Source: an optimization exercise on an open RTL-to-GDS flow (aim: small area, a short achievable clock period and few clock cycles). Production flows keep margins and buffers that such runs may drop.
RTL that was checked went through simulation tests only; none was proved equivalent to the original.
Not every run is shown, and edits may drop behaviour that the tests do not exercise.
Function not checked in runs 2, 5 and 6: the RTL went through the layout flow alone.
Treat power and IR drop as tool artefacts here; the default activity estimate runs too high for this design.

===== design/flow/run.sh =====
#!/bin/bash
# synth_recipe.tcl (not shown) runs the flow's synth.tcl, then flattens the netlist and writes it again
# the make line also repeats each setting of config.mk as NAME=value (left out here)
make -C /OpenROAD-flow-scripts/flow DESIGN_CONFIG=/design/flow/config.mk WORK_HOME=/design/flow/orfs CLKGATE_MAP_FILE= SYNTH_SCRIPT=/design/flow/synth_recipe.tcl finish

===== design/flow/config.mk =====
export PLATFORM = sky130hd
export DESIGN_NAME = filter2d
export DESIGN_NICKNAME = filter2d
export VERILOG_FILES = /design/flow/design.v
export SDC_FILE = /design/flow/constraint.sdc
export NUM_CORES = 4
export LEC_CHECK = 0
export CAP_MARGIN = 20
export CORE_MARGIN = 2
export CORE_UTILIZATION = 40
export SLEW_MARGIN = 20

===== design/flow/constraint.sdc =====
create_clock -name core_clock -period 10.0 [get_ports {clk}]
set_input_delay 2.0000 -clock core_clock [delete_from_list [all_inputs] [get_ports {clk}]]
set_output_delay 2.0000 -clock core_clock [all_outputs]
set_load 0.01 [all_outputs]

===== design/flow/design.v =====
module filter2d(
                input           clk,
                input           rstn,
                input           start,
                output reg      finish,
                output          cs,
                output          we,
                output [16:0]   addr,
                output [7:0]    din,
                input  [7:0]    dout,
                input           h_write,
                input  [3:0]    h_idx,
                input  [7:0]    h_data   
);
reg       on_proc;
reg [3:0] cnt;
reg [7:0] cnt_x;
reg [7:0] cnt_y;
always @(posedge clk or negedge rstn) begin
    if (!rstn) begin
        on_proc <= 1'b0;
        cnt     <= 1'b0;
        cnt_x   <= 1'b0;
        cnt_y   <= 1'b0;
        finish  <= 1'b0;
    end else begin
        if (start == 1'b1) on_proc <= 1'b1;
        else if ((cnt == 11) && (cnt_x == 255) && (cnt_y == 255)) on_proc <= 1'b0;
        if (on_proc == 1'b1) begin
            cnt <= (cnt == 11) ? 0 : cnt+1;
            if (cnt == 11) begin
                cnt_x <= (cnt_x == 255) ? 0 : cnt_x+1;
                if (cnt_x == 255) begin
                    cnt_y <= (cnt_y == 255) ? 0 : cnt_y+1;
                end
            end
        end
        finish <= ((cnt == 11) && (cnt_x == 255) && (cnt_y == 255));
    end
end
reg [15:0] rd_addr;
wire       mem_rd = (cnt >= 0) && (cnt <= 8) && (on_proc == 1'b1);
always @(*) begin
    case(cnt)  
        4'd0:    rd_addr = (cnt_y-1)*256 + cnt_x-1;
        4'd1:    rd_addr = (cnt_y-1)*256 + cnt_x;
        4'd2:    rd_addr = (cnt_y-1)*256 + cnt_x+1;
        4'd3:    rd_addr = (cnt_y  )*256 + cnt_x-1;
        4'd4:    rd_addr = (cnt_y  )*256 + cnt_x;
        4'd5:    rd_addr = (cnt_y  )*256 + cnt_x+1;
        4'd6:    rd_addr = (cnt_y+1)*256 + cnt_x-1;
        4'd7:    rd_addr = (cnt_y+1)*256 + cnt_x;
        4'd8:    rd_addr = (cnt_y+1)*256 + cnt_x+1;
        default: rd_addr = 'bx;
    endcase
end
reg [7:0] pd;
wire pd_en = (cnt >= 1) && (cnt <= 9);  
always @(posedge clk or negedge rstn) begin
    if (!rstn) begin
        pd <= 0;
    end else begin
        if (pd_en == 1'b1) pd <= dout;
    end
end
reg signed [7:0] h[0:8];
always @(posedge clk or negedge rstn) begin
    if (!rstn) begin
        h[0] <= 8'h08;
        h[1] <= 8'h10;
        h[2] <= 8'h08;
        h[3] <= 8'h10;
        h[4] <= 8'h20;
        h[5] <= 8'h10;
        h[6] <= 8'h08;
        h[7] <= 8'h10;
        h[8] <= 8'h08;
    end else begin
        if (h_write == 1'b1) begin
            h[h_idx] <= h_data;
        end
    end
end
wire signed [7:0]  coeff = h[cnt-2];
wire signed [15:0] mul   = pd *coeff;
reg  signed [19:0] acc;
wire signed [19:0] acc_in = (cnt == 1) ? 0 : mul + acc;
reg                acc_en;
always @(*) begin
    acc_en = 1'b0;
    case(cnt)
        4'd 1: acc_en =  1'b1;
        4'd 2: if((cnt_y >   0) && (cnt_x >   0)) acc_en = 1'b1;
        4'd 3: if( cnt_y >   0                  ) acc_en = 1'b1;
        4'd 4: if((cnt_y >   0) && (cnt_x < 255)) acc_en = 1'b1;
        4'd 5: if( cnt_x >   0                  ) acc_en = 1'b1;
        4'd 6:                                    acc_en = 1'b1;
        4'd 7: if( cnt_x < 255                  ) acc_en = 1'b1;
        4'd 8: if((cnt_y < 255) && (cnt_x >   0)) acc_en = 1'b1;
        4'd 9: if( cnt_y < 255                  ) acc_en = 1'b1;
        4'd10: if((cnt_y < 255) && (cnt_x < 255)) acc_en = 1'b1;
        default:                                  acc_en = 1'b0;
    endcase
end
always @(posedge clk or negedge rstn) begin
    if (!rstn) begin
        acc <= 'b0;
    end else begin
        if (acc_en == 1'b1) acc <= acc_in;
    end
end
wire [19:0] pd_rnd_1 = acc + (1<<6);
wire [12:0] pd_rnd   = pd_rnd_1[19:7];
wire [7:0]  pd_out   = (pd_rnd <   0) ? 0
                     : (pd_rnd > 255) ? 255
                     :  pd_rnd[7:0];
assign din = pd_out;
wire mem_wr = (cnt == 11);
wire [16:0] wr_addr = cnt_y * 256 + cnt_x + 256*256;
assign cs = mem_rd | mem_wr;
assign we = mem_wr;
assign addr = (mem_rd == 1'b1) ? rd_addr : wr_addr;
endmodule

Figure 1. Metal 3 (run 1).
Drawn at 2 px/um. Cells faint in the background.
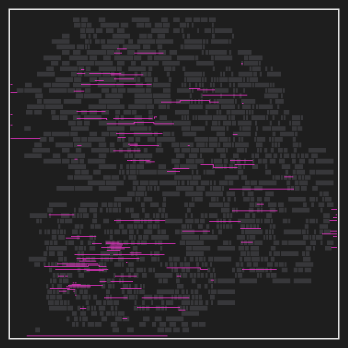
The longest straight run is 70.2 um. 79 nets have wire on it. The layer holds 4.2% of the routed length. The wires run mostly horizontal. The layer carries 1140 um of wire.
global-route track usage on met3: 0.0298
WL final: 27100 um
total number of vias: 8682

Figure 2. Clock wires, drivers and flops (run 1).
Drawn at 3 px/um.
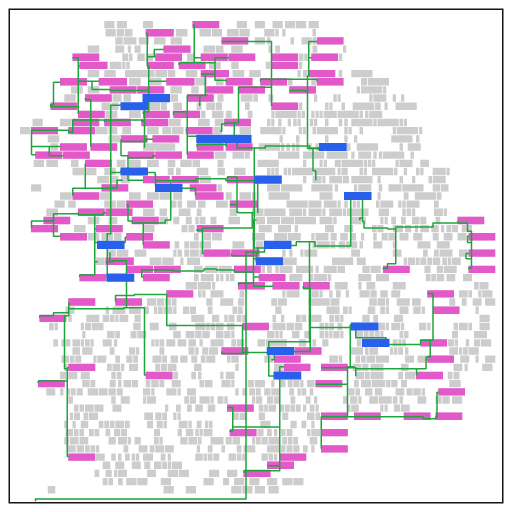
Key: blue = clock-net drivers [count 17]; green = clock wires [length 2050 um]; magenta = flip-flops [count 122]
Position of the flops: widely spread.
worst skew pair latency: 430 ps
Setup Skew: 12.4 ps

Figure 3. Selected gate families (run 1).
Drawn at 3 px/um.
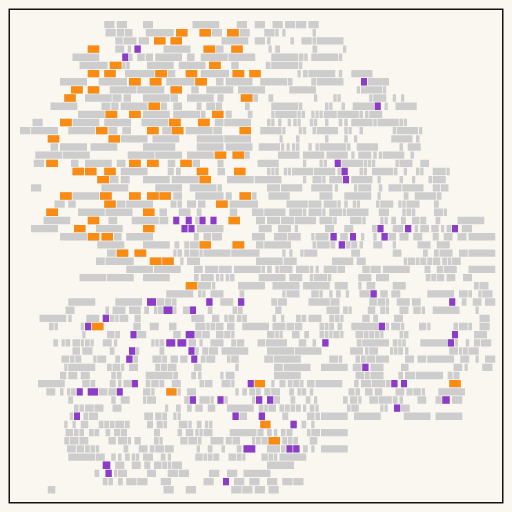
Key: purple = and/or cells [cells 65, most used and3_1]; orange = mux cells [cells 79, most used mux2_2]
multi-input combinational area share: 0.572
Layout Cells excl Fill: 1515
most common cell after layout, fill and taps aside: dfrtp_1

Figure 4. The whole layout, all layers (run 1).
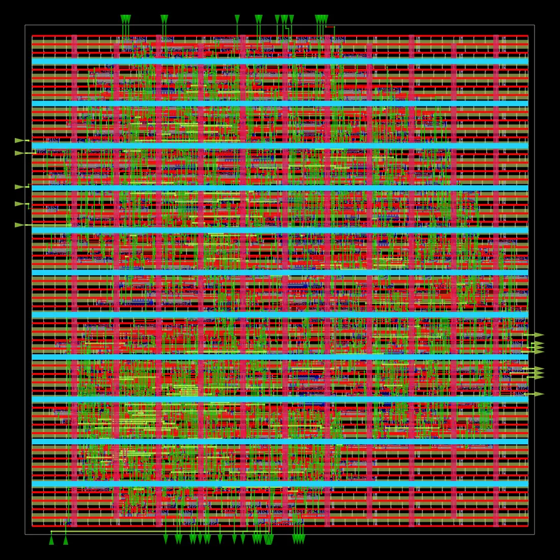
Die Y: 164 um
cell row count: 58
overall die width: 164 um
Layout Utilization: 0.461

==> impl_results.md, run 1 <==
* #MultiIn Comb at 889
* Placed Area at around 0.011 sq mm
* Initial core utilization at 0.407
* Initial antenna violation count at 0
* TAP cells at 330
* Largest net degree at the start of global routing at 80
* Top reg by flops: h
* Synth top area share at 0.276
* Inverters excl. clock at 81
* First DRT Iteration DRCs at 646
* Routed wl met3 at 1140 um
* Post-synthesis mux area share at 0.0865
* Share of cells above drive strength 1 at 0.126
* Synthesized netlist cell count at 1146
* Worst setup path category: flip-flop to flip-flop
* # diodes at 0
* Number of flip-flops in the largest register at 72
* Fraction of area in registers at 0.264
* Slowest stage cell, crit path: dfrtp_1
* CTS Hold Bufs at 0
* Clock buffer count at 17
* GPL Wtd Cong at 0.898
* Area-dominant cell class after layout: multi-input combinational cells
* Nets@finish at between 1000 and 1500
* IO Pins at 52
* Crit. path cell count at 29
* Proportion of cell area spent on the clock network at 0.0499
* Seq Cell Count at 122
* CP Capture Type: flip-flop
* WHS at 487 ps
* Worst slew margin at 0.196
* Synth async-reset ratio at 1.00
* Setup crit start kind: flip-flop
* Synth Area in Adders at 0.157
* Total CTS buffers at 17
* Slowest stage delay, CP at 660 ps
* Synth top area cells: dfrtp_1 28%, ha_1 8.4%, mux2_2 8.4%
* IO Port Bufs at 51
* Synth area leader: dfrtp_1
* Routing usage on met2 at 0.345
* Avg Inst Size Synth at 8.93 sq um
* Root Driver: clkbuf_16
* 1st-pass router iterations at 6
* Total GRT Usage at 0.208
* Worst path arrival time at 8930 ps
* Hold Crit Class: flip-flop to flip-flop
* Setup_tns at 0 ps
* Clock Pin Slew Worst Setup and Hold Paths at 70 ps
* Worst slew pin tran at between 1000 and 1500 ps
* # DRC at 0
* Busiest layer in global routing: met2
* Final cycle utilization of the critical path at 0.863
* Hold path start: acc[0]
* Cells after DPL at between 1000 and 1500
* Simple-gate share of the synthesized area at 0.176
* Critical path's top delay family: adder cells
* Routed Antenna Nets at 0
* FF-to-FF End: acc[19]
* Tmin final at 8630 ps
* Max Buffers Root-to-Sink at 2
* Final Hold Violating Endpoints at 0
* Fill count at approximately 2400
* Synth unique cells at 71
* Syn Nets at roughly 1300
* Final-report max-slew violation count at 0
* Nonclk buf count at a little over 60
* CORE AREA at between 0.02 and 0.03 sq mm
* M1 WL at 12600 um
* Reg2reg start: cnt[2]
* Setup-failing EPs final at 0
* Max frequency at 116 MHz
* Commonest cells post-synth: 113 x dfrtp_1, 105 x nor2_1, 95 x nand2_1
* Vias in the first global route at 8286
* Top FF cell, synth: dfrtp_1
* DR vias/cell at 5.73
* Outcome: finished clean
* Layout area overhead at 13.3%
* R2R depth at 29
* Most common cell in the netlist: dfrtp_1
* Most frequent cells in the layout: 113 x dfrtp_1, 105 x nor2_1, 95 x nand2_1
* Xor/xnor share of the synthesized area at 0.0470
* Seq cells post-synth at ~120
* Biggest regs: h x72, acc x20
* Die Area at roughly 0.027 sq mm
* Routed wire per std cell at 17.9 um
* GRT met1 Usage at 0.283
* Area of the mapped netlist at 0.0102 sq mm
* Gr ovfl total at 0
* Max Cap Viol at 0
* Signal buf overhead at 0.0520
* CTS tree: done
* Met2 wire len at about 13000 um
* Multi-input combinational cell area at 0.00664 sq mm
* Worst path most repeated cell: inv_1
* Critical path buffers and inverters at 5
Testbench counts for the RTL of run 1, summed over its fixed seeds: cycles 6,291,464.
--- run 2 (changed files replaced; the others as in run 1) ---
==> design/flow/design.v <==
module filter2d(
                input           clk,
                input           rstn,
                input           start,
                output reg      finish,
                output          cs,
                output          we,
                output [16:0]   addr,
                output [7:0]    din,
                input  [7:0]    dout,
                input           h_write,
                input  [3:0]    h_idx,
                input  [7:0]    h_data
);
reg        run;
reg  [2:0] t;
reg  [7:0] s;
reg  [7:0] b;
wire t_last = (t == 3'd5);
wire done   = (t == 3'd5) && (s == 8'd1) && b[7];
always @(posedge clk or negedge rstn) begin
    if (!rstn) begin
        run    <= 1'b0;
        t      <= 3'd0;
        s      <= 8'd0;
        b      <= 8'd0;
        finish <= 1'b0;
    end else begin
        finish <= run & done;
        if (start) begin
            run <= 1'b1;
            t   <= 3'd1;
            s   <= 8'd0;
            b   <= 8'd0;
        end else if (run) begin
            if (done) run <= 1'b0;
            t <= t_last ? 3'd0 : t + 3'd1;
            if (t_last) begin
                s <= s + 8'd1;
                if (s == 8'd255) b <= b + 8'd1;
            end
        end
    end
end
reg         cs_q, we_q;
reg  [16:0] addr_q;
reg  [7:0]  din_q;
assign cs   = cs_q;
assign we   = we_q;
assign addr = addr_q;
assign din  = din_q;
wire [6:0] bm1 = b[6:0] - 7'd1;
wire [6:0] bp1 = b[6:0] + 7'd1;
wire       wprev = (s[7:1] == 7'd0);           
wire [6:0] bw  = wprev ? bm1 : b[6:0];
wire [7:0] sw  = s - 8'd2;
reg        n_cs, n_we;
reg [16:0] n_addr;
always @(*) begin
    n_we = 1'b0;
    case (t)
        3'd0: begin n_addr = {1'b0, bm1,    1'b1, s};  n_cs = (b != 8'd0) && !b[7]; end
        3'd1: begin n_addr = {1'b0, b[6:0], 1'b0, s};  n_cs = !b[7]; end
        3'd2: begin n_addr = {1'b1, bw,     1'b0, sw}; n_cs = !((b == 8'd0) && wprev); n_we = 1'b1; end
        3'd3: begin n_addr = {1'b0, b[6:0], 1'b1, s};  n_cs = !b[7]; end
        3'd4: begin n_addr = {1'b1, bw,     1'b1, sw}; n_cs = !((b == 8'd0) && wprev); n_we = 1'b1; end
        default: begin n_addr = {1'b0, bp1, 1'b0, s};  n_cs = (b[6:0] != 7'd127) && !b[7]; end
    endcase
end
always @(posedge clk or negedge rstn) begin
    if (!rstn) begin
        cs_q <= 1'b0;
        we_q <= 1'b0;
    end else begin
        cs_q <= run & n_cs;
        we_q <= run & n_cs & n_we;
    end
end
always @(posedge clk) addr_q <= n_addr;
reg [7:0] h0, h1, h2, h3, h4, h5, h6, h7, h8;
always @(posedge clk or negedge rstn) begin
    if (!rstn) begin
        h0 <= 8'h08; h1 <= 8'h10; h2 <= 8'h08;
        h3 <= 8'h10; h4 <= 8'h20; h5 <= 8'h10;
        h6 <= 8'h08; h7 <= 8'h10; h8 <= 8'h08;
    end else if (h_write) begin
        case (h_idx)
            4'd0: h0 <= h_data;
            4'd1: h1 <= h_data;
            4'd2: h2 <= h_data;
            4'd3: h3 <= h_data;
            4'd4: h4 <= h_data;
            4'd5: h5 <= h_data;
            4'd6: h6 <= h_data;
            4'd7: h7 <= h_data;
            4'd8: h8 <= h_data;
            default: ;
        endcase
    end
end
reg       rv;
reg [7:0] pd;
wire      pd_en = (t == 3'd2) || (t == 3'd3) || (t == 3'd5) || (t == 3'd1);
always @(posedge clk) begin
    rv <= cs_q;
    if (pd_en) pd <= rv ? dout : 8'd0;
end
reg  [2:0] ksel, ksel2;
reg        mfirst;
wire [2:0] kdec = (t == 3'd2 || t == 3'd3) ? 3'b001 :
                  (t == 3'd4 || t == 3'd5) ? 3'b010 : 3'b100;
wire       mfirst_n = (t == 3'd2) ? (s == 8'd0) : mfirst;
always @(posedge clk) begin
    ksel   <= kdec;
    mfirst <= mfirst_n;
    ksel2  <= mfirst_n ? 3'b000 : kdec;
end
wire [7:0] c0 = ({8{ksel[0]}}  & h0) | ({8{ksel[1]}}  & h3) | ({8{ksel[2]}}  & h6);
wire [7:0] c1 = ({8{ksel[0]}}  & h1) | ({8{ksel[1]}}  & h4) | ({8{ksel[2]}}  & h7);
wire [7:0] c2 = ({8{ksel2[0]}} & h2) | ({8{ksel2[1]}} & h5) | ({8{ksel2[2]}} & h8);
reg [15:0] p0, p1, p2;
always @(posedge clk) begin
    p0 <= pd * c0;
    p1 <= pd * c1;
    p2 <= pd * c2;
end
localparam [19:0] K  = 20'hB8040;
localparam [19:0] KM = 20'hD0040;
reg  [2:0] ka;        
reg        mk;        
reg        afirst;
wire [2:0] kadec = (t == 3'd3 || t == 3'd4) ? 3'b001 :
                   (t == 3'd5 || t == 3'd0) ? 3'b010 : 3'b100;
wire       afirst_n = (t == 3'd3) ? (s == 8'd0) : afirst;
always @(posedge clk) begin
    ka     <= kadec;
    afirst <= afirst_n;
    mk     <= afirst_n & kadec[0];
end
wire [19:0] q0 = {4'd0, ~p0[15], p0[14:0]};
wire [19:0] q1 = {4'd0, ~p1[15], p1[14:0]};
wire [19:0] q2 = {4'd0, ~p2[15], p2[14:0]};
reg [19:0] fa, fb, ma, mb, na, nb;
wire [19:0] fres = fa + q2;
wire [19:0] mres = (mk    ? KM : ma) + q1;
wire [19:0] nres = (ka[0] ? K : na) + q0;
always @(posedge clk) begin
    fa <= fb;
    ma <= mb;
    na <= nb;
    fb <= ka[2] ? mres : fres;
    mb <= ka[2] ? nres : mres;
    nb <= nres;
end
wire [7:0] pix = (fres[19:15] != 5'd0) ? 8'hff : fres[14:7];
always @(posedge clk) if (ka[2]) din_q <= pix;
endmodule
==> run 2 against run 1 <==
  * Still clean on timing, DRC and antenna
  * Cell count is 70% higher
  * Wire length increased by 53%
  * Global-route usage fell by 3.7 points
  * Synthesized area grew 86%
  * Register-to-register slack better by 3100 ps
  * First-iteration DRC count up 14%
  * Critical endpoint is now p0[15]
==> impl_results.md, run 2 <==
* GRT met1 Usage at 0.233 (was 0.283)
* Initial core utilization at 0.408 (was 0.407)
* Routed wire per std cell at 16.1 um (was 17.9 um)
* Routed Antenna Nets at 0 (unchanged)
* Hold Crit Class: flip-flop to flip-flop (unchanged)
* Share of cells above drive strength 1 at 0.102 (was 0.126)
* Synth async-reset ratio at 0.308 (was 1.00)
* Total number of vias at 13300 (was 8682)
* Xor/xnor share of the synthesized area at 0.0386 (was 0.0470)
* Die Y at 222 um (was 164 um)
* Multi-input combinational cell area at 0.0113 sq mm (was 0.00664 sq mm)
* Fill count at 4411 (was 2385)
* Tmin final at 5490 ps (was 8630 ps)
* Placed Area at 0.0202 sq mm (was 0.0110 sq mm)
* Most frequent cells in the layout: 196 x dfxtp_1, 189 x inv_1, 182 x nor2b_1 (was 113 x dfrtp_1, 105 x nor2_1, 95 x nand2_1)
* Synth top area cells: dfxtp_1 21%, fa_1 12%, dfrtp_1 11% (was dfrtp_1 28%, ha_1 8.4%, mux2_2 8.4%)
* First DRT Iteration DRCs at 737 (was 646)
* Slowest stage cell, crit path: a222oi_1 (was dfrtp_1)
* Total CTS buffers at 36 (was 17)
* Cells after DPL at 2501 (was 1482)
* Setup-failing EPs final at 0 (unchanged)
* CP Capture Type: flip-flop (unchanged)
* Gr ovfl total at 0 (unchanged)
* Max Buffers Root-to-Sink at 3 (was 2)
* Final cycle utilization of the critical path at 0.549 (was 0.863)
* Most common cell in the netlist: dfxtp_1 (was dfrtp_1)
* Synth unique cells at 72 (was 71)
* Top FF cell, synth: dfxtp_1 (was dfrtp_1)
* IO Port Bufs at 51 (unchanged)
* Cell row count at 79 (was 58)
* CTS Hold Bufs at 0 (unchanged)
* Clock buffer count at 43 (was 17)
* Critical path's top delay family: adder cells (unchanged)
* Seq Cell Count at 308 (was 122)
* Proportion of cell area spent on the clock network at 0.0572 (was 0.0499)
* Layout area overhead at 12.6% (was 13.3%)
* GPL Wtd Cong at 0.830 (was 0.898)
* Overall die width at 222 um (was 164 um)
* Final Hold Violating Endpoints at 0 (unchanged)
* Busiest layer in global routing: met2 (unchanged)
* WL final at 41400 um (was 27100 um)
* Area-dominant cell class after layout: multi-input combinational cells (unchanged)
* CORE AREA at 0.0468 sq mm (was 0.0252 sq mm)
* FF-to-FF End: p0[15] (was acc[19])
* Final-report max-slew violation count at 0 (unchanged)
* Crit. path cell count at 16 (was 29)
* Max frequency at 182 MHz (was 116 MHz)
* Largest net degree at the start of global routing at 80 (unchanged)
* Worst setup path category: flip-flop to flip-flop (unchanged)
* Commonest cells post-synth: 197 x dfxtp_1, 189 x inv_1, 182 x nor2b_1 (was 113 x dfrtp_1, 105 x nor2_1, 95 x nand2_1)
* Reg2reg start: ksel[0] (was cnt[2])
* Setup crit start kind: flip-flop (unchanged)
* Setup_tns at 0 ps (unchanged)
* Syn Nets at 2188 (was 1276)
* Die Area at 0.0494 sq mm (was 0.0269 sq mm)
* Global-route track usage on met3 at 0.0231 (was 0.0298)
* 1st-pass router iterations at 9 (was 6)
* # DRC at 0 (unchanged)
* Critical path buffers and inverters at 4 (was 5)
* Max Cap Viol at 0 (unchanged)
* Area of the mapped netlist at 0.0191 sq mm (was 0.0102 sq mm)
* WHS at 321 ps (was 487 ps)
* Layout Cells excl Fill at 2571 (was 1515)
* Synth top area share at 0.207 (was 0.276)
* Outcome: finished clean (unchanged)
* Met2 wire len at 18900 um (was 13000 um)
* Slowest stage delay, CP at 1000 ps (was 660 ps)
* Nets@finish at 2238 (was 1302)
* Simple-gate share of the synthesized area at 0.167 (was 0.176)
* Root Driver: clkbuf_16 (unchanged)
* Worst slew margin at 0.268 (was 0.196)
* Post-synthesis mux area share at 0.0566 (was 0.0865)
* Initial antenna violation count at 0 (unchanged)
* DR vias/cell at 5.18 (was 5.73)
* Routed wl met3 at 1550 um (was 1140 um)
* Synth Area in Adders at 0.225 (was 0.157)
Figure 5. IR drop over the die (run 2).
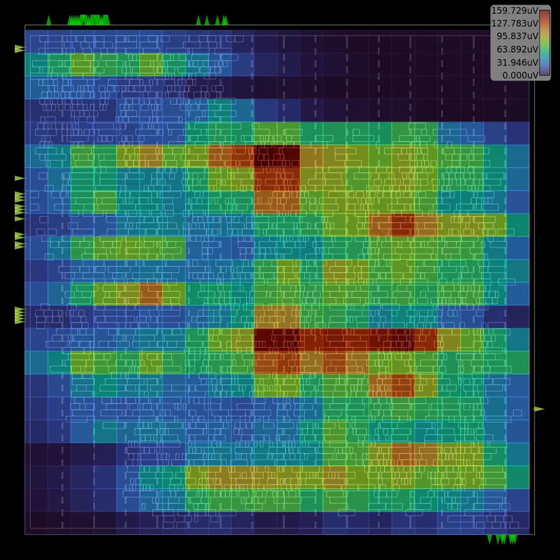

Figure 6. Selected gate families (run 2).
Drawn at 2 px/um.
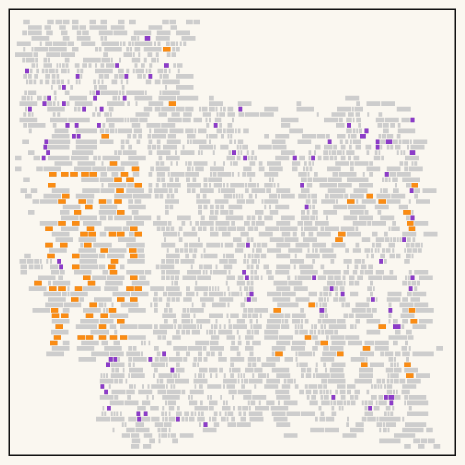
Key: orange = mux cells [cells 97, most used mux2_2]; purple = and/or cells [cells 83, most used and2_1, where widely spread]
most common cell after layout, fill and taps aside: dfxtp_1
multi-input combinational area share: 0.527

Figure 7. Clock wires, drivers and flops (run 2).
Drawn at 2 px/um.
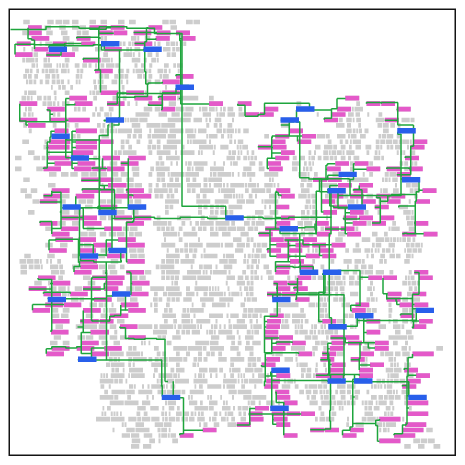
Key: magenta = flip-flops [count 308]; green = clock wires [length 3910 um]; blue = clock-net drivers [count 36]
Position of the flops: widely spread.
worst skew pair latency: 530 ps
Setup Skew: 10.5 ps

Figure 8. The whole layout, all layers (run 2).
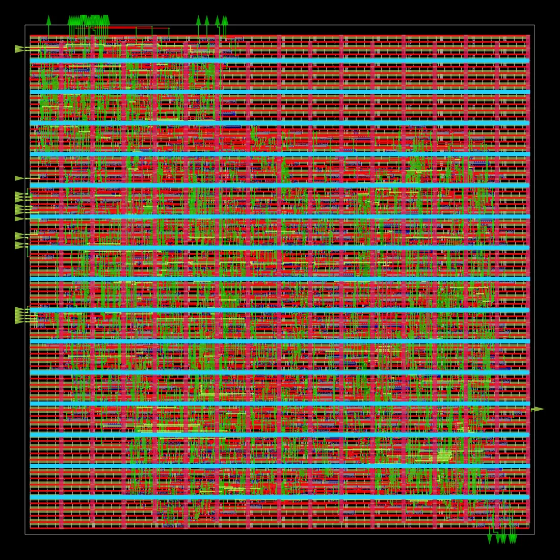

--- run 3 (changed files replaced; the others as in run 2) ---
==> design/flow/design.v <==
module filter2d(
                input           clk,
                input           rstn,
                input           start,
                output reg      finish,
                output          cs,
                output          we,
                output [16:0]   addr,
                output [7:0]    din,
                input  [7:0]    dout,
                input           h_write,
                input  [3:0]    h_idx,
                input  [7:0]    h_data
);
reg        run;
reg  [2:0] t;
reg  [7:0] s;
reg  [7:0] b;
wire t_last = (t == 3'd5);
wire done   = (t == 3'd5) && (s == 8'd1) && b[7];
always @(posedge clk or negedge rstn) begin
    if (!rstn) begin
        run    <= 1'b0;
        t      <= 3'd0;
        s      <= 8'd0;
        b      <= 8'd0;
        finish <= 1'b0;
    end else begin
        finish <= run & done;
        if (start) begin
            run <= 1'b1;
            t   <= 3'd1;
            s   <= 8'd0;
            b   <= 8'd0;
        end else if (run) begin
            if (done) run <= 1'b0;
            t <= t_last ? 3'd0 : t + 3'd1;
            if (t_last) begin
                s <= s + 8'd1;
                if (s == 8'd255) b <= b + 8'd1;
            end
        end
    end
end
reg         cs_q, we_q;
reg  [16:0] addr_q;
reg  [7:0]  din_q;
assign cs   = cs_q;
assign we   = we_q;
assign addr = addr_q;
assign din  = din_q;
wire [6:0] bm1 = b[6:0] - 7'd1;
wire [6:0] bp1 = b[6:0] + 7'd1;
wire       wprev = (s[7:1] == 7'd0);           
wire [6:0] bw  = wprev ? bm1 : b[6:0];
wire [7:0] sw  = s - 8'd2;
reg        n_cs, n_we;
reg [16:0] n_addr;
always @(*) begin
    n_we = 1'b0;
    case (t)
        3'd0: begin n_addr = {1'b0, bm1,    1'b1, s};  n_cs = (b != 8'd0) && !b[7]; end
        3'd1: begin n_addr = {1'b0, b[6:0], 1'b0, s};  n_cs = !b[7]; end
        3'd2: begin n_addr = {1'b1, bw,     1'b0, sw}; n_cs = !((b == 8'd0) && wprev); n_we = 1'b1; end
        3'd3: begin n_addr = {1'b0, b[6:0], 1'b1, s};  n_cs = !b[7]; end
        3'd4: begin n_addr = {1'b1, bw,     1'b1, sw}; n_cs = !((b == 8'd0) && wprev); n_we = 1'b1; end
        default: begin n_addr = {1'b0, bp1, 1'b0, s};  n_cs = (b[6:0] != 7'd127) && !b[7]; end
    endcase
end
always @(posedge clk or negedge rstn) begin
    if (!rstn) begin
        cs_q <= 1'b0;
        we_q <= 1'b0;
    end else begin
        cs_q <= run & n_cs;
        we_q <= run & n_cs & n_we;
    end
end
always @(posedge clk) addr_q <= n_addr;
reg [7:0] h0, h1, h2, h3, h4, h5, h6, h7, h8;
always @(posedge clk or negedge rstn) begin
    if (!rstn) begin
        h0 <= 8'h08; h1 <= 8'h10; h2 <= 8'h08;
        h3 <= 8'h10; h4 <= 8'h20; h5 <= 8'h10;
        h6 <= 8'h08; h7 <= 8'h10; h8 <= 8'h08;
    end else if (h_write) begin
        case (h_idx)
            4'd0: h0 <= h_data;
            4'd1: h1 <= h_data;
            4'd2: h2 <= h_data;
            4'd3: h3 <= h_data;
            4'd4: h4 <= h_data;
            4'd5: h5 <= h_data;
            4'd6: h6 <= h_data;
            4'd7: h7 <= h_data;
            4'd8: h8 <= h_data;
            default: ;
        endcase
    end
end
reg       rv;
reg [7:0] pd;
wire      pd_en = (t == 3'd2) || (t == 3'd3) || (t == 3'd5) || (t == 3'd1);
always @(posedge clk) begin
    rv <= cs_q;
    if (pd_en) pd <= rv ? dout : 8'd0;
end
reg  [7:0] cr0, cr1, cr2;
reg        mfirst;
wire [2:0] kdec = (t == 3'd2 || t == 3'd3) ? 3'b001 :
                  (t == 3'd4 || t == 3'd5) ? 3'b010 : 3'b100;
wire       mfirst_n = (t == 3'd2) ? (s == 8'd0) : mfirst;
always @(posedge clk) begin
    mfirst <= mfirst_n;
    cr0 <= ({8{kdec[0]}} & h0) | ({8{kdec[1]}} & h3) | ({8{kdec[2]}} & h6);
    cr1 <= ({8{kdec[0]}} & h1) | ({8{kdec[1]}} & h4) | ({8{kdec[2]}} & h7);
    cr2 <= (({8{kdec[0]}} & h2) | ({8{kdec[1]}} & h5) | ({8{kdec[2]}} & h8)) & {8{~mfirst_n}};
end
wire [15:0] ms0, mc0, ms1, mc1, ms2, mc2;
mul8cs u_m0 (.a(pd), .b(cr0), .s(ms0), .c(mc0));
mul8cs u_m1 (.a(pd), .b(cr1), .s(ms1), .c(mc1));
mul8cs u_m2 (.a(pd), .b(cr2), .s(ms2), .c(mc2));
reg [15:0] ps0, pc0, ps1, pc1, ps2, pc2;
always @(posedge clk) begin
    ps0 <= ms0; pc0 <= mc0;
    ps1 <= ms1; pc1 <= mc1;
    ps2 <= ms2; pc2 <= mc2;
end
localparam [19:0] K = 20'd64;
reg  [2:0] ka;        
reg        mk;        
reg        afirst;
wire [2:0] kadec = (t == 3'd3 || t == 3'd4) ? 3'b001 :
                   (t == 3'd5 || t == 3'd0) ? 3'b010 : 3'b100;
wire       afirst_n = (t == 3'd3) ? (s == 8'd0) : afirst;
always @(posedge clk) begin
    ka     <= kadec;
    afirst <= afirst_n;
    mk     <= afirst_n & kadec[0];
end
function [19:0] macc;
    input [19:0] x;
    input [15:0] ps, pc;
    reg   [15:0] p;
    begin
        p    = ps + pc;
        macc = x + {4'd0, ps} + {4'd0, pc} + {{4{p[15]}}, 16'd0};
    end
endfunction
reg [19:0] fa, fb, ma, mb, na, nb;
wire [19:0] fres = macc(fa, ps2, pc2);
wire [19:0] mres = macc(mk    ? K : ma, ps1, pc1);
wire [19:0] nres = macc(ka[0] ? K : na, ps0, pc0);
always @(posedge clk) begin
    fa <= fb;
    ma <= mb;
    na <= nb;
    fb <= ka[2] ? mres : fres;
    mb <= ka[2] ? nres : mres;
    nb <= nres;
end
wire [7:0] pix = (fres[19:15] != 5'd0) ? 8'hff : fres[14:7];
always @(posedge clk) if (ka[2]) din_q <= pix;
endmodule
module mul8cs(input [7:0] a, input [7:0] b, output [15:0] s, output [15:0] c);
wire pp0_0 = a[0] & b[0];
wire pp0_1 = a[1] & b[0];
wire pp0_2 = a[2] & b[0];
wire pp0_3 = a[3] & b[0];
wire pp0_4 = a[4] & b[0];
wire pp0_5 = a[5] & b[0];
wire pp0_6 = a[6] & b[0];
wire pp0_7 = a[7] & b[0];
wire pp1_0 = a[0] & b[1];
wire pp1_1 = a[1] & b[1];
wire pp1_2 = a[2] & b[1];
wire pp1_3 = a[3] & b[1];
wire pp1_4 = a[4] & b[1];
wire pp1_5 = a[5] & b[1];
wire pp1_6 = a[6] & b[1];
wire pp1_7 = a[7] & b[1];
wire pp2_0 = a[0] & b[2];
wire pp2_1 = a[1] & b[2];
wire pp2_2 = a[2] & b[2];
wire pp2_3 = a[3] & b[2];
wire pp2_4 = a[4] & b[2];
wire pp2_5 = a[5] & b[2];
wire pp2_6 = a[6] & b[2];
wire pp2_7 = a[7] & b[2];
wire pp3_0 = a[0] & b[3];
wire pp3_1 = a[1] & b[3];
wire pp3_2 = a[2] & b[3];
wire pp3_3 = a[3] & b[3];
wire pp3_4 = a[4] & b[3];
wire pp3_5 = a[5] & b[3];
wire pp3_6 = a[6] & b[3];
wire pp3_7 = a[7] & b[3];
wire pp4_0 = a[0] & b[4];
wire pp4_1 = a[1] & b[4];
wire pp4_2 = a[2] & b[4];
wire pp4_3 = a[3] & b[4];
wire pp4_4 = a[4] & b[4];
wire pp4_5 = a[5] & b[4];
wire pp4_6 = a[6] & b[4];
wire pp4_7 = a[7] & b[4];
wire pp5_0 = a[0] & b[5];
wire pp5_1 = a[1] & b[5];
wire pp5_2 = a[2] & b[5];
wire pp5_3 = a[3] & b[5];
wire pp5_4 = a[4] & b[5];
wire pp5_5 = a[5] & b[5];
wire pp5_6 = a[6] & b[5];
wire pp5_7 = a[7] & b[5];
wire pp6_0 = a[0] & b[6];
wire pp6_1 = a[1] & b[6];
wire pp6_2 = a[2] & b[6];
wire pp6_3 = a[3] & b[6];
wire pp6_4 = a[4] & b[6];
wire pp6_5 = a[5] & b[6];
wire pp6_6 = a[6] & b[6];
wire pp6_7 = a[7] & b[6];
wire pp7_0 = a[0] & b[7];
wire pp7_1 = a[1] & b[7];
wire pp7_2 = a[2] & b[7];
wire pp7_3 = a[3] & b[7];
wire pp7_4 = a[4] & b[7];
wire pp7_5 = a[5] & b[7];
wire pp7_6 = a[6] & b[7];
wire pp7_7 = a[7] & b[7];
wire w1 = pp0_6 ^ pp1_5;
wire w2 = pp0_6 & pp1_5;
wire w3 = pp0_7 ^ pp1_6 ^ pp2_5;
wire w4 = (pp0_7 & pp1_6) | (pp0_7 & pp2_5) | (pp1_6 & pp2_5);
wire w5 = pp3_4 ^ pp4_3;
wire w6 = pp3_4 & pp4_3;
wire w7 = pp1_7 ^ pp2_6 ^ pp3_5;
wire w8 = (pp1_7 & pp2_6) | (pp1_7 & pp3_5) | (pp2_6 & pp3_5);
wire w9 = pp4_4 ^ pp5_3;
wire w10 = pp4_4 & pp5_3;
wire w11 = pp2_7 ^ pp3_6 ^ pp4_5;
wire w12 = (pp2_7 & pp3_6) | (pp2_7 & pp4_5) | (pp3_6 & pp4_5);
wire w13 = pp0_4 ^ pp1_3;
wire w14 = pp0_4 & pp1_3;
wire w15 = pp0_5 ^ pp1_4 ^ pp2_3;
wire w16 = (pp0_5 & pp1_4) | (pp0_5 & pp2_3) | (pp1_4 & pp2_3);
wire w17 = pp3_2 ^ pp4_1;
wire w18 = pp3_2 & pp4_1;
wire w19 = w1 ^ pp2_4 ^ pp3_3;
wire w20 = (w1 & pp2_4) | (w1 & pp3_3) | (pp2_4 & pp3_3);
wire w21 = pp4_2 ^ pp5_1 ^ pp6_0;
wire w22 = (pp4_2 & pp5_1) | (pp4_2 & pp6_0) | (pp5_1 & pp6_0);
wire w23 = w2 ^ w3 ^ w5;
wire w24 = (w2 & w3) | (w2 & w5) | (w3 & w5);
wire w25 = pp5_2 ^ pp6_1 ^ pp7_0;
wire w26 = (pp5_2 & pp6_1) | (pp5_2 & pp7_0) | (pp6_1 & pp7_0);
wire w27 = w4 ^ w6 ^ w7;
wire w28 = (w4 & w6) | (w4 & w7) | (w6 & w7);
wire w29 = w9 ^ pp6_2 ^ pp7_1;
wire w30 = (w9 & pp6_2) | (w9 & pp7_1) | (pp6_2 & pp7_1);
wire w31 = w8 ^ w10 ^ w11;
wire w32 = (w8 & w10) | (w8 & w11) | (w10 & w11);
wire w33 = pp5_4 ^ pp6_3 ^ pp7_2;
wire w34 = (pp5_4 & pp6_3) | (pp5_4 & pp7_2) | (pp6_3 & pp7_2);
wire w35 = w12 ^ pp3_7 ^ pp4_6;
wire w36 = (w12 & pp3_7) | (w12 & pp4_6) | (pp3_7 & pp4_6);
wire w37 = pp5_5 ^ pp6_4 ^ pp7_3;
wire w38 = (pp5_5 & pp6_4) | (pp5_5 & pp7_3) | (pp6_4 & pp7_3);
wire w39 = pp4_7 ^ pp5_6 ^ pp6_5;
wire w40 = (pp4_7 & pp5_6) | (pp4_7 & pp6_5) | (pp5_6 & pp6_5);
wire w41 = pp0_3 ^ pp1_2;
wire w42 = pp0_3 & pp1_2;
wire w43 = w13 ^ pp2_2 ^ pp3_1;
wire w44 = (w13 & pp2_2) | (w13 & pp3_1) | (pp2_2 & pp3_1);
wire w45 = w14 ^ w15 ^ w17;
wire w46 = (w14 & w15) | (w14 & w17) | (w15 & w17);
wire w47 = w16 ^ w18 ^ w19;
wire w48 = (w16 & w18) | (w16 & w19) | (w18 & w19);
wire w49 = w20 ^ w22 ^ w23;
wire w50 = (w20 & w22) | (w20 & w23) | (w22 & w23);
wire w51 = w24 ^ w26 ^ w27;
wire w52 = (w24 & w26) | (w24 & w27) | (w26 & w27);
wire w53 = w28 ^ w30 ^ w31;
wire w54 = (w28 & w30) | (w28 & w31) | (w30 & w31);
wire w55 = w32 ^ w34 ^ w35;
wire w56 = (w32 & w34) | (w32 & w35) | (w34 & w35);
wire w57 = w36 ^ w38 ^ w39;
wire w58 = (w36 & w38) | (w36 & w39) | (w38 & w39);
wire w59 = w40 ^ pp5_7 ^ pp6_6;
wire w60 = (w40 & pp5_7) | (w40 & pp6_6) | (pp5_7 & pp6_6);
wire w61 = pp0_2 ^ pp1_1;
wire w62 = pp0_2 & pp1_1;
wire w63 = w41 ^ pp2_1 ^ pp3_0;
wire w64 = (w41 & pp2_1) | (w41 & pp3_0) | (pp2_1 & pp3_0);
wire w65 = w42 ^ w43 ^ pp4_0;
wire w66 = (w42 & w43) | (w42 & pp4_0) | (w43 & pp4_0);
wire w67 = w44 ^ w45 ^ pp5_0;
wire w68 = (w44 & w45) | (w44 & pp5_0) | (w45 & pp5_0);
wire w69 = w46 ^ w47 ^ w21;
wire w70 = (w46 & w47) | (w46 & w21) | (w47 & w21);
wire w71 = w48 ^ w49 ^ w25;
wire w72 = (w48 & w49) | (w48 & w25) | (w49 & w25);
wire w73 = w50 ^ w51 ^ w29;
wire w74 = (w50 & w51) | (w50 & w29) | (w51 & w29);
wire w75 = w52 ^ w53 ^ w33;
wire w76 = (w52 & w53) | (w52 & w33) | (w53 & w33);
wire w77 = w54 ^ w55 ^ w37;
wire w78 = (w54 & w55) | (w54 & w37) | (w55 & w37);
wire w79 = w56 ^ w57 ^ pp7_4;
wire w80 = (w56 & w57) | (w56 & pp7_4) | (w57 & pp7_4);
wire w81 = w58 ^ w59 ^ pp7_5;
wire w82 = (w58 & w59) | (w58 & pp7_5) | (w59 & pp7_5);
wire w83 = w60 ^ pp6_7 ^ pp7_6;
wire w84 = (w60 & pp6_7) | (w60 & pp7_6) | (pp6_7 & pp7_6);
assign s = {1'b0, w84, w82, w80, w78, w76, w74, w72, w70, w68, w66, w64, w62, w61, pp0_1, pp0_0};
assign c = {1'b0, pp7_7, w83, w81, w79, w77, w75, w73, w71, w69, w67, w65, w63, pp2_0, pp1_0, 1'b0};
endmodule
Figure 9. The whole layout, all layers (run 3).
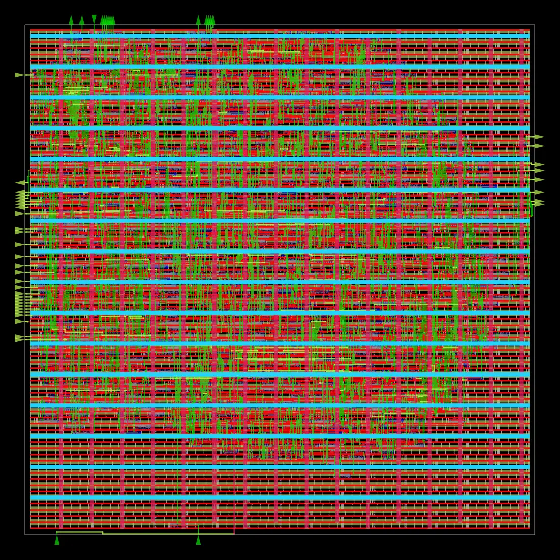
overall die width: 225 um
cell row count: 81

Figure 10. Metal 3 (run 3).
Drawn at 1.5 px/um. Cells faint in the background.
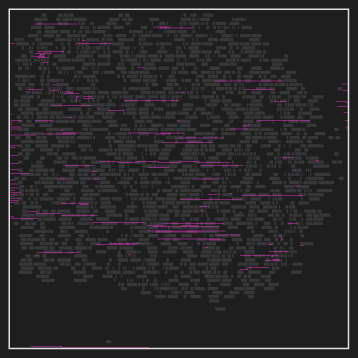
100 nets have wire on it. The layer holds 3.8% of the routed length.
total number of vias: 12600
WL final: 42300 um
global-route track usage on met3: 0.0231

Figure 11. IR drop over the die (run 3).
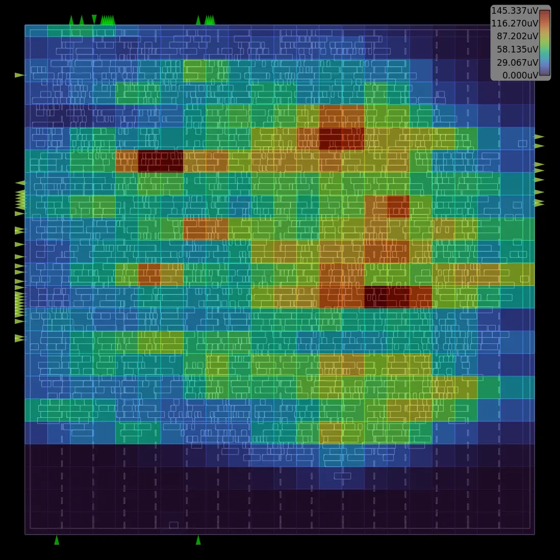

==> run 3 against run 2 <==
  * Flip-flop and latch count up 57
  * Via count down 5.2%
  * Critical path type unchanged
  * Clock skew up 9.9 ps
  * Worst hold slack better by 4.6 ps
  * Utilization down 0.47 points
  * Register-to-register slack better by 1400 ps
  * Setup slack improved by 1400 ps
  * Still clean
==> impl_results.md, run 3 <==
* Outcome: finished clean (unchanged)
* Critical path's top delay family: compound AO/OA/AOI/OAI gates (was adder cells)
* Busiest layer in global routing: met2 (unchanged)
* Gr ovfl total at 0 (unchanged)
* Crit. path cell count at 13 (was 16)
* Synth async-reset ratio at 0.260 (was 0.308)
* R2R depth at 13 (was 16)
* IO Pins at 52 (unchanged)
* CORE AREA at 0.0486 sq mm (was 0.0468 sq mm)
* Largest net degree at the start of global routing at 75 (was 80)
* Max frequency at 246 MHz (was 182 MHz)
* Simple-gate share of the synthesized area at 0.139 (was 0.167)
* Fill count at 4554 (was 4411)
* First DRT Iteration DRCs at 691 (was 737)
* GRT met1 Usage at 0.241 (was 0.233)
* Proportion of cell area spent on the clock network at 0.0656 (was 0.0572)
* TAP cells at 622 (was 607)
* Layout Cells excl Fill at 2494 (was 2571)
* Seq Cell Count at 365 (was 308)
* Cells after DPL at 2420 (was 2501)
* Most common cell after layout, fill and taps aside: dfxtp_1 (unchanged)
* CP Capture Type: flip-flop (unchanged)
* Reg2reg start: mk (was ksel[0])
* # diodes at 0 (unchanged)
* Total CTS buffers at 40 (was 36)
* Initial core utilization at 0.402 (was 0.408)
* Critical path startpoint: mk (was ksel[0])
* Routing usage on met2 at 0.282 (was 0.283)
* Layout Utilization at 0.454 (was 0.459)
* Area-dominant cell class after layout: multi-input combinational cells (unchanged)
* Worst setup path category: flip-flop to flip-flop (unchanged)
* CTS tree: done (unchanged)
* Synth Area in Adders at 0.240 (was 0.225)
* Most common cell in the netlist: dfxtp_1 (unchanged)
* Slowest stage delay, CP at 830 ps (was 1000 ps)
* Setup_tns at 0 ps (unchanged)
* Hold path start: mb[13] (was fb[5])
* Routed wl met3 at 1620 um (was 1550 um)
* Setup-failing EPs final at 0 (unchanged)
* Final Hold Violating Endpoints at 0 (unchanged)
* Multi-input combinational cell area at 0.0108 sq mm (was 0.0113 sq mm)
* Syn Nets at 2108 (was 2188)
* Seq/Total Area, Yosys at 0.407 (was 0.358)
* Nets@finish at 2149 (was 2238)
* WHS at 325 ps (was 321 ps)
* Most frequent cells in the layout: 253 x dfxtp_1, 163 x and2_1, 150 x fa_1 (was 196 x dfxtp_1, 189 x inv_1, 182 x nor2b_1)
* Total GRT Usage at 0.172 (was 0.171)
* Signal buf overhead at 0.0247 (was 0.0300)
* Max Buffers Root-to-Sink at 3 (unchanged)
* Setup crit start kind: flip-flop (unchanged)
* CP required at 10400 ps (was 10450 ps)
* Synth top area share at 0.260 (was 0.207)
* Max Cap Viol at 0 (unchanged)
* Die Area at 0.0507 sq mm (was 0.0494 sq mm)
* Worst skew pair latency at 540 ps (was 530 ps)
* Worst path arrival time at 4460 ps (was 5940 ps)
* Top FF cell, synth: dfxtp_1 (unchanged)
* Placed Area at 0.0206 sq mm (was 0.0202 sq mm)
* Synth top area cells: dfxtp_1 26%, fa_1 15%, dfrtp_1 11% (was dfxtp_1 21%, fa_1 12%, dfrtp_1 11%)
* Avg Inst Size Synth at 10.9 sq um (was 10.1 sq um)
* Clock buffer count at 49 (was 43)
* Seq cells post-synth at 365 (was 308)
* Critical path buffers and inverters at 1 (was 4)
* Tmin final at 4060 ps (was 5490 ps)
* Initial antenna violation count at 0 (unchanged)
* Worst slew margin at 0.267 (was 0.268)
* Multi-input combinational area share at 0.490 (was 0.527)
* Clock Pin Slew Worst Setup and Hold Paths at 60 ps (about the same)
* Root Driver: clkbuf_16 (unchanged)
* Met2 wire len at 19400 um (was 18900 um)
* 1st-pass router iterations at 5 (was 9)
* Post-synthesis mux area share at 0.0641 (was 0.0566)
* Hold Crit Class: flip-flop to flip-flop (unchanged)
* Inverters excl. clock at 144 (was 190)
* #MultiIn Comb at 1233 (was 1331)
* FF-to-FF End: mb[19] (was p0[15])
* Slowest stage cell, crit path: dfxtp_1 (was a222oi_1)
* DR vias/cell at 5.06 (was 5.18)
* Area of the mapped netlist at 0.0196 sq mm (was 0.0191 sq mm)
* Routed Antenna Nets at 0 (unchanged)
* Synth unique cells at 71 (was 72)
* # DRC at 0 (unchanged)
* Commonest cells post-synth: 254 x dfxtp_1, 163 x and2_1, 150 x fa_1 (was 197 x dfxtp_1, 189 x inv_1, 182 x nor2b_1)
* Fraction of area in registers at 0.360 (was 0.317)
* Vias in the first global route at 13200 (was 13600)
* Setup Skew at 20.4 ps (was 10.5 ps)
* Worst slew pin tran at 1100 ps (about the same)
* Setup bufs post-CTS at 0 (unchanged)
* Layout area overhead at 13.0% (was 12.6%)
* Nonclk buf count at 56 (was 71)
* GPL Wtd Cong at 0.851 (was 0.830)
* Xor/xnor share of the synthesized area at 0.0289 (was 0.0386)
* Synth area leader: dfxtp_1 (unchanged)
* Final cycle utilization of the critical path at 0.406 (was 0.549)
* Final-report max-slew violation count at 0 (unchanged)
* Share of cells above drive strength 1 at 0.0978 (was 0.102)
Testbench counts for the RTL of run 3, summed over its fixed seeds: cycles 1,572,960.
--- run 4 (diff from run 3) ---
==> design/flow/flow/run.sh (new file) <==
#!/bin/bash
# Standard layout, with the timing repair aimed at a shorter period than the
# clock's (the SDC is unchanged; only repair_timing's setup margin is raised).
set -euo pipefail
bash standard.sh SETUP_SLACK_MARGIN=7 TNS_END_PERCENT=100 finish > standard.log 2>&1
==> design/flow/standard.sh (new file) <==
#!/bin/bash
# synth_recipe.tcl (not shown) runs the flow's synth.tcl, then flattens the netlist and writes it again
# the make line also repeats each setting of config.mk as NAME=value (left out here)
make -C /OpenROAD-flow-scripts/flow DESIGN_CONFIG=/design/flow/config.mk WORK_HOME=/design/flow/orfs CLKGATE_MAP_FILE= SYNTH_SCRIPT=/design/flow/synth_recipe.tcl "${@:-finish}"
removed: design/flow/run.sh
Figure 12. Selected gate families (run 4).
Drawn at 2 px/um.
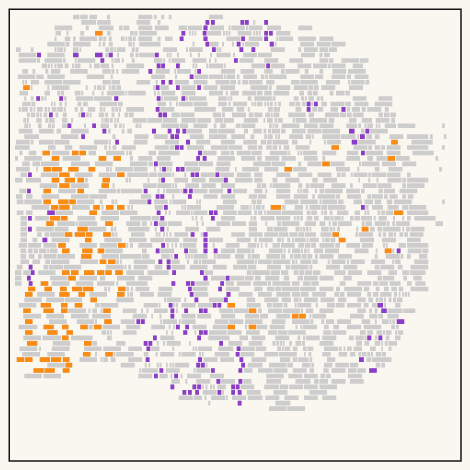
Key: purple = and/or cells [cells 194, most used and2_1]; orange = mux cells [cells 115, most used mux2_2]
Layout Cells excl Fill: 2557
multi-input combinational area share: 0.503

Figure 13. Metal 3 (run 4).
Drawn at 1.5 px/um. Cells faint in the background.
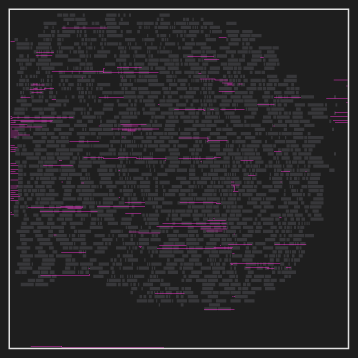
The longest straight run is 68.1 um. The layer holds 3.6% of the routed length. 97 nets have wire on it. The wires run mostly horizontal.
total number of vias: 12900
WL final: 45300 um
global-route track usage on met3: 0.0261

==> run 4 against run 3 <==
  * Cell count rose by 2.5%
  * Via count up 2.6%
  * Clock skew is 7.0 ps higher
  * Clock-buffer cell count grew 8
  * Flip-flop and latch count stayed put
  * Wire length up 7.1%
  * Global-route usage grew 0.87 points
  * Critical path depth grew 2
  * Synthesized area did not move
  * Critical path type unchanged
==> impl_results.md, run 4 <==
* Nets@finish at 2211 (was 2149)
* Fraction of area in registers at 0.335 (was 0.360)
* Syn Nets at 2108 (unchanged)
* Xor/xnor share of the synthesized area at 0.0289 (unchanged)
* Most common cell after layout, fill and taps aside: dfxtp_1 (unchanged)
* IO Port Bufs at 51 (unchanged)
* Cells after DPL at 2419 (was 2420)
* Simple-gate share of the synthesized area at 0.139 (unchanged)
* Proportion of cell area spent on the clock network at 0.0606 (was 0.0656)
* Share of cells above drive strength 1 at 0.226 (was 0.0978)
* Final cycle utilization of the critical path at 0.328 (was 0.406)
* # diodes at 0 (unchanged)
* Clock Pin Slew Worst Setup and Hold Paths at 60 ps (about the same)
* Max frequency at 305 MHz (was 246 MHz)
* Multi-input combinational cell area at 0.0120 sq mm (was 0.0108 sq mm)
* Worst setup path category: flip-flop to flip-flop (unchanged)
* Layout area overhead at 21.9% (was 13.0%)
* Slowest stage delay, CP at 350 ps (was 830 ps)
* CORE AREA at 0.0486 sq mm (unchanged)
* Reg2reg start: ps2[4] (was mk)
* Largest net degree at the start of global routing at 86 (was 75)
* # DRC at 0 (unchanged)
* R2R depth at 15 (was 13)
* FF-to-FF End: din_q[3] (was mb[19])
* Setup-failing EPs final at 0 (unchanged)
* Setup_tns at 0 ps (unchanged)
* Initial antenna violation count at 0 (unchanged)
* Total GRT Usage at 0.181 (was 0.172)
* Critical path startpoint: ps2[4] (was mk)
* DR vias/cell at 5.06 (about the same)
* Synth area leader: dfxtp_1 (unchanged)
* Post-synthesis mux area share at 0.0641 (unchanged)
* Area of the mapped netlist at 0.0196 sq mm (unchanged)
* Layout Utilization at 0.490 (was 0.454)
* Hold path start: fb[7] (was mb[13])
* CP Capture Type: flip-flop (unchanged)
* Worst path arrival time at 3580 ps (was 4460 ps)
* 1st-pass router iterations at 5 (unchanged)
* Synth Area in Adders at 0.240 (unchanged)
* Critical path's top delay family: compound AO/OA/AOI/OAI gates (unchanged)
* Slowest stage cell, crit path: dfxtp_2 (was dfxtp_1)
* Top FF cell, synth: dfxtp_1 (unchanged)
* Routing usage on met2 at 0.297 (was 0.282)
* Tmin final at 3280 ps (was 4060 ps)
* Synth async-reset ratio at 0.260 (unchanged)
* CP required at 10300 ps (was 10400 ps)
* Nonclk buf count at 117 (was 56)
* Routed wire per std cell at 17.7 um (was 16.9 um)
* Synth unique cells at 71 (unchanged)
* Critical path buffers and inverters at 0 (was 1)
* Overall die width at 225 um (unchanged)
* Clock buffer count at 57 (was 49)
* Seq cells post-synth at 365 (unchanged)
* Max Buffers Root-to-Sink at 3 (unchanged)
* Gr ovfl total at 0 (unchanged)
* Cell row count at 81 (unchanged)
* Seq Cell Count at 365 (unchanged)
* Setup Skew at 27.4 ps (was 20.4 ps)
* Worst slew pin tran at 946 ps (was 1100 ps)
* Total CTS buffers at 41 (was 40)
* Die Area at 0.0507 sq mm (unchanged)
* Inverters excl. clock at 144 (unchanged)
* Synth top area share at 0.260 (unchanged)
* GPL Wtd Cong at 0.825 (was 0.851)
* Most frequent cells in the layout: 226 x dfxtp_1, 162 x and2_1, 146 x fa_1 (was 253 x dfxtp_1, 163 x and2_1, 150 x fa_1)
* Placed Area at 0.0209 sq mm (was 0.0206 sq mm)
* Most common cell in the netlist: dfxtp_1 (unchanged)
* Fill count at 4367 (was 4554)
* Outcome: finished clean (unchanged)
* Area-dominant cell class after layout: multi-input combinational cells (unchanged)
* Worst path most repeated cell: ha_4
Figure 14. The whole layout, all layers (run 4).
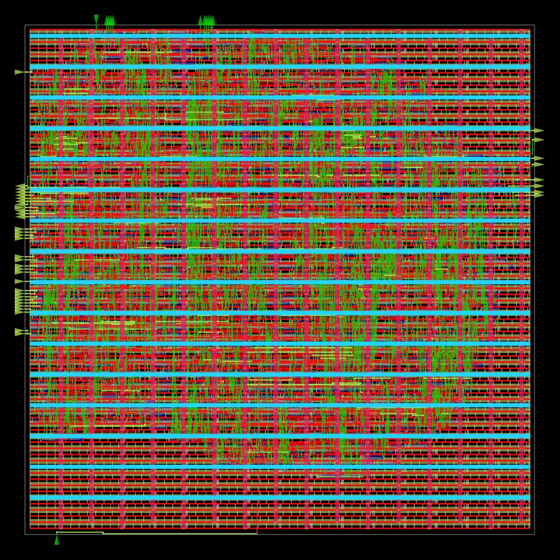
Die Y: 225 um
IO Pins: 52
Design Area, Final: 0.0238 sq mm

--- run 5 (diff from run 4) ---
--- a/design/flow/design.v
+++ b/design/flow/design.v
@@ -148,8 +148,10 @@
     end
 endfunction
-reg [19:0] fa, fb, ma, mb, na, nb;
+reg [19:0] fa, fb;
+reg [18:0] ma, mb;
+reg [17:0] na, nb;
 wire [19:0] fres = macc(fa, ps2, pc2);
-wire [19:0] mres = macc(mk    ? K : ma, ps1, pc1);
-wire [19:0] nres = macc(ka[0] ? K : na, ps0, pc0);
+wire [19:0] mres = macc(mk    ? K : {ma[18], ma}, ps1, pc1);
+wire [19:0] nres = macc(ka[0] ? K : {{2{na[17]}}, na}, ps0, pc0);
 always @(posedge clk) begin
     fa <= fb;
@@ -157,6 +159,6 @@
     na <= nb;
     fb <= ka[2] ? mres : fres;
-    mb <= ka[2] ? nres : mres;
-    nb <= nres;
+    mb <= ka[2] ? nres[18:0] : mres[18:0];
+    nb <= nres[17:0];
 end
 wire [7:0] pix = (fres[19:15] != 5'd0) ? 8'hff : fres[14:7];
==> design/flow/flow/run.sh (replaced) <==
#!/bin/bash
# Standard layout, with the timing repair aimed at a shorter period than the
# clock's (the SDC is unchanged; only repair_timing's setup margin is raised).
set -euo pipefail
bash standard.sh SETUP_SLACK_MARGIN=6.8 TNS_END_PERCENT=100 finish > standard.log 2>&1
Figure 15. Metal 3 (run 5).
Drawn at 1.5 px/um. Cells faint in the background.
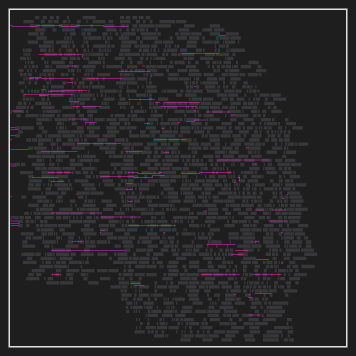
The wires run mostly horizontal. The layer carries 1120 um of wire.
total number of vias: 13000
global-route track usage on met3: 0.0227
WL final: 43200 um

Figure 16. Clock wires, drivers and flops (run 5).
Drawn at 2 px/um.
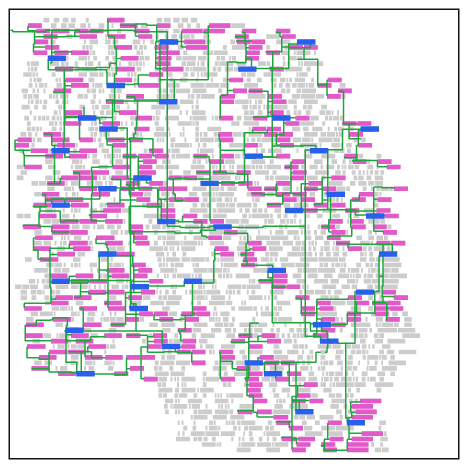
Key: magenta = flip-flops [count 359]; green = clock wires [length 4570 um]; blue = clock-net drivers [count 39]
Position of the flops: widely spread. There are 40 routed clock nets.
worst skew pair latency: 560 ps
Setup Skew: 27.4 ps

Figure 17. The whole layout, all layers (run 5).
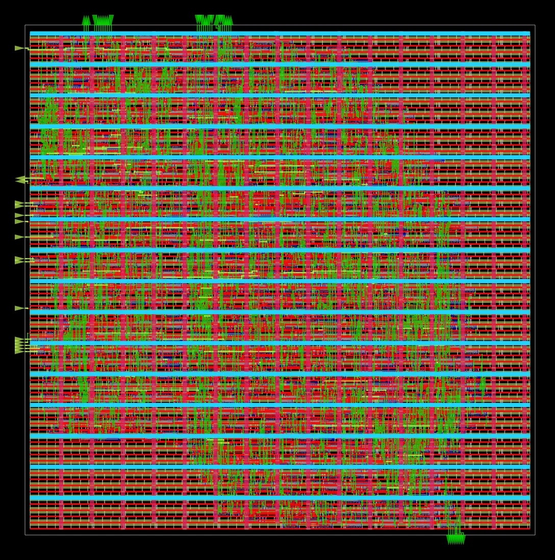
Layout Cells excl Fill: 2567
Die Y: 224 um
overall die width: 224 um
cell row count: 80

==> run 5 against run 4 <==
  * Die area fell by 0.99%
  * Setup slack got worse by 210 ps
  * Design area fell by 3.5%
  * Cell count rose by 0.39%
  * Clock-buffer cell count rose by 3
  * Global-route usage fell by 0.54 points
  * Sequential share of layout area rose by 0.60 points
  * Synthesized area fell by 1.0%
  * Clock skew barely moved
  * Critical endpoint is now din_q[0]
==> impl_results.md, run 5 <==
* FF-to-FF End: din_q[0] (was din_q[3])
* Layout Utilization at 0.482 (was 0.490)
* Setup bufs post-CTS at 31 (was 45)
* DR vias/cell at 5.05 (was 5.06)
* First DRT Iteration DRCs at 682 (was 745)
* Cells after DPL at 2449 (was 2419)
* Layout area overhead at 18.8% (was 21.9%)
* CORE AREA at 0.0477 sq mm (was 0.0486 sq mm)
* Critical path startpoint: pc2[12] (was ps2[4])
* WHS at 317 ps (was 318 ps)
* Final Hold Violating Endpoints at 0 (unchanged)
* Total CTS buffers at 39 (was 41)
* Hold path start: fb[18] (was fb[7])
* # diodes at 0 (unchanged)
* Root Driver: clkbuf_16 (unchanged)
* Inverters excl. clock at 147 (was 144)
* Routed Antenna Nets at 0 (unchanged)
* Routed wl met3 at 1120 um (was 1620 um)
* Simple-gate share of the synthesized area at 0.152 (was 0.139)
* Vias in the first global route at 13600 (was 13700)
* Routed wire per std cell at 16.8 um (was 17.7 um)
* Clock buffer count at 60 (was 57)
* Max Buffers Root-to-Sink at 3 (unchanged)
* #MultiIn Comb at 1267 (was 1233)
* Final cycle utilization of the critical path at 0.349 (was 0.328)
* Xor/xnor share of the synthesized area at 0.0222 (was 0.0289)
* IO Port Bufs at 51 (unchanged)
* Critical path's top delay family: compound AO/OA/AOI/OAI gates (unchanged)
* Synth top area cells: dfxtp_1 26%, fa_1 16%, dfrtp_1 11% (was dfxtp_1 26%, fa_1 15%, dfrtp_1 11%)
* # DRC at 0 (unchanged)
* Hold Crit Class: flip-flop to flip-flop (unchanged)
* Worst slew pin tran at 1020 ps (was 946 ps)
* M1 WL at 20100 um (was 21200 um)
* GPL Wtd Cong at 0.829 (was 0.825)
* Synth Area in Adders at 0.241 (was 0.240)
* Gr ovfl total at 0 (unchanged)
* Fill count at 4305 (was 4367)
* Seq/Total Area, Yosys at 0.405 (was 0.407)
* Outcome: finished clean (unchanged)
* Slowest stage delay, CP at 490 ps (was 350 ps)
Figure 18. IR drop over the die (run 5).
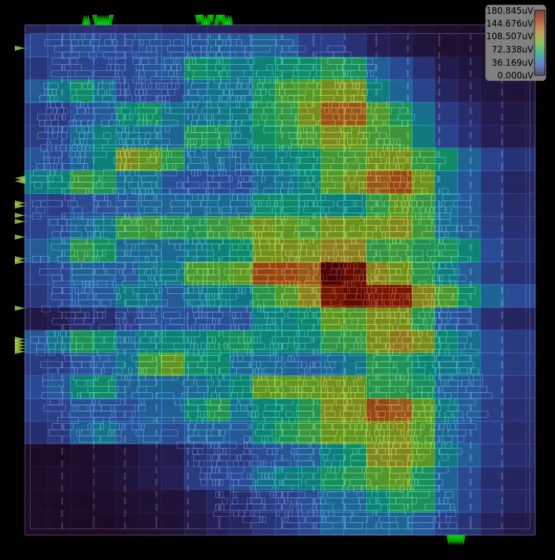

--- run 6 (diff from run 5) ---
==> design/flow/flow/run.sh (replaced) <==
#!/bin/bash
# Standard layout, with the timing repair aimed at a shorter period than the
# clock's (the SDC is unchanged; only repair_timing's setup margin is raised).
set -euo pipefail
bash standard.sh SETUP_SLACK_MARGIN=6.5 TNS_END_PERCENT=100 finish > standard.log 2>&1
Figure 19. IR drop over the die (run 6).
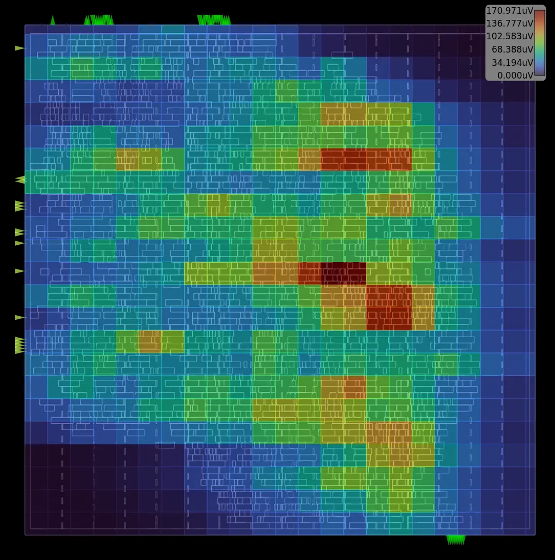

Figure 20. Floorplan with the power grid (run 6).
Drawn at 2 px/um. Pins as bars on the die edge.
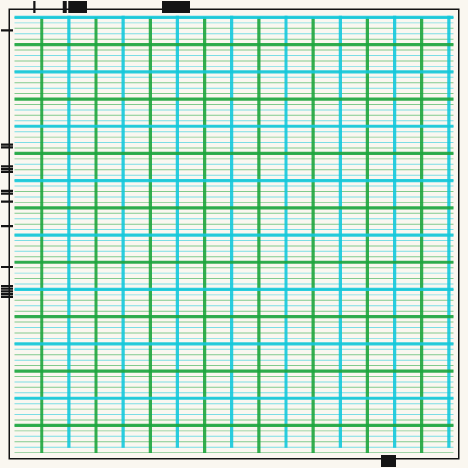
Key: green = VSS; cyan = VDD
81 met1 rails follow the rows. 52 signal pins sit on the boundary.
CORE AREA: 0.0477 sq mm

==> run 6 against run 5 <==
  * Cell count down 1.3%
  * Critical path depth up 2
  * Critical path type unchanged
  * Design area down 2.8%
  * Clock skew down 1.2 ps
  * Register-to-register slack worse by 20 ps
  * Critical endpoint unchanged
  * Clock-buffer cell count down 6
  * Still clean on timing, DRC and antenna
  * Flip-flop and latch count unchanged
==> impl_results.md, run 6 <==
* Outcome: finished clean (unchanged)
* WHS at 323 ps (was 317 ps)
* Reg2reg start: ps2[12] (was pc2[12])
* Busiest layer in global routing: met2 (unchanged)
* CP required at 10300 ps (was 10290 ps)
* Hold path start: nb[5] (was fb[18])
* Routed wl met3 at 1270 um (was 1120 um)
* Syn Nets at 2132 (unchanged)
* Inverters excl. clock at 147 (unchanged)
* Initial antenna violation count at 0 (unchanged)
* Seq Cell Count at 359 (unchanged)
* Cells after DPL at 2447 (was 2449)
* CTS Hold Bufs at 0 (unchanged)
* Gr ovfl total at 0 (unchanged)
* Critical path startpoint: ps2[12] (was pc2[12])
* Commonest cells post-synth: 248 x dfxtp_1, 173 x nand2_1, 168 x and2_1 (unchanged)
* Total number of vias at 12800 (was 13000)
* Avg Inst Size Synth at 10.6 sq um (unchanged)
* #MultiIn Comb at 1267 (unchanged)
* Share of cells above drive strength 1 at 0.131 (was 0.180)
* Proportion of cell area spent on the clock network at 0.0575 (was 0.0566)
* Crit. path cell count at 14 (was 12)
* Max Buffers Root-to-Sink at 3 (unchanged)
* # diodes at 0 (unchanged)
* Setup crit start kind: flip-flop (unchanged)
* Final Hold Violating Endpoints at 0 (unchanged)
* Routed Antenna Nets at 0 (unchanged)
* Area of the mapped netlist at 0.0194 sq mm (unchanged)
* Initial core utilization at 0.406 (unchanged)
* Synthesized netlist cell count at 1825 (unchanged)
* Max frequency at 285 MHz (was 287 MHz)
* M1 WL at 19600 um (was 20100 um)
* Multi-input combinational cell area at 0.0112 sq mm (was 0.0116 sq mm)
* Largest net degree at the start of global routing at 79 (unchanged)
* First DRT Iteration DRCs at 574 (was 682)
* Fraction of area in registers at 0.351 (was 0.341)
* Most common cell after layout, fill and taps aside: dfxtp_1 (unchanged)
* CTS tree: done (unchanged)
* Most common cell in the netlist: dfxtp_1 (unchanged)
* Fill count at 4277 (was 4305)
* Layout Cells excl Fill at 2534 (was 2567)
* Clock buffer count at 54 (was 60)
* Slowest stage cell, crit path: dfxtp_4 (was fa_1)
* IO Pins at 52 (unchanged)
* Total GRT Usage at 0.172 (was 0.175)
* Seq/Total Area, Yosys at 0.405 (unchanged)
* Critical path's top delay family: compound AO/OA/AOI/OAI gates (unchanged)
* Layout Utilization at 0.468 (was 0.482)
* Worst slew margin at 0.301 (was 0.323)
* Die Area at 0.0502 sq mm (unchanged)
* Slowest stage delay, CP at 360 ps (was 490 ps)
* Vias in the first global route at 13300 (was 13600)
* Global-route track usage on met3 at 0.0228 (was 0.0227)
* CP Capture Type: flip-flop (unchanged)
* Final-report max-slew violation count at 0 (unchanged)
* Top FF cell, synth: dfxtp_1 (unchanged)
* Synth top area cells: dfxtp_1 26%, fa_1 16%, dfrtp_1 11% (unchanged)
Figure 21. The whole layout, all layers (run 6).
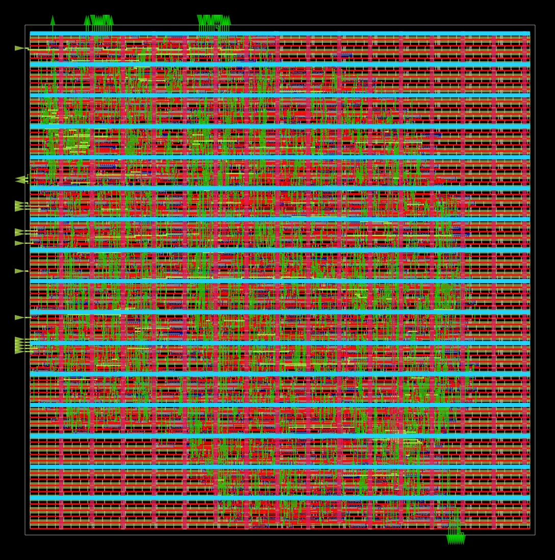
WL final: 41900 um
Design Area, Final: 0.0224 sq mm

Figure 22. Clock wires, drivers and flops (run 6).
Drawn at 2 px/um.
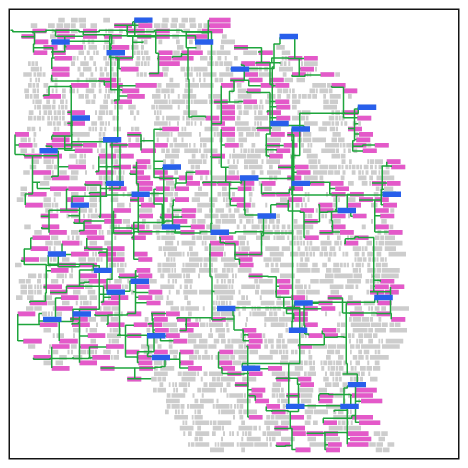

--- run 7 (diff from run 6) ---
--- a/design/flow/design.v
+++ b/design/flow/design.v
@@ -13,34 +13,38 @@
                 input  [7:0]    h_data
 );
-reg        run;
+reg        run, pend;
 reg  [2:0] t;
 reg  [7:0] s;
 reg  [7:0] b;
 wire t_last = (t == 3'd5);
-wire done   = (t == 3'd5) && (s == 8'd1) && b[7];
+wire done   = t_last && (s == 8'd1) && b[7];
+wire go     = (start | pend) && (t_last || (t == 3'd0));
 always @(posedge clk or negedge rstn) begin
     if (!rstn) begin
         run    <= 1'b0;
+        pend   <= 1'b0;
         t      <= 3'd0;
-        s      <= 8'd0;
-        b      <= 8'd0;
         finish <= 1'b0;
     end else begin
+        t      <= t_last ? 3'd0 : t + 3'd1;
         finish <= run & done;
-        if (start) begin
-            run <= 1'b1;
-            t   <= 3'd1;
-            s   <= 8'd0;
-            b   <= 8'd0;
-        end else if (run) begin
-            if (done) run <= 1'b0;
-            t <= t_last ? 3'd0 : t + 3'd1;
-            if (t_last) begin
-                s <= s + 8'd1;
-                if (s == 8'd255) b <= b + 8'd1;
-            end
+        if (go) begin
+            run  <= 1'b1;
+            pend <= 1'b0;
+        end else begin
+            if (start) pend <= 1'b1;
+            if (done)  run  <= 1'b0;
         end
     end
 end
+always @(posedge clk) begin
+    if (go) begin
+        s <= 8'd0;
+        b <= 8'd0;
+    end else if (run && t_last) begin
+        s <= s + 8'd1;
+        if (s == 8'd255) b <= b + 8'd1;
+    end
+end
 reg         cs_q, we_q;
 reg  [16:0] addr_q;
@@ -61,7 +65,7 @@
     case (t)
         3'd0: begin n_addr = {1'b0, bm1,    1'b1, s};  n_cs = (b != 8'd0) && !b[7]; end
-        3'd1: begin n_addr = {1'b0, b[6:0], 1'b0, s};  n_cs = !b[7]; end
+        3'd1: begin n_addr = {1'b0, b[6:0], 1'b1, s};  n_cs = !b[7]; end
         3'd2: begin n_addr = {1'b1, bw,     1'b0, sw}; n_cs = !((b == 8'd0) && wprev); n_we = 1'b1; end
-        3'd3: begin n_addr = {1'b0, b[6:0], 1'b1, s};  n_cs = !b[7]; end
+        3'd3: begin n_addr = {1'b0, b[6:0], 1'b0, s};  n_cs = !b[7]; end
         3'd4: begin n_addr = {1'b1, bw,     1'b1, sw}; n_cs = !((b == 8'd0) && wprev); n_we = 1'b1; end
         default: begin n_addr = {1'b0, bp1, 1'b0, s};  n_cs = (b[6:0] != 7'd127) && !b[7]; end
@@ -78,23 +82,62 @@
 end
 always @(posedge clk) addr_q <= n_addr;
-reg [7:0] h0, h1, h2, h3, h4, h5, h6, h7, h8;
+reg  [7:0] q00, q01, q02, q10, q11, q12, q20, q21, q22;
+reg  [1:0] tm3;                       
+always @(*) begin
+    case (t)
+        3'd0, 3'd3: tm3 = 2'd0;
+        3'd1, 3'd4: tm3 = 2'd1;
+        default:    tm3 = 2'd2;
+    endcase
+end
+reg  [1:0] wr, wc;
+reg        wv;
+always @(*) begin
+    wv = h_write;
+    case (h_idx)
+        4'd0: begin wr = 2'd0; wc = 2'd0; end
+        4'd1: begin wr = 2'd0; wc = 2'd1; end
+        4'd2: begin wr = 2'd0; wc = 2'd2; end
+        4'd3: begin wr = 2'd1; wc = 2'd0; end
+        4'd4: begin wr = 2'd1; wc = 2'd1; end
+        4'd5: begin wr = 2'd1; wc = 2'd2; end
+        4'd6: begin wr = 2'd2; wc = 2'd0; end
+        4'd7: begin wr = 2'd2; wc = 2'd1; end
+        4'd8: begin wr = 2'd2; wc = 2'd2; end
+        default: begin wr = 2'd0; wc = 2'd0; wv = 1'b0; end
+    endcase
+end
+reg  [1:0] wp;
+always @(*) begin
+    case ({wr, tm3})
+        {2'd0, 2'd0}, {2'd1, 2'd1}, {2'd2, 2'd2}: wp = 2'd2;
+        {2'd1, 2'd0}, {2'd2, 2'd1}, {2'd0, 2'd2}: wp = 2'd0;
+        default:                                  wp = 2'd1;
+    endcase
+end
+wire w00 = wv && wp == 2'd0 && wc == 2'd0;
+wire w01 = wv && wp == 2'd0 && wc == 2'd1;
+wire w02 = wv && wp == 2'd0 && wc == 2'd2;
+wire w10 = wv && wp == 2'd1 && wc == 2'd0;
+wire w11 = wv && wp == 2'd1 && wc == 2'd1;
+wire w12 = wv && wp == 2'd1 && wc == 2'd2;
+wire w20 = wv && wp == 2'd2 && wc == 2'd0;
+wire w21 = wv && wp == 2'd2 && wc == 2'd1;
+wire w22 = wv && wp == 2'd2 && wc == 2'd2;
 always @(posedge clk or negedge rstn) begin
     if (!rstn) begin
-        h0 <= 8'h08; h1 <= 8'h10; h2 <= 8'h08;
-        h3 <= 8'h10; h4 <= 8'h20; h5 <= 8'h10;
-        h6 <= 8'h08; h7 <= 8'h10; h8 <= 8'h08;
-    end else if (h_write) begin
-        case (h_idx)
-            4'd0: h0 <= h_data;
-            4'd1: h1 <= h_data;
-            4'd2: h2 <= h_data;
-            4'd3: h3 <= h_data;
-            4'd4: h4 <= h_data;
-            4'd5: h5 <= h_data;
-            4'd6: h6 <= h_data;
-            4'd7: h7 <= h_data;
-            4'd8: h8 <= h_data;
-            default: ;
-        endcase
+        q00 <= 8'h08; q01 <= 8'h10; q02 <= 8'h08;
+        q10 <= 8'h10; q11 <= 8'h20; q12 <= 8'h10;
+        q20 <= 8'h08; q21 <= 8'h10; q22 <= 8'h08;
+    end else begin
+        q00 <= w00 ? h_data : q10;
+        q01 <= w01 ? h_data : q11;
+        q02 <= w02 ? h_data : q12;
+        q10 <= w10 ? h_data : q20;
+        q11 <= w11 ? h_data : q21;
+        q12 <= w12 ? h_data : q22;
+        q20 <= w20 ? h_data : q00;
+        q21 <= w21 ? h_data : q01;
+        q22 <= w22 ? h_data : q02;
     end
 end
@@ -106,19 +149,12 @@
     if (pd_en) pd <= rv ? dout : 8'd0;
 end
-reg  [7:0] cr0, cr1, cr2;
 reg        mfirst;
-wire [2:0] kdec = (t == 3'd2 || t == 3'd3) ? 3'b001 :
-                  (t == 3'd4 || t == 3'd5) ? 3'b010 : 3'b100;
 wire       mfirst_n = (t == 3'd2) ? (s == 8'd0) : mfirst;
-always @(posedge clk) begin
-    mfirst <= mfirst_n;
-    cr0 <= ({8{kdec[0]}} & h0) | ({8{kdec[1]}} & h3) | ({8{kdec[2]}} & h6);
-    cr1 <= ({8{kdec[0]}} & h1) | ({8{kdec[1]}} & h4) | ({8{kdec[2]}} & h7);
-    cr2 <= (({8{kdec[0]}} & h2) | ({8{kdec[1]}} & h5) | ({8{kdec[2]}} & h8)) & {8{~mfirst_n}};
-end
+always @(posedge clk) mfirst <= mfirst_n;
+wire [7:0] cf2 = q02 & {8{~mfirst}};
 wire [15:0] ms0, mc0, ms1, mc1, ms2, mc2;
-mul8cs u_m0 (.a(pd), .b(cr0), .s(ms0), .c(mc0));
-mul8cs u_m1 (.a(pd), .b(cr1), .s(ms1), .c(mc1));
-mul8cs u_m2 (.a(pd), .b(cr2), .s(ms2), .c(mc2));
+mul8cs u_m0 (.a(pd), .b(q00), .s(ms0), .c(mc0));
+mul8cs u_m1 (.a(pd), .b(q01), .s(ms1), .c(mc1));
+mul8cs u_m2 (.a(pd), .b(cf2), .s(ms2), .c(mc2));
 reg [15:0] ps0, pc0, ps1, pc1, ps2, pc2;
 always @(posedge clk) begin
==> design/flow/flow/run.sh (replaced) <==
#!/bin/bash
# Standard layout, with the timing repair aimed at a shorter period than the
# clock's (the SDC is unchanged; only repair_timing's setup margin is raised).
set -euo pipefail
bash standard.sh SETUP_SLACK_MARGIN=7 TNS_END_PERCENT=100 finish > standard.log 2>&1
Figure 23. Clock wires, drivers and flops (run 7).
Drawn at 2 px/um.
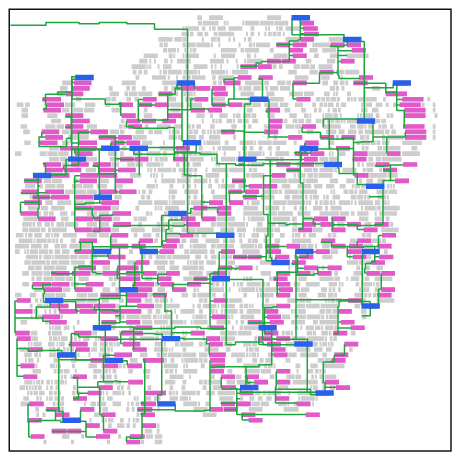
Key: blue = clock-net drivers [count 38]; green = clock wires [length 4630 um]; magenta = flip-flops [count 336]
Position of the flops: widely spread. There are 39 routed clock nets.
Setup Skew: 22.7 ps

Figure 24. The whole layout, all layers (run 7).
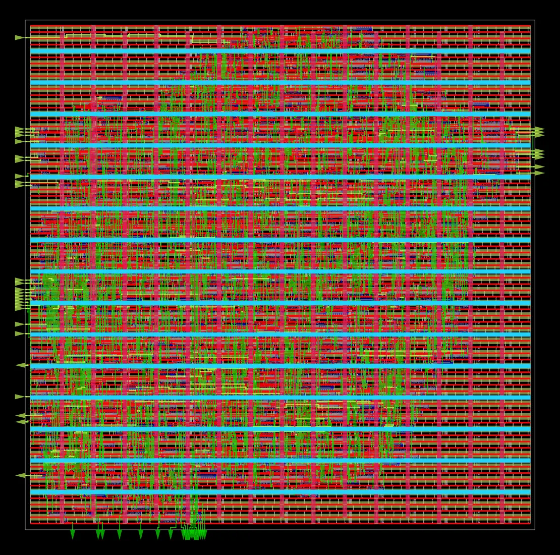
Die Area: 0.0484 sq mm
cell row count: 79

Figure 25. Floorplan with the power grid (run 7).
Drawn at 2 px/um. Pins as bars on the die edge.
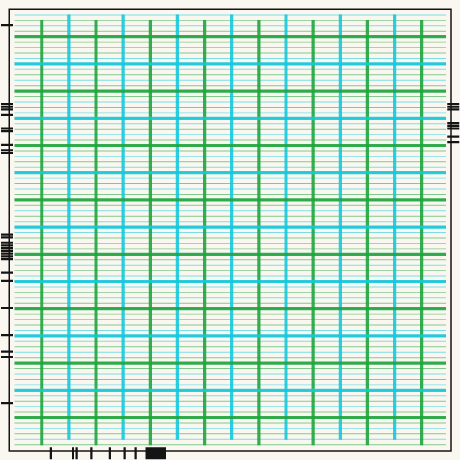
Key: green = VSS; cyan = VDD
52 signal pins sit on the boundary. 15 straps on met4. 15 straps on met5.
overall die width: 220 um
Die Y: 220 um
CORE AREA: 0.0464 sq mm

==> run 7 against run 6 <==
  * Synthesized area shrank 3.6%
  * Cell count is 1.8% lower
  * Clock skew decreased by 3.5 ps
  * Flip-flop and latch count shrank 23
  * Clock-buffer cell count down 1
  * Maximum frequency grew 6.6%
  * Die area decreased by 3.5%
  * Non-clock buffer count rose by 46
  * Critical path depth decreased by 2
  * Global-route usage is 1.5 points higher
  * Largest cell class unchanged
==> impl_results.md, run 7 <==
* Outcome: finished clean (unchanged)
* Worst slew pin tran at 1060 ps (was 1050 ps)
* Final Hold Violating Endpoints at 0 (unchanged)
* Biggest regs: fa x20, fb x20 (unchanged)
* Root Driver: clkbuf_16 (unchanged)
* Multi-input combinational area share at 0.524 (was 0.501)
* Final cycle utilization of the critical path at 0.329 (was 0.351)
* Signal buf overhead at 0.0488 (was 0.0311)
* Multi-input combinational cell area at 0.0122 sq mm (was 0.0112 sq mm)
* Layout Utilization at 0.503 (was 0.468)
* Routed Antenna Nets at 0 (unchanged)
* Placed Area at 0.0200 sq mm (was 0.0205 sq mm)
* Critical path buffers and inverters at 1 (unchanged)
* Busiest layer in global routing: met2 (unchanged)
* FF-to-FF End: din_q[6] (was din_q[0])
* Synth async-reset ratio at 0.238 (was 0.265)
* Fraction of area in registers at 0.316 (was 0.351)
* Worst setup path category: flip-flop to flip-flop (unchanged)
* Clock Pin Slew Worst Setup and Hold Paths at 60 ps (about the same)
* Routing usage on met2 at 0.311 (was 0.286)
* Crit. path cell count at 12 (was 14)
* Nets@finish at 2158 (was 2195)
* Clock buffer count at 53 (was 54)
* TAP cells at 607 (was 615)
* Top FF cell, synth: dfxtp_1 (unchanged)
* Seq/Total Area, Yosys at 0.391 (was 0.405)
* Hold path start: mb[4] (was nb[5])
* 1st-pass router iterations at 5 (unchanged)
* Number of flops mapped to enable cells by yosys at 17 (was 16)
* Worst path arrival time at 3590 ps (was 3810 ps)
* #MultiIn Comb at 1207 (was 1267)
* Layout Cells excl Fill at 2488 (was 2534)
* Setup crit start kind: flip-flop (unchanged)
* Total number of vias at 12600 (was 12800)
* Avg Inst Size Synth at 10.8 sq um (was 10.6 sq um)
* DR vias/cell at 5.08 (was 5.06)
* Hold Crit Class: flip-flop to flip-flop (unchanged)
* Routed wl met3 at 1610 um (was 1270 um)
* Critical path's top delay family: compound AO/OA/AOI/OAI gates (unchanged)
* Syn Nets at 2041 (was 2132)
* Worst slew margin at 0.296 (was 0.301)
* Proportion of cell area spent on the clock network at 0.0554 (was 0.0575)
* R2R depth at 12 (was 14)
* Synth top area share at 0.256 (about the same)
* Worst path most repeated cell: ha_4 (unchanged)
* Final-report max-slew violation count at 0 (unchanged)
* Routed wire per std cell at 18.0 um (was 16.5 um)
* CP required at 10290 ps (was 10300 ps)
* Synth Area in Adders at 0.250 (was 0.241)
* Most common cell after layout, fill and taps aside: dfxtp_1 (unchanged)
* Initial antenna violation count at 0 (unchanged)
* Max Cap Viol at 0 (unchanged)
* Layout area overhead at 24.8% (was 15.4%)
* Area-dominant cell class after layout: multi-input combinational cells (unchanged)
* Xor/xnor share of the synthesized area at 0.0248 (was 0.0222)
* Inverters excl. clock at 148 (was 147)
* Gr ovfl total at 0 (unchanged)
* Met2 wire len at 21000 um (was 20000 um)
* M1 WL at 20700 um (was 19600 um)
* Reg2reg start: pc2[8] (was ps2[12])
* Most frequent cells in the layout: 219 x dfxtp_1, 161 x and2_1, 142 x inv_1 (was 241 x dfxtp_1, 170 x nand2_1, 166 x and2_1)
* Max frequency at 304 MHz (was 285 MHz)
* Critical path startpoint: pc2[8] (was ps2[12])
* IO Pins at 52 (unchanged)
* # DRC at 0 (unchanged)
* Seq Cell Count at 336 (was 359)
* Design Area, Final at 0.0233 sq mm (was 0.0224 sq mm)
* Tmin final at 3290 ps (was 3510 ps)
* Max Buffers Root-to-Sink at 3 (unchanged)
* CP Capture Type: flip-flop (unchanged)
* Simple-gate share of the synthesized area at 0.146 (was 0.152)
* Setup-failing EPs final at 0 (unchanged)
* Share of cells above drive strength 1 at 0.264 (was 0.131)
* Total GRT Usage at 0.187 (was 0.172)
* WHS at 313 ps (was 323 ps)
* Setup bufs post-CTS at 42 (was 7)
* Seq cells post-synth at 336 (was 359)
* Slowest stage delay, CP at 460 ps (was 360 ps)
* Nonclk buf count at 120 (was 74)
* Synth top area cells: dfxtp_1 26%, fa_1 16%, dfrtp_1 9.5% (was dfxtp_1 26%, fa_1 16%, dfrtp_1 11%)
* Slowest stage cell, crit path: a2111o_1 (was dfxtp_4)
* IO Port Bufs at 51 (unchanged)
* CTS Hold Bufs at 0 (unchanged)
* Global-route track usage on met3 at 0.0300 (was 0.0228)
* Most common cell in the netlist: dfxtp_1 (unchanged)
* Commonest cells post-synth: 239 x dfxtp_1, 163 x and2_1, 150 x fa_1 (was 248 x dfxtp_1, 173 x nand2_1, 168 x and2_1)
* Synth unique cells at 78 (was 71)
* Largest net degree at the start of global routing at 81 (was 79)
* # diodes at 0 (unchanged)
* Total CTS buffers at 38 (was 39)
* Setup_tns at 0 ps (unchanged)
* Synthesized netlist cell count at 1734 (was 1825)
* Area of the mapped netlist at 0.0187 sq mm (was 0.0194 sq mm)
* WL final at 44800 um (was 41900 um)
* Vias in the first global route at 13200 (was 13300)
* Fill count at 4059 (was 4277)
Testbench counts for the RTL of run 7, summed over its fixed seeds: cycles 1,572,980.
--- run 8 (diff from run 7) ---
==> design/flow/flow/run.sh (replaced) <==
#!/bin/bash
# Standard layout, with the timing repair aimed at a shorter period than the
# clock's (the SDC is unchanged; only repair_timing's setup margin is raised).
set -euo pipefail
bash standard.sh SETUP_SLACK_MARGIN=7 CTS_CLUSTER_SIZE=30 CTS_CLUSTER_DIAMETER=100 finish > standard.log 2>&1
==> run 8 against run 7 <==
  * Global-route usage is 0.68 points lower
  * Die area unchanged
  * Clock-buffer cell count decreased by 32
  * Sequential share of layout area rose by 1.3 points
==> impl_results.md, run 8 <==
* Synth async-reset ratio at 0.238 (unchanged)
* Worst path most repeated cell: ha_4 (unchanged)
* Clock buffer count at 21 (was 53)
* Total GRT Usage at 0.180 (was 0.187)
* Routed wl met3 at 1290 um (was 1610 um)
* Seq/Total Area, Yosys at 0.391 (unchanged)
* TAP cells at 607 (unchanged)
* Worst slew margin at 0.296 (about the same)
* Root Driver: clkbuf_16 (unchanged)
* Biggest regs: fa x20, fb x20 (unchanged)
* Slowest stage cell, crit path: a2111o_1 (unchanged)
* Multi-input combinational cell area at 0.0120 sq mm (was 0.0122 sq mm)
* CP Capture Type: flip-flop (unchanged)
* Synth top area share at 0.256 (unchanged)
* Critical path's top delay family: compound AO/OA/AOI/OAI gates (unchanged)
* #MultiIn Comb at 1206 (was 1207)
* Worst setup path category: flip-flop to flip-flop (unchanged)
* Cell row count at 79 (unchanged)
* Layout area overhead at 19.9% (was 24.8%)
* Hold Crit Class: flip-flop to flip-flop (unchanged)
* Simple-gate share of the synthesized area at 0.146 (unchanged)
* Max Buffers Root-to-Sink at 3 (unchanged)
* Layout Utilization at 0.483 (was 0.503)
* Max Cap Viol at 0 (unchanged)
* Top FF cell, synth: dfxtp_1 (unchanged)
* Area of the mapped netlist at 0.0187 sq mm (unchanged)
* Hold path start: mb[4] (unchanged)
* Outcome: finished clean (unchanged)
* 1st-pass router iterations at 5 (unchanged)
* Final cycle utilization of the critical path at 0.331 (was 0.329)
* Synth area leader: dfxtp_1 (unchanged)
* # DRC at 0 (unchanged)
* Worst slew pin tran at 1050 ps (was 1060 ps)
* Initial core utilization at 0.403 (unchanged)
* Most frequent cells in the layout: 216 x dfxtp_1, 161 x and2_1, 141 x fa_1 (was 219 x dfxtp_1, 161 x and2_1, 142 x inv_1)
* Cells after DPL at 2351 (unchanged)
* Setup crit start kind: flip-flop (unchanged)
* Final-report max-slew violation count at 0 (unchanged)
* Proportion of cell area spent on the clock network at 0.0198 (was 0.0554)
* Number of flops mapped to enable cells by yosys at 17 (unchanged)
* M1 WL at 20200 um (was 20700 um)
* Setup-failing EPs final at 0 (unchanged)
* Gr ovfl total at 0 (unchanged)
* Setup Skew at 15.9 ps (was 22.7 ps)
* Vias in the first global route at 12900 (was 13200)
* Tmin final at 3310 ps (was 3290 ps)
* Slowest stage delay, CP at 410 ps (was 460 ps)
* Seq cells post-synth at 336 (unchanged)
* GRT met1 Usage at 0.247 (was 0.250)
* Nonclk buf count at 136 (was 120)
* Synthesized netlist cell count at 1734 (unchanged)
* WHS at 329 ps (was 313 ps)
* Share of cells above drive strength 1 at 0.252 (was 0.264)
* Routed Antenna Nets at 0 (unchanged)
* Die Area at 0.0484 sq mm (unchanged)
* Synth top area cells: dfxtp_1 26%, fa_1 16%, dfrtp_1 9.5% (unchanged)
* First DRT Iteration DRCs at 593 (was 596)
* Avg Inst Size Synth at 10.8 sq um (unchanged)
* Routing usage on met2 at 0.309 (was 0.311)
* Met2 wire len at 20700 um (was 21000 um)
* Routed wire per std cell at 17.6 um (was 18.0 um)
* Post-synthesis mux area share at 0.0587 (unchanged)
* Max frequency at 302 MHz (was 304 MHz)
* Total CTS buffers at 15 (was 38)
* Nets@finish at 2150 (was 2158)
* Syn Nets at 2041 (unchanged)
* Area-dominant cell class after layout: multi-input combinational cells (unchanged)
Figure 26. Selected gate families (run 8).
Drawn at 2 px/um.
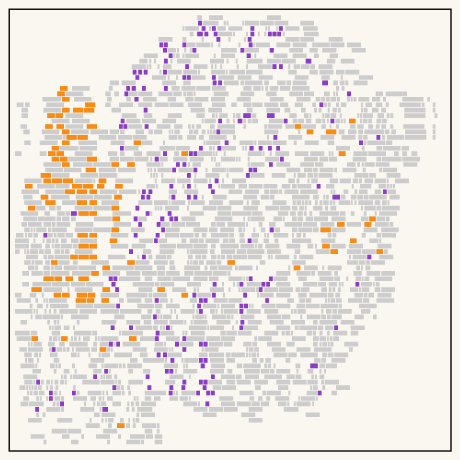
Key: purple = and/or cells [cells 196, most used and2_1]; orange = mux cells [cells 99, most used mux2_2]
Layout Cells excl Fill: 2457
multi-input combinational area share: 0.536

Figure 27. IR drop over the die (run 8).
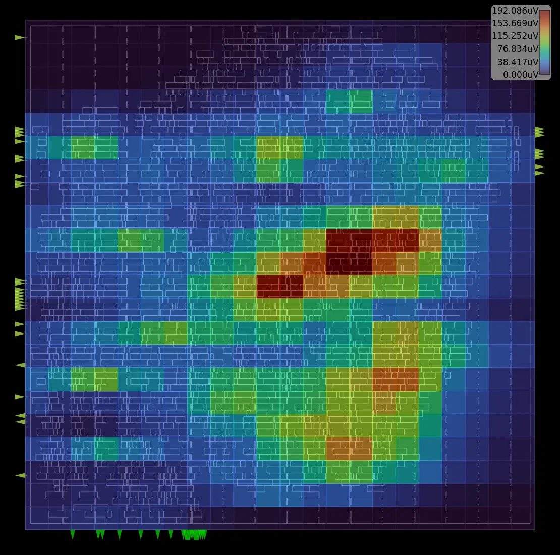

Figure 28. Metal 3 (run 8).
Drawn at 1.5 px/um. Cells faint in the background.
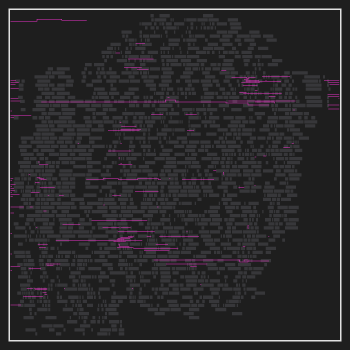
The wires run mostly horizontal. The layer holds 3.0% of the routed length. 105 nets have wire on it.
global-route track usage on met3: 0.0148
WL final: 43200 um
total number of vias: 12400

--- run 9 (diff from run 8) ---
==> design/flow/flow/run.sh (replaced) <==
#!/bin/bash
# Standard layout, with the timing repair aimed at a shorter period than the
# clock's (the SDC is unchanged; only repair_timing's setup margin is raised).
set -euo pipefail
bash standard.sh SETUP_SLACK_MARGIN=7 TNS_END_PERCENT=5 CORE_UTILIZATION=55 CTS_CLUSTER_SIZE=24 CTS_CLUSTER_DIAMETER=80 finish > standard.log 2>&1
Figure 29. Floorplan with the power grid (run 9).
Drawn at 2 px/um. Pins as bars on the die edge.
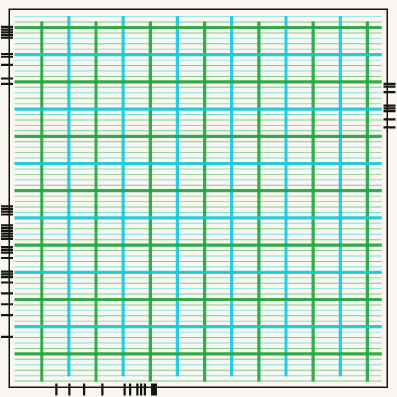
Key: cyan = VDD; green = VSS
52 signal pins sit on the boundary. 68 met1 rails follow the rows. The core has 67 rows. 13 straps on met4.
Die Y: 188 um
CORE AREA: 0.0334 sq mm
overall die width: 188 um

Figure 30. IR drop over the die (run 9).
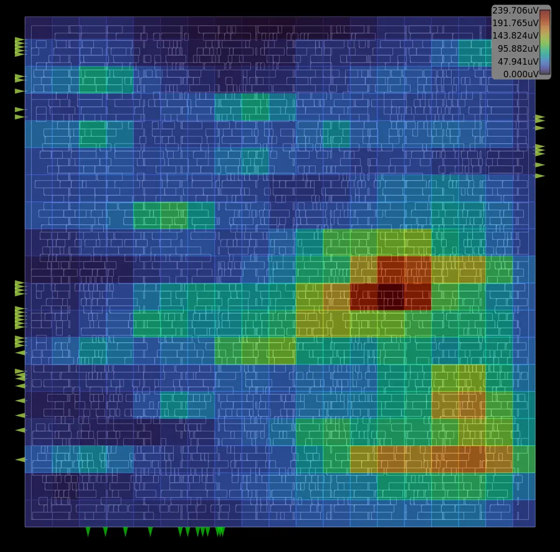

Figure 31. The whole layout, all layers (run 9).
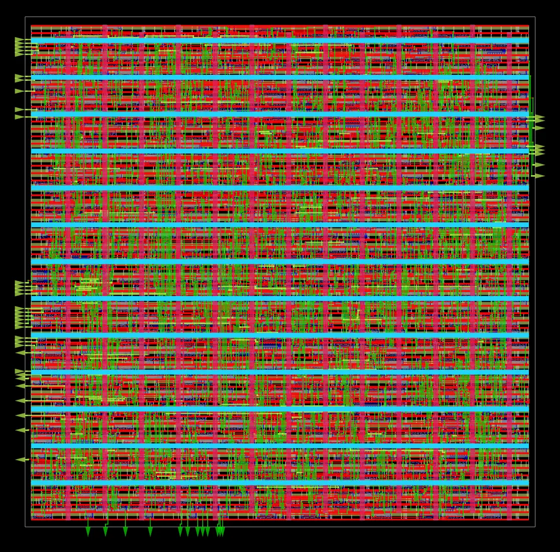
cell row count: 67
Layout Cells excl Fill: 2256
Die Area: 0.0354 sq mm
Design Area, Final: 0.0214 sq mm

==> run 9 against run 8 <==
  * Highest routed layer unchanged
  * Via count down 2.1%
  * Synthesized area unchanged
  * Largest cell class unchanged
  * Flip-flop and latch count stayed put
  * Wire length is 5.4% lower
  * Design area down 4.5%
  * Still clean
  * Non-clock buffer count down 52
  * Global-route usage up 5.3 points
  * Critical path type is now primary input to flip-flop
  * Clock skew rose by 2.5 ps
==> impl_results.md, run 9 <==
* IO Port Bufs at 51 (unchanged)
* Max Buffers Root-to-Sink at 3 (unchanged)
* Global-route track usage on met3 at 0.0231 (was 0.0148)
* Slowest stage cell, crit path: nor2_1 (was a2111o_1)
* Synth unique cells at 78 (unchanged)
* # diodes at 0 (unchanged)
* Final-report max-slew violation count at 0 (unchanged)
* Setup_tns at 0 ps (unchanged)
* Synthesized netlist cell count at 1734 (unchanged)
* Synth async-reset ratio at 0.238 (unchanged)
* Multi-input combinational cell area at 0.0115 sq mm (was 0.0120 sq mm)
* DR vias/cell at 5.40 (was 5.07)
* 1st-pass router iterations at 5 (unchanged)
* Final cycle utilization of the critical path at 0.332 (was 0.331)
* Syn Nets at 2041 (unchanged)
* Total CTS buffers at 19 (was 15)
* Hold path start: nb[0] (was mb[4])
* Setup-failing EPs final at 0 (unchanged)
* Fill count at 2683 (was 4155)
* Area-dominant cell class after layout: multi-input combinational cells (unchanged)
* WL final at 40800 um (was 43200 um)
* Multi-input combinational area share at 0.538 (was 0.536)
* Root Driver: clkbuf_16 (unchanged)
* Crit. path cell count at 9 (was 14)
* Max frequency at 301 MHz (was 302 MHz)
* CTS Hold Bufs at 0 (unchanged)
* Area of the mapped netlist at 0.0187 sq mm (unchanged)
* Tmin final at 3320 ps (was 3310 ps)
* Routed wire per std cell at 18.1 um (was 17.6 um)
* Nonclk buf count at 84 (was 136)
* Met2 wire len at 19100 um (was 20700 um)
* Cells after DPL at 2191 (was 2351)
* Worst slew pin tran at 1020 ps (was 1050 ps)
* Number of flops mapped to enable cells by yosys at 17 (unchanged)
* Setup crit start kind: primary input (was flip-flop)
* Clock Pin Slew Worst Setup and Hold Paths at 90 ps (was 110 ps)
* CP required at 10420 ps (was 10280 ps)
* Seq Cell Count at 336 (unchanged)
* Critical path startpoint: h_idx[2] (was pc2[8])
* FF-to-FF End: din_q[0] (was din_q[6])
* TAP cells at 448 (was 607)
* Synth top area cells: dfxtp_1 26%, fa_1 16%, dfrtp_1 9.5% (unchanged)
* Most common cell in the netlist: dfxtp_1 (unchanged)
* Signal buf overhead at 0.0368 (was 0.0570)
* First DRT Iteration DRCs at 548 (was 593)
* Top FF cell, synth: dfxtp_1 (unchanged)
* Setup bufs post-CTS at 22 (was 47)
* Worst skew pair latency at 530 ps (was 520 ps)
* Gr ovfl total at 0 (unchanged)
* Worst slew margin at 0.319 (was 0.296)
* Seq/Total Area, Yosys at 0.391 (unchanged)
* M1 WL at 19700 um (was 20200 um)
* Initial antenna violation count at 0 (unchanged)
* Routed Antenna Nets at 0 (unchanged)
* Synth top area share at 0.256 (unchanged)
* Setup Skew at 18.4 ps (was 15.9 ps)
* Worst path most repeated cell: nor2_1 (was ha_4)
* Outcome: finished clean (unchanged)
* WHS at 330 ps (was 329 ps)
* CTS tree: done (unchanged)
* Total number of vias at 12200 (was 12400)
* Commonest cells post-synth: 239 x dfxtp_1, 163 x and2_1, 150 x fa_1 (unchanged)
* Simple-gate share of the synthesized area at 0.146 (unchanged)
* Proportion of cell area spent on the clock network at 0.0297 (was 0.0198)
* Routing usage on met2 at 0.387 (was 0.309)
* Post-synthesis mux area share at 0.0587 (unchanged)
* Biggest regs: fa x20, fb x20 (unchanged)
* Nets@finish at 2103 (was 2150)
* Seq cells post-synth at 336 (unchanged)
* Most common cell after layout, fill and taps aside: dfxtp_1 (unchanged)
* # DRC at 0 (unchanged)
* Critical path's top delay family: simple AND/OR/NAND/NOR gates (was compound AO/OA/AOI/OAI gates)
* Hold Crit Class: flip-flop to flip-flop (unchanged)
* Avg Inst Size Synth at 10.8 sq um (unchanged)
* Routed wl met3 at 1210 um (was 1290 um)
--- run 10 (diff from run 9) ---
==> design/flow/flow/run.sh (replaced) <==
#!/bin/bash
# Standard layout, with the timing repair aimed at a shorter period than the
# clock's (the SDC is unchanged; only repair_timing's setup margin is raised).
set -euo pipefail
bash standard.sh SETUP_SLACK_MARGIN=7 TNS_END_PERCENT=5 CORE_UTILIZATION=55 CTS_CLUSTER_SIZE=24 CTS_CLUSTER_DIAMETER=80 MATCH_CELL_FOOTPRINT=0 finish > standard.log 2>&1
==> run 10 against run 9 <==
  * Flip-flop and latch count stayed put
  * Wire length is 1.2% lower
  * First-iteration DRC count is 5.7% lower
  * Setup slack better by 7.2 ps
  * Largest cell class unchanged
==> impl_results.md, run 10 <==
* Max Cap Viol at 0 (unchanged)
* # diodes at 0 (unchanged)
* Fill count at 2726 (was 2683)
* Routed wire per std cell at 17.9 um (was 18.1 um)
* Signal buf overhead at 0.0406 (was 0.0368)
* Gr ovfl total at 0 (unchanged)
* Multi-input combinational area share at 0.534 (was 0.538)
* IO Pins at 52 (unchanged)
* Nets@finish at 2100 (was 2103)
* Critical path startpoint: ps2[8] (was h_idx[2])
* Fraction of area in registers at 0.345 (was 0.343)
* Hold path start: nb[11] (was nb[0])
* GPL Wtd Cong at 0.839 (was 0.825)
* FF-to-FF End: din_q[3] (was din_q[0])
* 1st-pass router iterations at 5 (unchanged)
* Setup Skew at 20.7 ps (was 18.4 ps)
* CORE AREA at 0.0334 sq mm (unchanged)
* Outcome: finished clean (unchanged)
* Total number of vias at 12100 (was 12200)
* Number of flops mapped to enable cells by yosys at 17 (unchanged)
* Clock Pin Slew Worst Setup and Hold Paths at 90 ps (about the same)
* Setup crit start kind: flip-flop (was primary input)
* Vias in the first global route at 12400 (about the same)
* Met2 wire len at 18400 um (was 19100 um)
* CP Capture Type: flip-flop (unchanged)
* Commonest cells post-synth: 239 x dfxtp_1, 163 x and2_1, 150 x fa_1 (unchanged)
* Initial core utilization at 0.558 (unchanged)
* Overall die width at 188 um (unchanged)
* # DRC at 0 (unchanged)
* Most frequent cells in the layout: 230 x dfxtp_1, 162 x and2_1, 150 x fa_1 (was 228 x dfxtp_1, 162 x and2_1, 150 x fa_1)
* Area of the mapped netlist at 0.0187 sq mm (unchanged)
* First DRT Iteration DRCs at 517 (was 548)
* Syn Nets at 2041 (unchanged)
* Die Y at 188 um (unchanged)
* Top FF cell, synth: dfxtp_1 (unchanged)
* Layout area overhead at 13.7% (was 14.4%)
* Nonclk buf count at 81 (was 84)
* Synth Area in Adders at 0.250 (unchanged)
* Synth top area share at 0.256 (unchanged)
* Max Buffers Root-to-Sink at 3 (unchanged)
Figure 32. The whole layout, all layers (run 10).
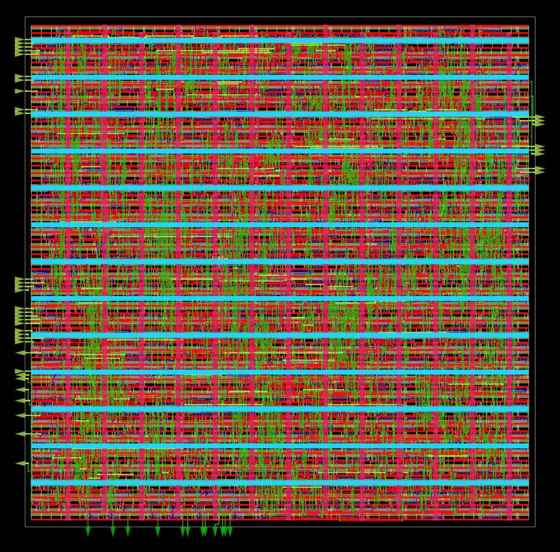
Design Area, Final: 0.0212 sq mm
Layout Utilization: 0.635
Layout Cells excl Fill: 2253

Figure 33. IR drop over the die (run 10).
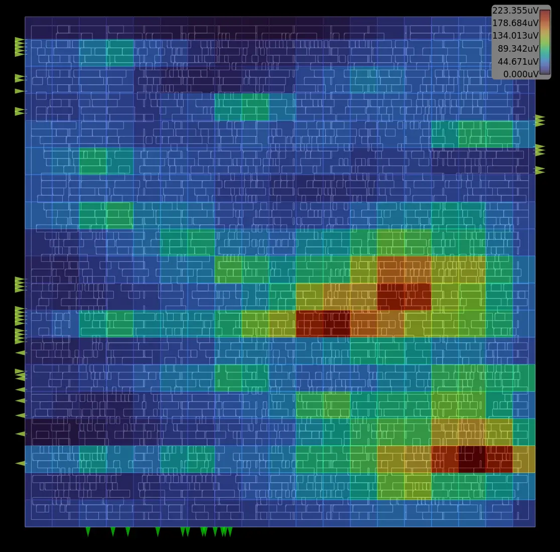

Figure 34. Floorplan with the power grid (run 10).
Drawn at 2 px/um. Pins as bars on the die edge.
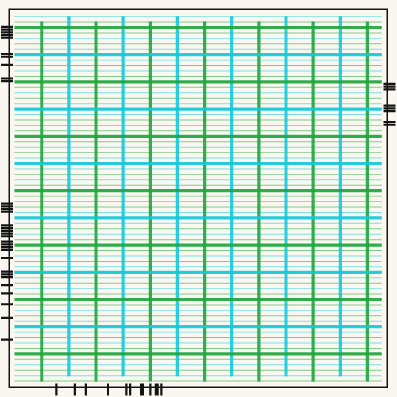
Key: green = VSS; cyan = VDD
13 straps on met5. 13 straps on met4. The core has 67 rows.

--- run 11 (diff from run 10) ---
==> design/flow/flow/run.sh (replaced) <==
#!/bin/bash
# Standard layout, with the timing repair aimed at a shorter period than the
# clock's (the SDC is unchanged; only repair_timing's setup margin is raised).
set -euo pipefail
bash standard.sh SETUP_SLACK_MARGIN=7 TNS_END_PERCENT=5 CORE_UTILIZATION=65 CTS_CLUSTER_SIZE=24 CTS_CLUSTER_DIAMETER=80 finish > standard.log 2>&1
Figure 35. Metal 3 (run 11).
Drawn at 2 px/um. Cells faint in the background.
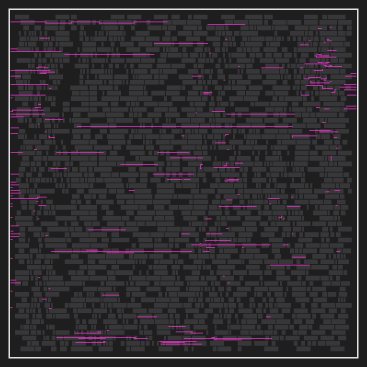
The layer holds 3.5% of the routed length. The wires run mostly horizontal. 134 nets have wire on it. The longest straight run is 108 um.
total number of vias: 12500
WL final: 42000 um

Figure 36. Clock wires, drivers and flops (run 11).
Drawn at 3 px/um.
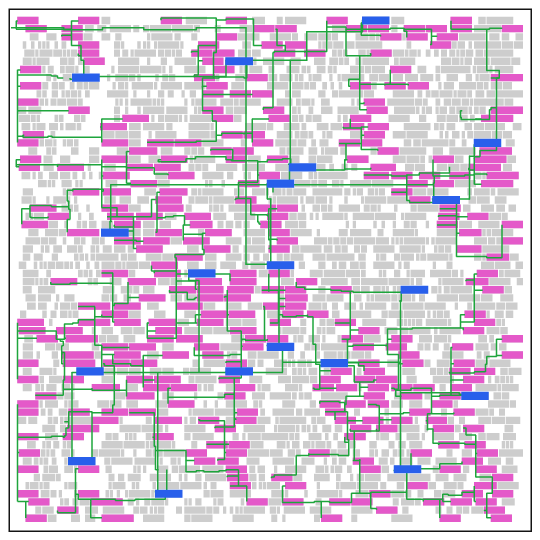
Key: magenta = flip-flops [count 336]; blue = clock-net drivers [count 19]; green = clock wires [length 3780 um]
Position of the flops: widely spread.
Setup Skew: 14.3 ps
worst skew pair latency: 530 ps

Figure 37. Selected gate families (run 11).
Drawn at 3 px/um.
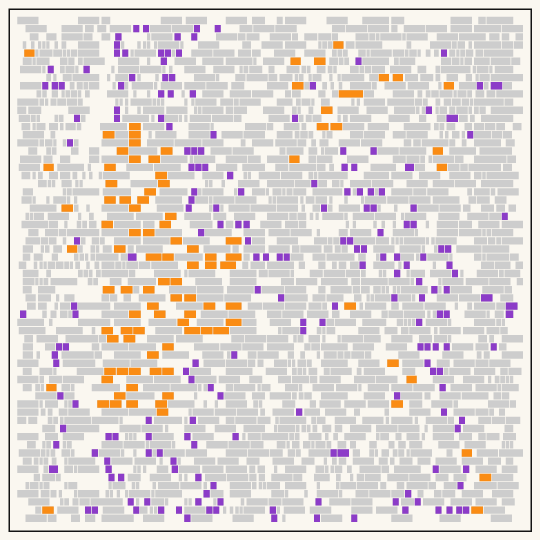
Key: orange = mux cells [cells 99, most used mux2_2]; purple = and/or cells [cells 196, most used and2_1, where widely spread]
multi-input combinational area share: 0.541
Layout Cells excl Fill: 2195

==> run 11 against run 10 <==
  * Synthesized cell count unchanged
  * Clock-buffer cell count decreased by 1
  * Design area about the same
  * Cell count fell by 2.6%
  * Flip-flop and latch count stayed put
  * Register-to-register slack lost 50 ps
  * First-iteration DRC count grew 41%
  * Maximum frequency down 1.5%
  * Synthesized area stayed put
==> impl_results.md, run 11 <==
* #MultiIn Comb at 1207 (unchanged)
* Routed wl met3 at 1450 um (was 1270 um)
* Outcome: finished clean (unchanged)
* Vias in the first global route at 13200 (was 12400)
* Largest net degree at the start of global routing at 81 (unchanged)
* Biggest regs: fa x20, fb x20 (unchanged)
* Fill count at 2040 (was 2726)
* Max frequency at 297 MHz (was 302 MHz)
* Synth area leader: dfxtp_1 (unchanged)
* Initial antenna violation count at 0 (unchanged)
* Critical path's top delay family: compound AO/OA/AOI/OAI gates (unchanged)
* Worst path arrival time at 3620 ps (was 3570 ps)
* Busiest layer in global routing: met2 (unchanged)
* Die Area at 0.0301 sq mm (was 0.0354 sq mm)
* Multi-input combinational cell area at 0.0115 sq mm (was 0.0113 sq mm)
* Placed Area at 0.0196 sq mm (was 0.0197 sq mm)
* Seq cells post-synth at 336 (unchanged)
* Tmin final at 3360 ps (was 3310 ps)
* Cell row count at 62 (was 67)
* # DRC at 0 (unchanged)
* Signal buf overhead at 0.0370 (was 0.0406)
* Setup bufs post-CTS at 21 (was 18)
* Hold path start: fb[10] (was nb[11])
* FF-to-FF End: din_q[6] (was din_q[3])
* Synthesized netlist cell count at 1734 (unchanged)
* DR vias/cell at 5.69 (was 5.36)
* Hold Crit Class: flip-flop to flip-flop (unchanged)
* Max Cap Viol at 0 (unchanged)
* CTS tree: done (unchanged)
* Avg Inst Size Synth at 10.8 sq um (unchanged)
* Synth top area cells: dfxtp_1 26%, fa_1 16%, dfrtp_1 9.5% (unchanged)
* First DRT Iteration DRCs at 727 (was 517)
* IO Port Bufs at 51 (unchanged)
* Routing usage on met2 at 0.499 (was 0.381)
* Cells after DPL at 2133 (was 2193)
* Number of flops mapped to enable cells by yosys at 17 (unchanged)
* Nonclk buf count at 87 (was 81)
* Synth unique cells at 78 (unchanged)
* Most common cell after layout, fill and taps aside: dfxtp_1 (unchanged)
* Most frequent cells in the layout: 227 x dfxtp_1, 162 x and2_1, 148 x inv_1, 148 x fa_1, 104 x ha_1 (was 230 x dfxtp_1, 162 x and2_1, 150 x fa_1)
* R2R depth at 10 (was 14)
* Max Buffers Root-to-Sink at 3 (unchanged)
* M1 WL at 18600 um (was 19800 um)
* Root Driver: clkbuf_16 (unchanged)
* Top FF cell, synth: dfxtp_1 (unchanged)
* Share of cells above drive strength 1 at 0.170 (was 0.156)
* Post-synthesis mux area share at 0.0587 (unchanged)
* Crit. path cell count at 10 (was 14)
--- run 12 (diff from run 11) ---
==> design/flow/flow/run.sh (replaced) <==
#!/bin/bash
# Standard layout, with the timing repair aimed at a shorter period than the
# clock's (the SDC is unchanged; only repair_timing's setup margin is raised).
set -euo pipefail
bash standard.sh SETUP_SLACK_MARGIN=7 TNS_END_PERCENT=5 CORE_UTILIZATION=55 finish > standard.log 2>&1
Figure 38. Metal 3 (run 12).
Drawn at 2 px/um. Cells faint in the background.
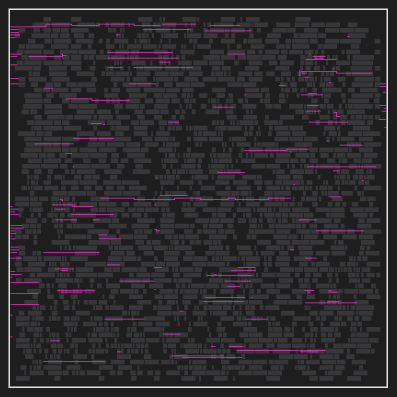
The layer holds 3.5% of the routed length. 101 nets have wire on it. The longest straight run is 44.6 um. The wires run mostly horizontal.
WL final: 41900 um
global-route track usage on met3: 0.0318
total number of vias: 12400

Figure 39. Selected gate families (run 12).
Drawn at 2 px/um.
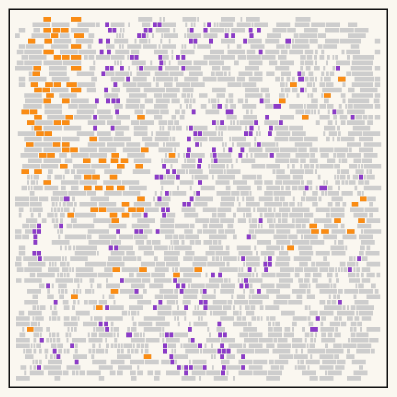
Key: orange = mux cells [cells 99, most used mux2_2]; purple = and/or cells [cells 196, most used and2_1]
multi-input combinational area share: 0.524
Layout Cells excl Fill: 2293

Figure 40. The whole layout, all layers (run 12).
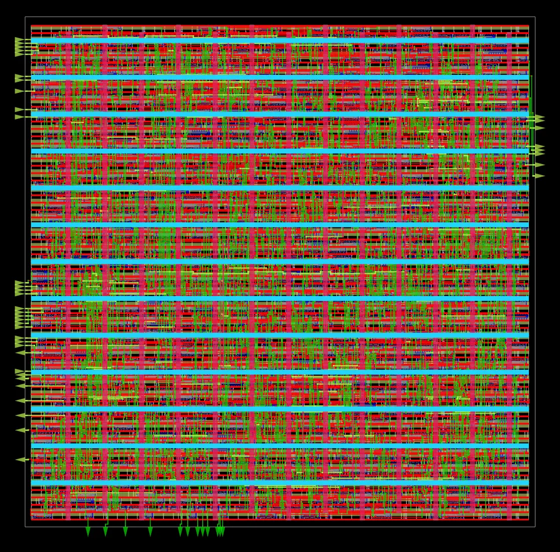
Design Area, Final: 0.0221 sq mm
Layout Utilization: 0.660

==> run 12 against run 11 <==
  * Clock skew increased by 2.6 ps
  * Worst hold slack worse by 10 ps
  * Utilization is 8.6 points lower
  * Critical path depth is 1 higher
  * Global-route usage fell by 4.6 points
  * First-iteration DRC count decreased by 25%
  * Largest cell class unchanged
  * Cell count grew 4.5%
  * Flip-flop and latch count did not move
  * Setup slack better by 75 ps
  * Register-to-register slack gained 70 ps
  * Maximum frequency up 2.3%
==> impl_results.md, run 12 <==
* Layout area overhead at 18.2% (was 13.7%)
* Die Y at 188 um (was 173 um)
* Area of the mapped netlist at 0.0187 sq mm (unchanged)
* Seq/Total Area, Yosys at 0.391 (unchanged)
* Outcome: finished clean (unchanged)
* Total CTS buffers at 37 (was 19)
* Worst path arrival time at 3560 ps (was 3620 ps)
* Max Buffers Root-to-Sink at 3 (unchanged)
* IO Port Bufs at 51 (unchanged)
* Critical path buffers and inverters at 2 (was 1)
* R2R depth at 11 (was 10)
* Vias in the first global route at 12700 (was 13200)
* Fill count at 2607 (was 2040)
* Met2 wire len at 19600 um (was 20500 um)
* Avg Inst Size Synth at 10.8 sq um (unchanged)
* Routed wire per std cell at 18.3 um (was 19.1 um)
* Inverters excl. clock at 148 (unchanged)
* Final cycle utilization of the critical path at 0.329 (was 0.336)
* DR vias/cell at 5.40 (was 5.69)
* Post-synthesis mux area share at 0.0587 (unchanged)
* Clock buffer count at 55 (was 25)
* CTS tree: done (unchanged)
* Tmin final at 3290 ps (was 3360 ps)
* CP required at 10270 ps (was 10250 ps)
* CORE AREA at 0.0334 sq mm (was 0.0285 sq mm)
* Die Area at 0.0354 sq mm (was 0.0301 sq mm)
* Worst path most repeated cell: buf_4
* Setup bufs post-CTS at 23 (was 21)
* Cell row count at 67 (was 62)
* CTS Hold Bufs at 0 (unchanged)
* Reg2reg start: ps2[5] (was ps2[7])
* Nonclk buf count at 86 (was 87)
* Synth top area cells: dfxtp_1 26%, fa_1 16%, dfrtp_1 9.5% (unchanged)
* Max frequency at 304 MHz (was 297 MHz)
* Worst slew margin at 0.314 (was 0.261)
* Busiest layer in global routing: met2 (unchanged)
* FF-to-FF End: din_q[6] (unchanged)
* First DRT Iteration DRCs at 543 (was 727)
* Synth unique cells at 78 (unchanged)
* Overall die width at 188 um (was 173 um)
* Largest net degree at the start of global routing at 81 (unchanged)
* IO Pins at 52 (unchanged)
* 1st-pass router iterations at 5 (unchanged)
* # diodes at 0 (was 1)
* Crit. path cell count at 11 (was 10)
* Synth Area in Adders at 0.250 (unchanged)
* Nets@finish at 2123 (was 2106)
* GPL Wtd Cong at 0.825 (was 0.900)
* Synth async-reset ratio at 0.238 (unchanged)
* Initial antenna violation count at 0 (unchanged)
* Seq Cell Count at 336 (unchanged)
* Gr ovfl total at 0 (unchanged)
* Placed Area at 0.0196 sq mm (about the same)
* Setup Skew at 16.9 ps (was 14.3 ps)
* CP Capture Type: flip-flop (unchanged)
* Top FF cell, synth: dfxtp_1 (unchanged)
* Final-report max-slew violation count at 0 (unchanged)
* Commonest cells post-synth: 239 x dfxtp_1, 163 x and2_1, 150 x fa_1 (unchanged)
* Signal buf overhead at 0.0372 (was 0.0370)
* Proportion of cell area spent on the clock network at 0.0561 (was 0.0275)
* #MultiIn Comb at 1207 (unchanged)
* Setup crit start kind: flip-flop (unchanged)
* Synth area leader: dfxtp_1 (unchanged)
* Biggest regs: fa x20, fb x20 (unchanged)
* Syn Nets at 2041 (unchanged)
* Routing usage on met2 at 0.395 (was 0.499)
* Slowest stage delay, CP at 480 ps (was 500 ps)
* Synth top area share at 0.256 (unchanged)
* Clock Pin Slew Worst Setup and Hold Paths at 60 ps (was 90 ps)
* Routed Antenna Nets at 0 (unchanged)
* M1 WL at 20000 um (was 18600 um)
* Root Driver: clkbuf_16 (unchanged)
* Final Hold Violating Endpoints at 0 (unchanged)
* WHS at 322 ps (was 332 ps)
* Hold path start: nb[12] (was fb[10])
* Worst setup path category: flip-flop to flip-flop (unchanged)
* Number of flops mapped to enable cells by yosys at 17 (unchanged)
* Setup_tns at 0 ps (unchanged)
* Most frequent cells in the layout: 231 x dfxtp_1, 162 x and2_1, 149 x fa_1 (was 227 x dfxtp_1, 162 x and2_1, 148 x inv_1, 148 x fa_1, 104 x ha_1)
* Setup-failing EPs final at 0 (unchanged)
* Multi-input combinational cell area at 0.0116 sq mm (was 0.0115 sq mm)
* Seq cells post-synth at 336 (unchanged)
* GRT met1 Usage at 0.337 (was 0.374)
* Cells after DPL at 2191 (was 2133)
Figure 41. IR drop over the die (run 12).
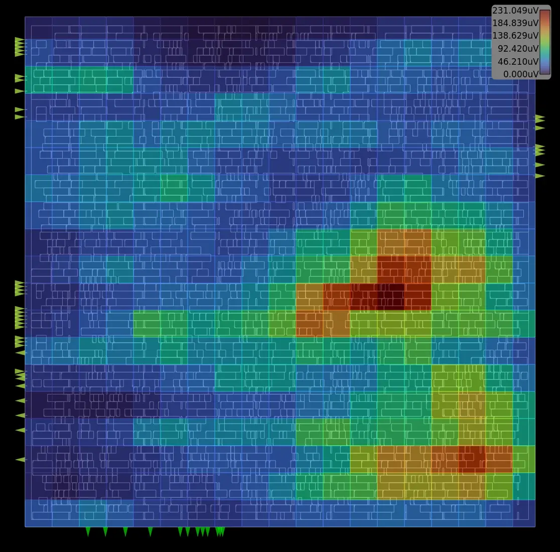

## Run 13: large edit since run 12, in outline
design/flow/design.v: 354 -> 327 lines; modules unchanged: 1
  filter2d: edited, 202 -> 175 lines
==> design/flow/flow/run.sh (replaced) <==
#!/bin/bash
# Standard layout, with the timing repair aimed at a shorter period than the
# clock's (the SDC is unchanged; only repair_timing's setup margin is raised).
set -euo pipefail
bash standard.sh SETUP_SLACK_MARGIN=7 TNS_END_PERCENT=5 CORE_UTILIZATION=55 CTS_CLUSTER_SIZE=24 CTS_CLUSTER_DIAMETER=80 MATCH_CELL_FOOTPRINT=0 finish > standard.log 2>&1
Figure 42. IR drop over the die (run 13).
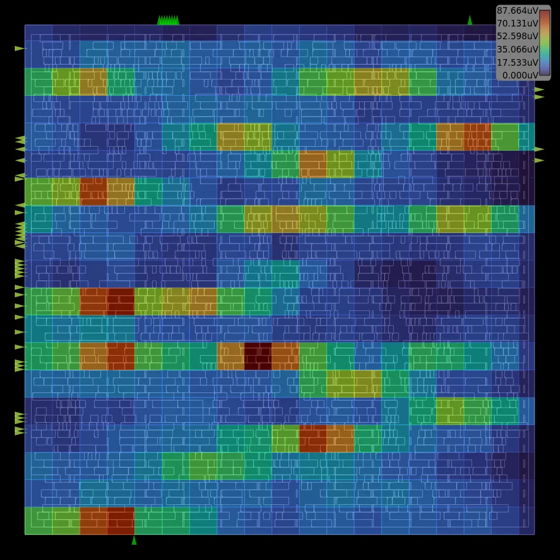

Figure 43. Selected gate families (run 13).
Drawn at 2 px/um.
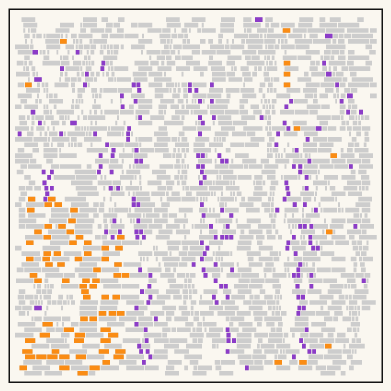
Key: purple = and/or cells [cells 189, most used and2_1, where widely spread]; orange = mux cells [cells 84, most used mux2_2]
Layout Cells excl Fill: 2165
multi-input combinational area share: 0.527

Figure 44. Clock wires, drivers and flops (run 13).
Drawn at 3 px/um.
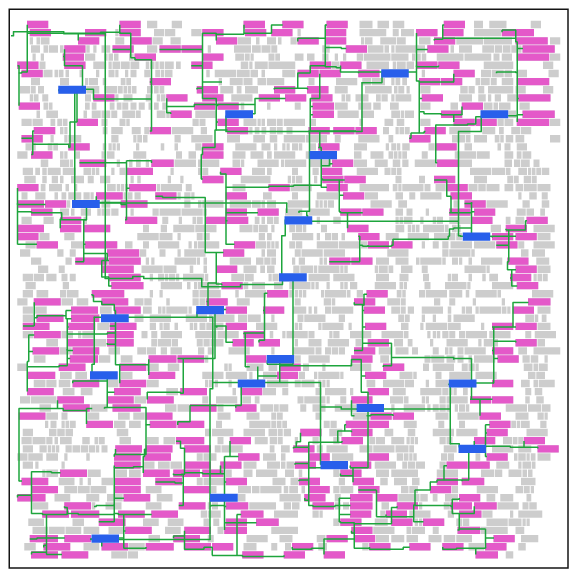
Key: blue = clock-net drivers [count 20]; green = clock wires [length 3600 um]; magenta = flip-flops [count 337]
There are 21 routed clock nets. Position of the flops: widely spread.
Setup Skew: 16.7 ps
worst skew pair latency: 540 ps

==> run 13 against run 12 <==
  * Critical path depth fell by 5
  * Clock skew about the same
  * Sequential share of layout area is 2.6 points higher
  * Global-route usage is 0.51 points lower
  * Setup slack got worse by 160 ps
  * Worst hold slack better by 1.3 ps
  * Clock-buffer cell count is 29 lower
==> impl_results.md, run 13 <==
* Global-route track usage on met3 at 0.0247 (was 0.0318)
* First DRT Iteration DRCs at 490 (was 543)
* Synthesized netlist cell count at 1655 (was 1734)
* Most common cell in the netlist: dfxtp_1 (unchanged)
* R2R depth at 13 (was 11)
* Placed Area at 0.0193 sq mm (was 0.0196 sq mm)
* Routed wl met3 at 1240 um (was 1450 um)
* Multi-input combinational cell area at 0.0109 sq mm (was 0.0116 sq mm)
* Avg Inst Size Synth at 11.0 sq um (was 10.8 sq um)
* Largest net degree at the start of global routing at 84 (was 81)
* Signal buf overhead at 0.0346 (was 0.0372)
* # diodes at 0 (unchanged)
* Clock Pin Slew Worst Setup and Hold Paths at 90 ps (was 60 ps)
* WHS at 323 ps (was 322 ps)
* Tmin final at 3450 ps (was 3290 ps)
* Cells after DPL at 2112 (was 2191)
* TAP cells at 442 (was 448)
* Final cycle utilization of the critical path at 0.345 (was 0.329)
* CP required at 10410 ps (was 10270 ps)
* Worst setup path category: primary input to flip-flop (was flip-flop to flip-flop)
* Reg2reg start: fa[1] (was ps2[5])
* Synth area leader: dfxtp_1 (unchanged)
* Syn Nets at 1962 (was 2041)
* Initial antenna violation count at 1 (was 0)
* CORE AREA at 0.0325 sq mm (was 0.0334 sq mm)
* Most common cell after layout, fill and taps aside: dfxtp_1 (unchanged)
* Setup-failing EPs final at 0 (unchanged)
* Setup crit start kind: primary input (was flip-flop)
* Slowest stage delay, CP at 620 ps (was 480 ps)
* Fraction of area in registers at 0.357 (was 0.332)
* Busiest layer in global routing: met2 (unchanged)
* 1st-pass router iterations at 5 (unchanged)
* Setup bufs post-CTS at 12 (was 23)
* Total GRT Usage at 0.235 (was 0.240)
* Synth unique cells at 71 (was 78)
* Final-report max-slew violation count at 0 (unchanged)
* Nonclk buf count at 76 (was 86)
* Critical path's top delay family: simple AND/OR/NAND/NOR gates (was compound AO/OA/AOI/OAI gates)
* Layout area overhead at 13.4% (was 18.2%)
* Slowest stage cell, crit path: clkdlybuf4s50_1 (was fa_1)
* Number of flops mapped to enable cells by yosys at 17 (unchanged)
* IO Port Bufs at 51 (unchanged)
* Clock buffer count at 26 (was 55)
* Proportion of cell area spent on the clock network at 0.0306 (was 0.0561)
* Routed wire per std cell at 17.8 um (was 18.3 um)
* Fill count at 2719 (was 2607)
* Total number of vias at 11800 (was 12400)
* Hold path start: mb[6] (was nb[12])
* Simple-gate share of the synthesized area at 0.139 (was 0.146)
* Die Area at 0.0345 sq mm (was 0.0354 sq mm)
* Max Cap Viol at 0 (unchanged)
* Biggest regs: fa x20, fb x20 (unchanged)
* Outcome: finished clean (unchanged)
* M1 WL at 17000 um (was 20000 um)
* Synth Area in Adders at 0.258 (was 0.250)
* Nets@finish at 2018 (was 2123)
* Root Driver: clkbuf_16 (unchanged)
* Final Hold Violating Endpoints at 0 (unchanged)
* Area of the mapped netlist at 0.0182 sq mm (was 0.0187 sq mm)
* Crit. path cell count at 6 (was 11)
* Share of cells above drive strength 1 at 0.149 (was 0.188)
* Synth top area cells: dfxtp_1 26%, fa_1 17%, dfrtp_1 10% (was dfxtp_1 26%, fa_1 16%, dfrtp_1 9.5%)
* Top FF cell, synth: dfxtp_1 (unchanged)
* CTS tree: done (unchanged)
* GPL Wtd Cong at 0.848 (was 0.825)
* Critical path buffers and inverters at 1 (was 2)
* Worst slew margin at 0.339 (was 0.314)
* CTS Hold Bufs at 0 (unchanged)
Testbench counts for the RTL of run 13, summed over its fixed seeds: cycles 1,572,980.

what the ideal ports hide:
Ports are ideal in the flow. The routed layouts listed here were re-timed in OpenROAD. Step 1 sets driving cells, clkbuf_16 on the clock port and buf_2 on the other inputs (assumed; they add their load-dependent delay and slew). Step 2, shift: input delay + t, output delay - t, t = (earliest + latest rising clock arrival at the registers) / 2. This alone moves slack from input paths to output paths. Three values: no drivers, after step 1, after step 2; two values: the first two.
run | shift t [ns] | slack for setup (ns) | clock arrival spread, ns | worst register clock-pin slew, ns | worst data-port slew with drivers (ns)
run 1 | 0.473 | 1.374 / 1.374 / 1.374 | 0.014 / 0.014 | 0.07 / 0.07 | 0.03
run 2 | 0.581 | 4.509 / 4.509 / 4.509 | 0.014 / 0.014 | 0.06 / 0.06 | 0.03
run 3 | 0.587 | 5.937 / 5.937 / 5.840 | 0.026 / 0.025 | 0.06 / 0.06 | 0.04
run 4 | 0.608 | 6.717 / 6.717 / 6.443 | 0.027 / 0.028 | 0.06 / 0.06 | 0.03
run 5 | 0.603 | 6.510 / 6.510 / 6.205 | 0.028 / 0.027 | 0.06 / 0.06 | 0.04
run 6 | 0.609 | 6.491 / 6.491 / 6.022 | 0.027 / 0.026 | 0.06 / 0.06 | 0.03
run 7 | 0.607 | 6.708 / 6.708 / 6.130 | 0.023 / 0.023 | 0.06 / 0.06 | 0.06
run 8 | 0.566 | 6.691 / 6.691 / 6.145 | 0.018 / 0.018 | 0.12 / 0.12 | 0.06
run 9 | 0.579 | 6.679 / 6.688 / 6.110 | 0.019 / 0.019 | 0.09 / 0.09 | 0.06
run 10 | 0.577 | 6.686 / 6.686 / 6.203 | 0.022 / 0.023 | 0.10 / 0.10 | 0.06
run 11 | 0.573 | 6.635 / 6.635 / 6.166 | 0.014 / 0.014 | 0.10 / 0.10 | 0.06
run 12 | 0.580 | 6.710 / 6.710 / 6.184 | 0.018 / 0.018 | 0.06 / 0.06 | 0.06
run 13 | 0.581 | 6.552 / 6.530 / 6.001 | 0.017 / 0.017 | 0.09 / 0.09 | 0.05
After both steps every run listed still meets setup and hold. The setup slack of run 7, which loses most, moves by 0.000 ns with the drivers and by -0.578 ns with both steps.
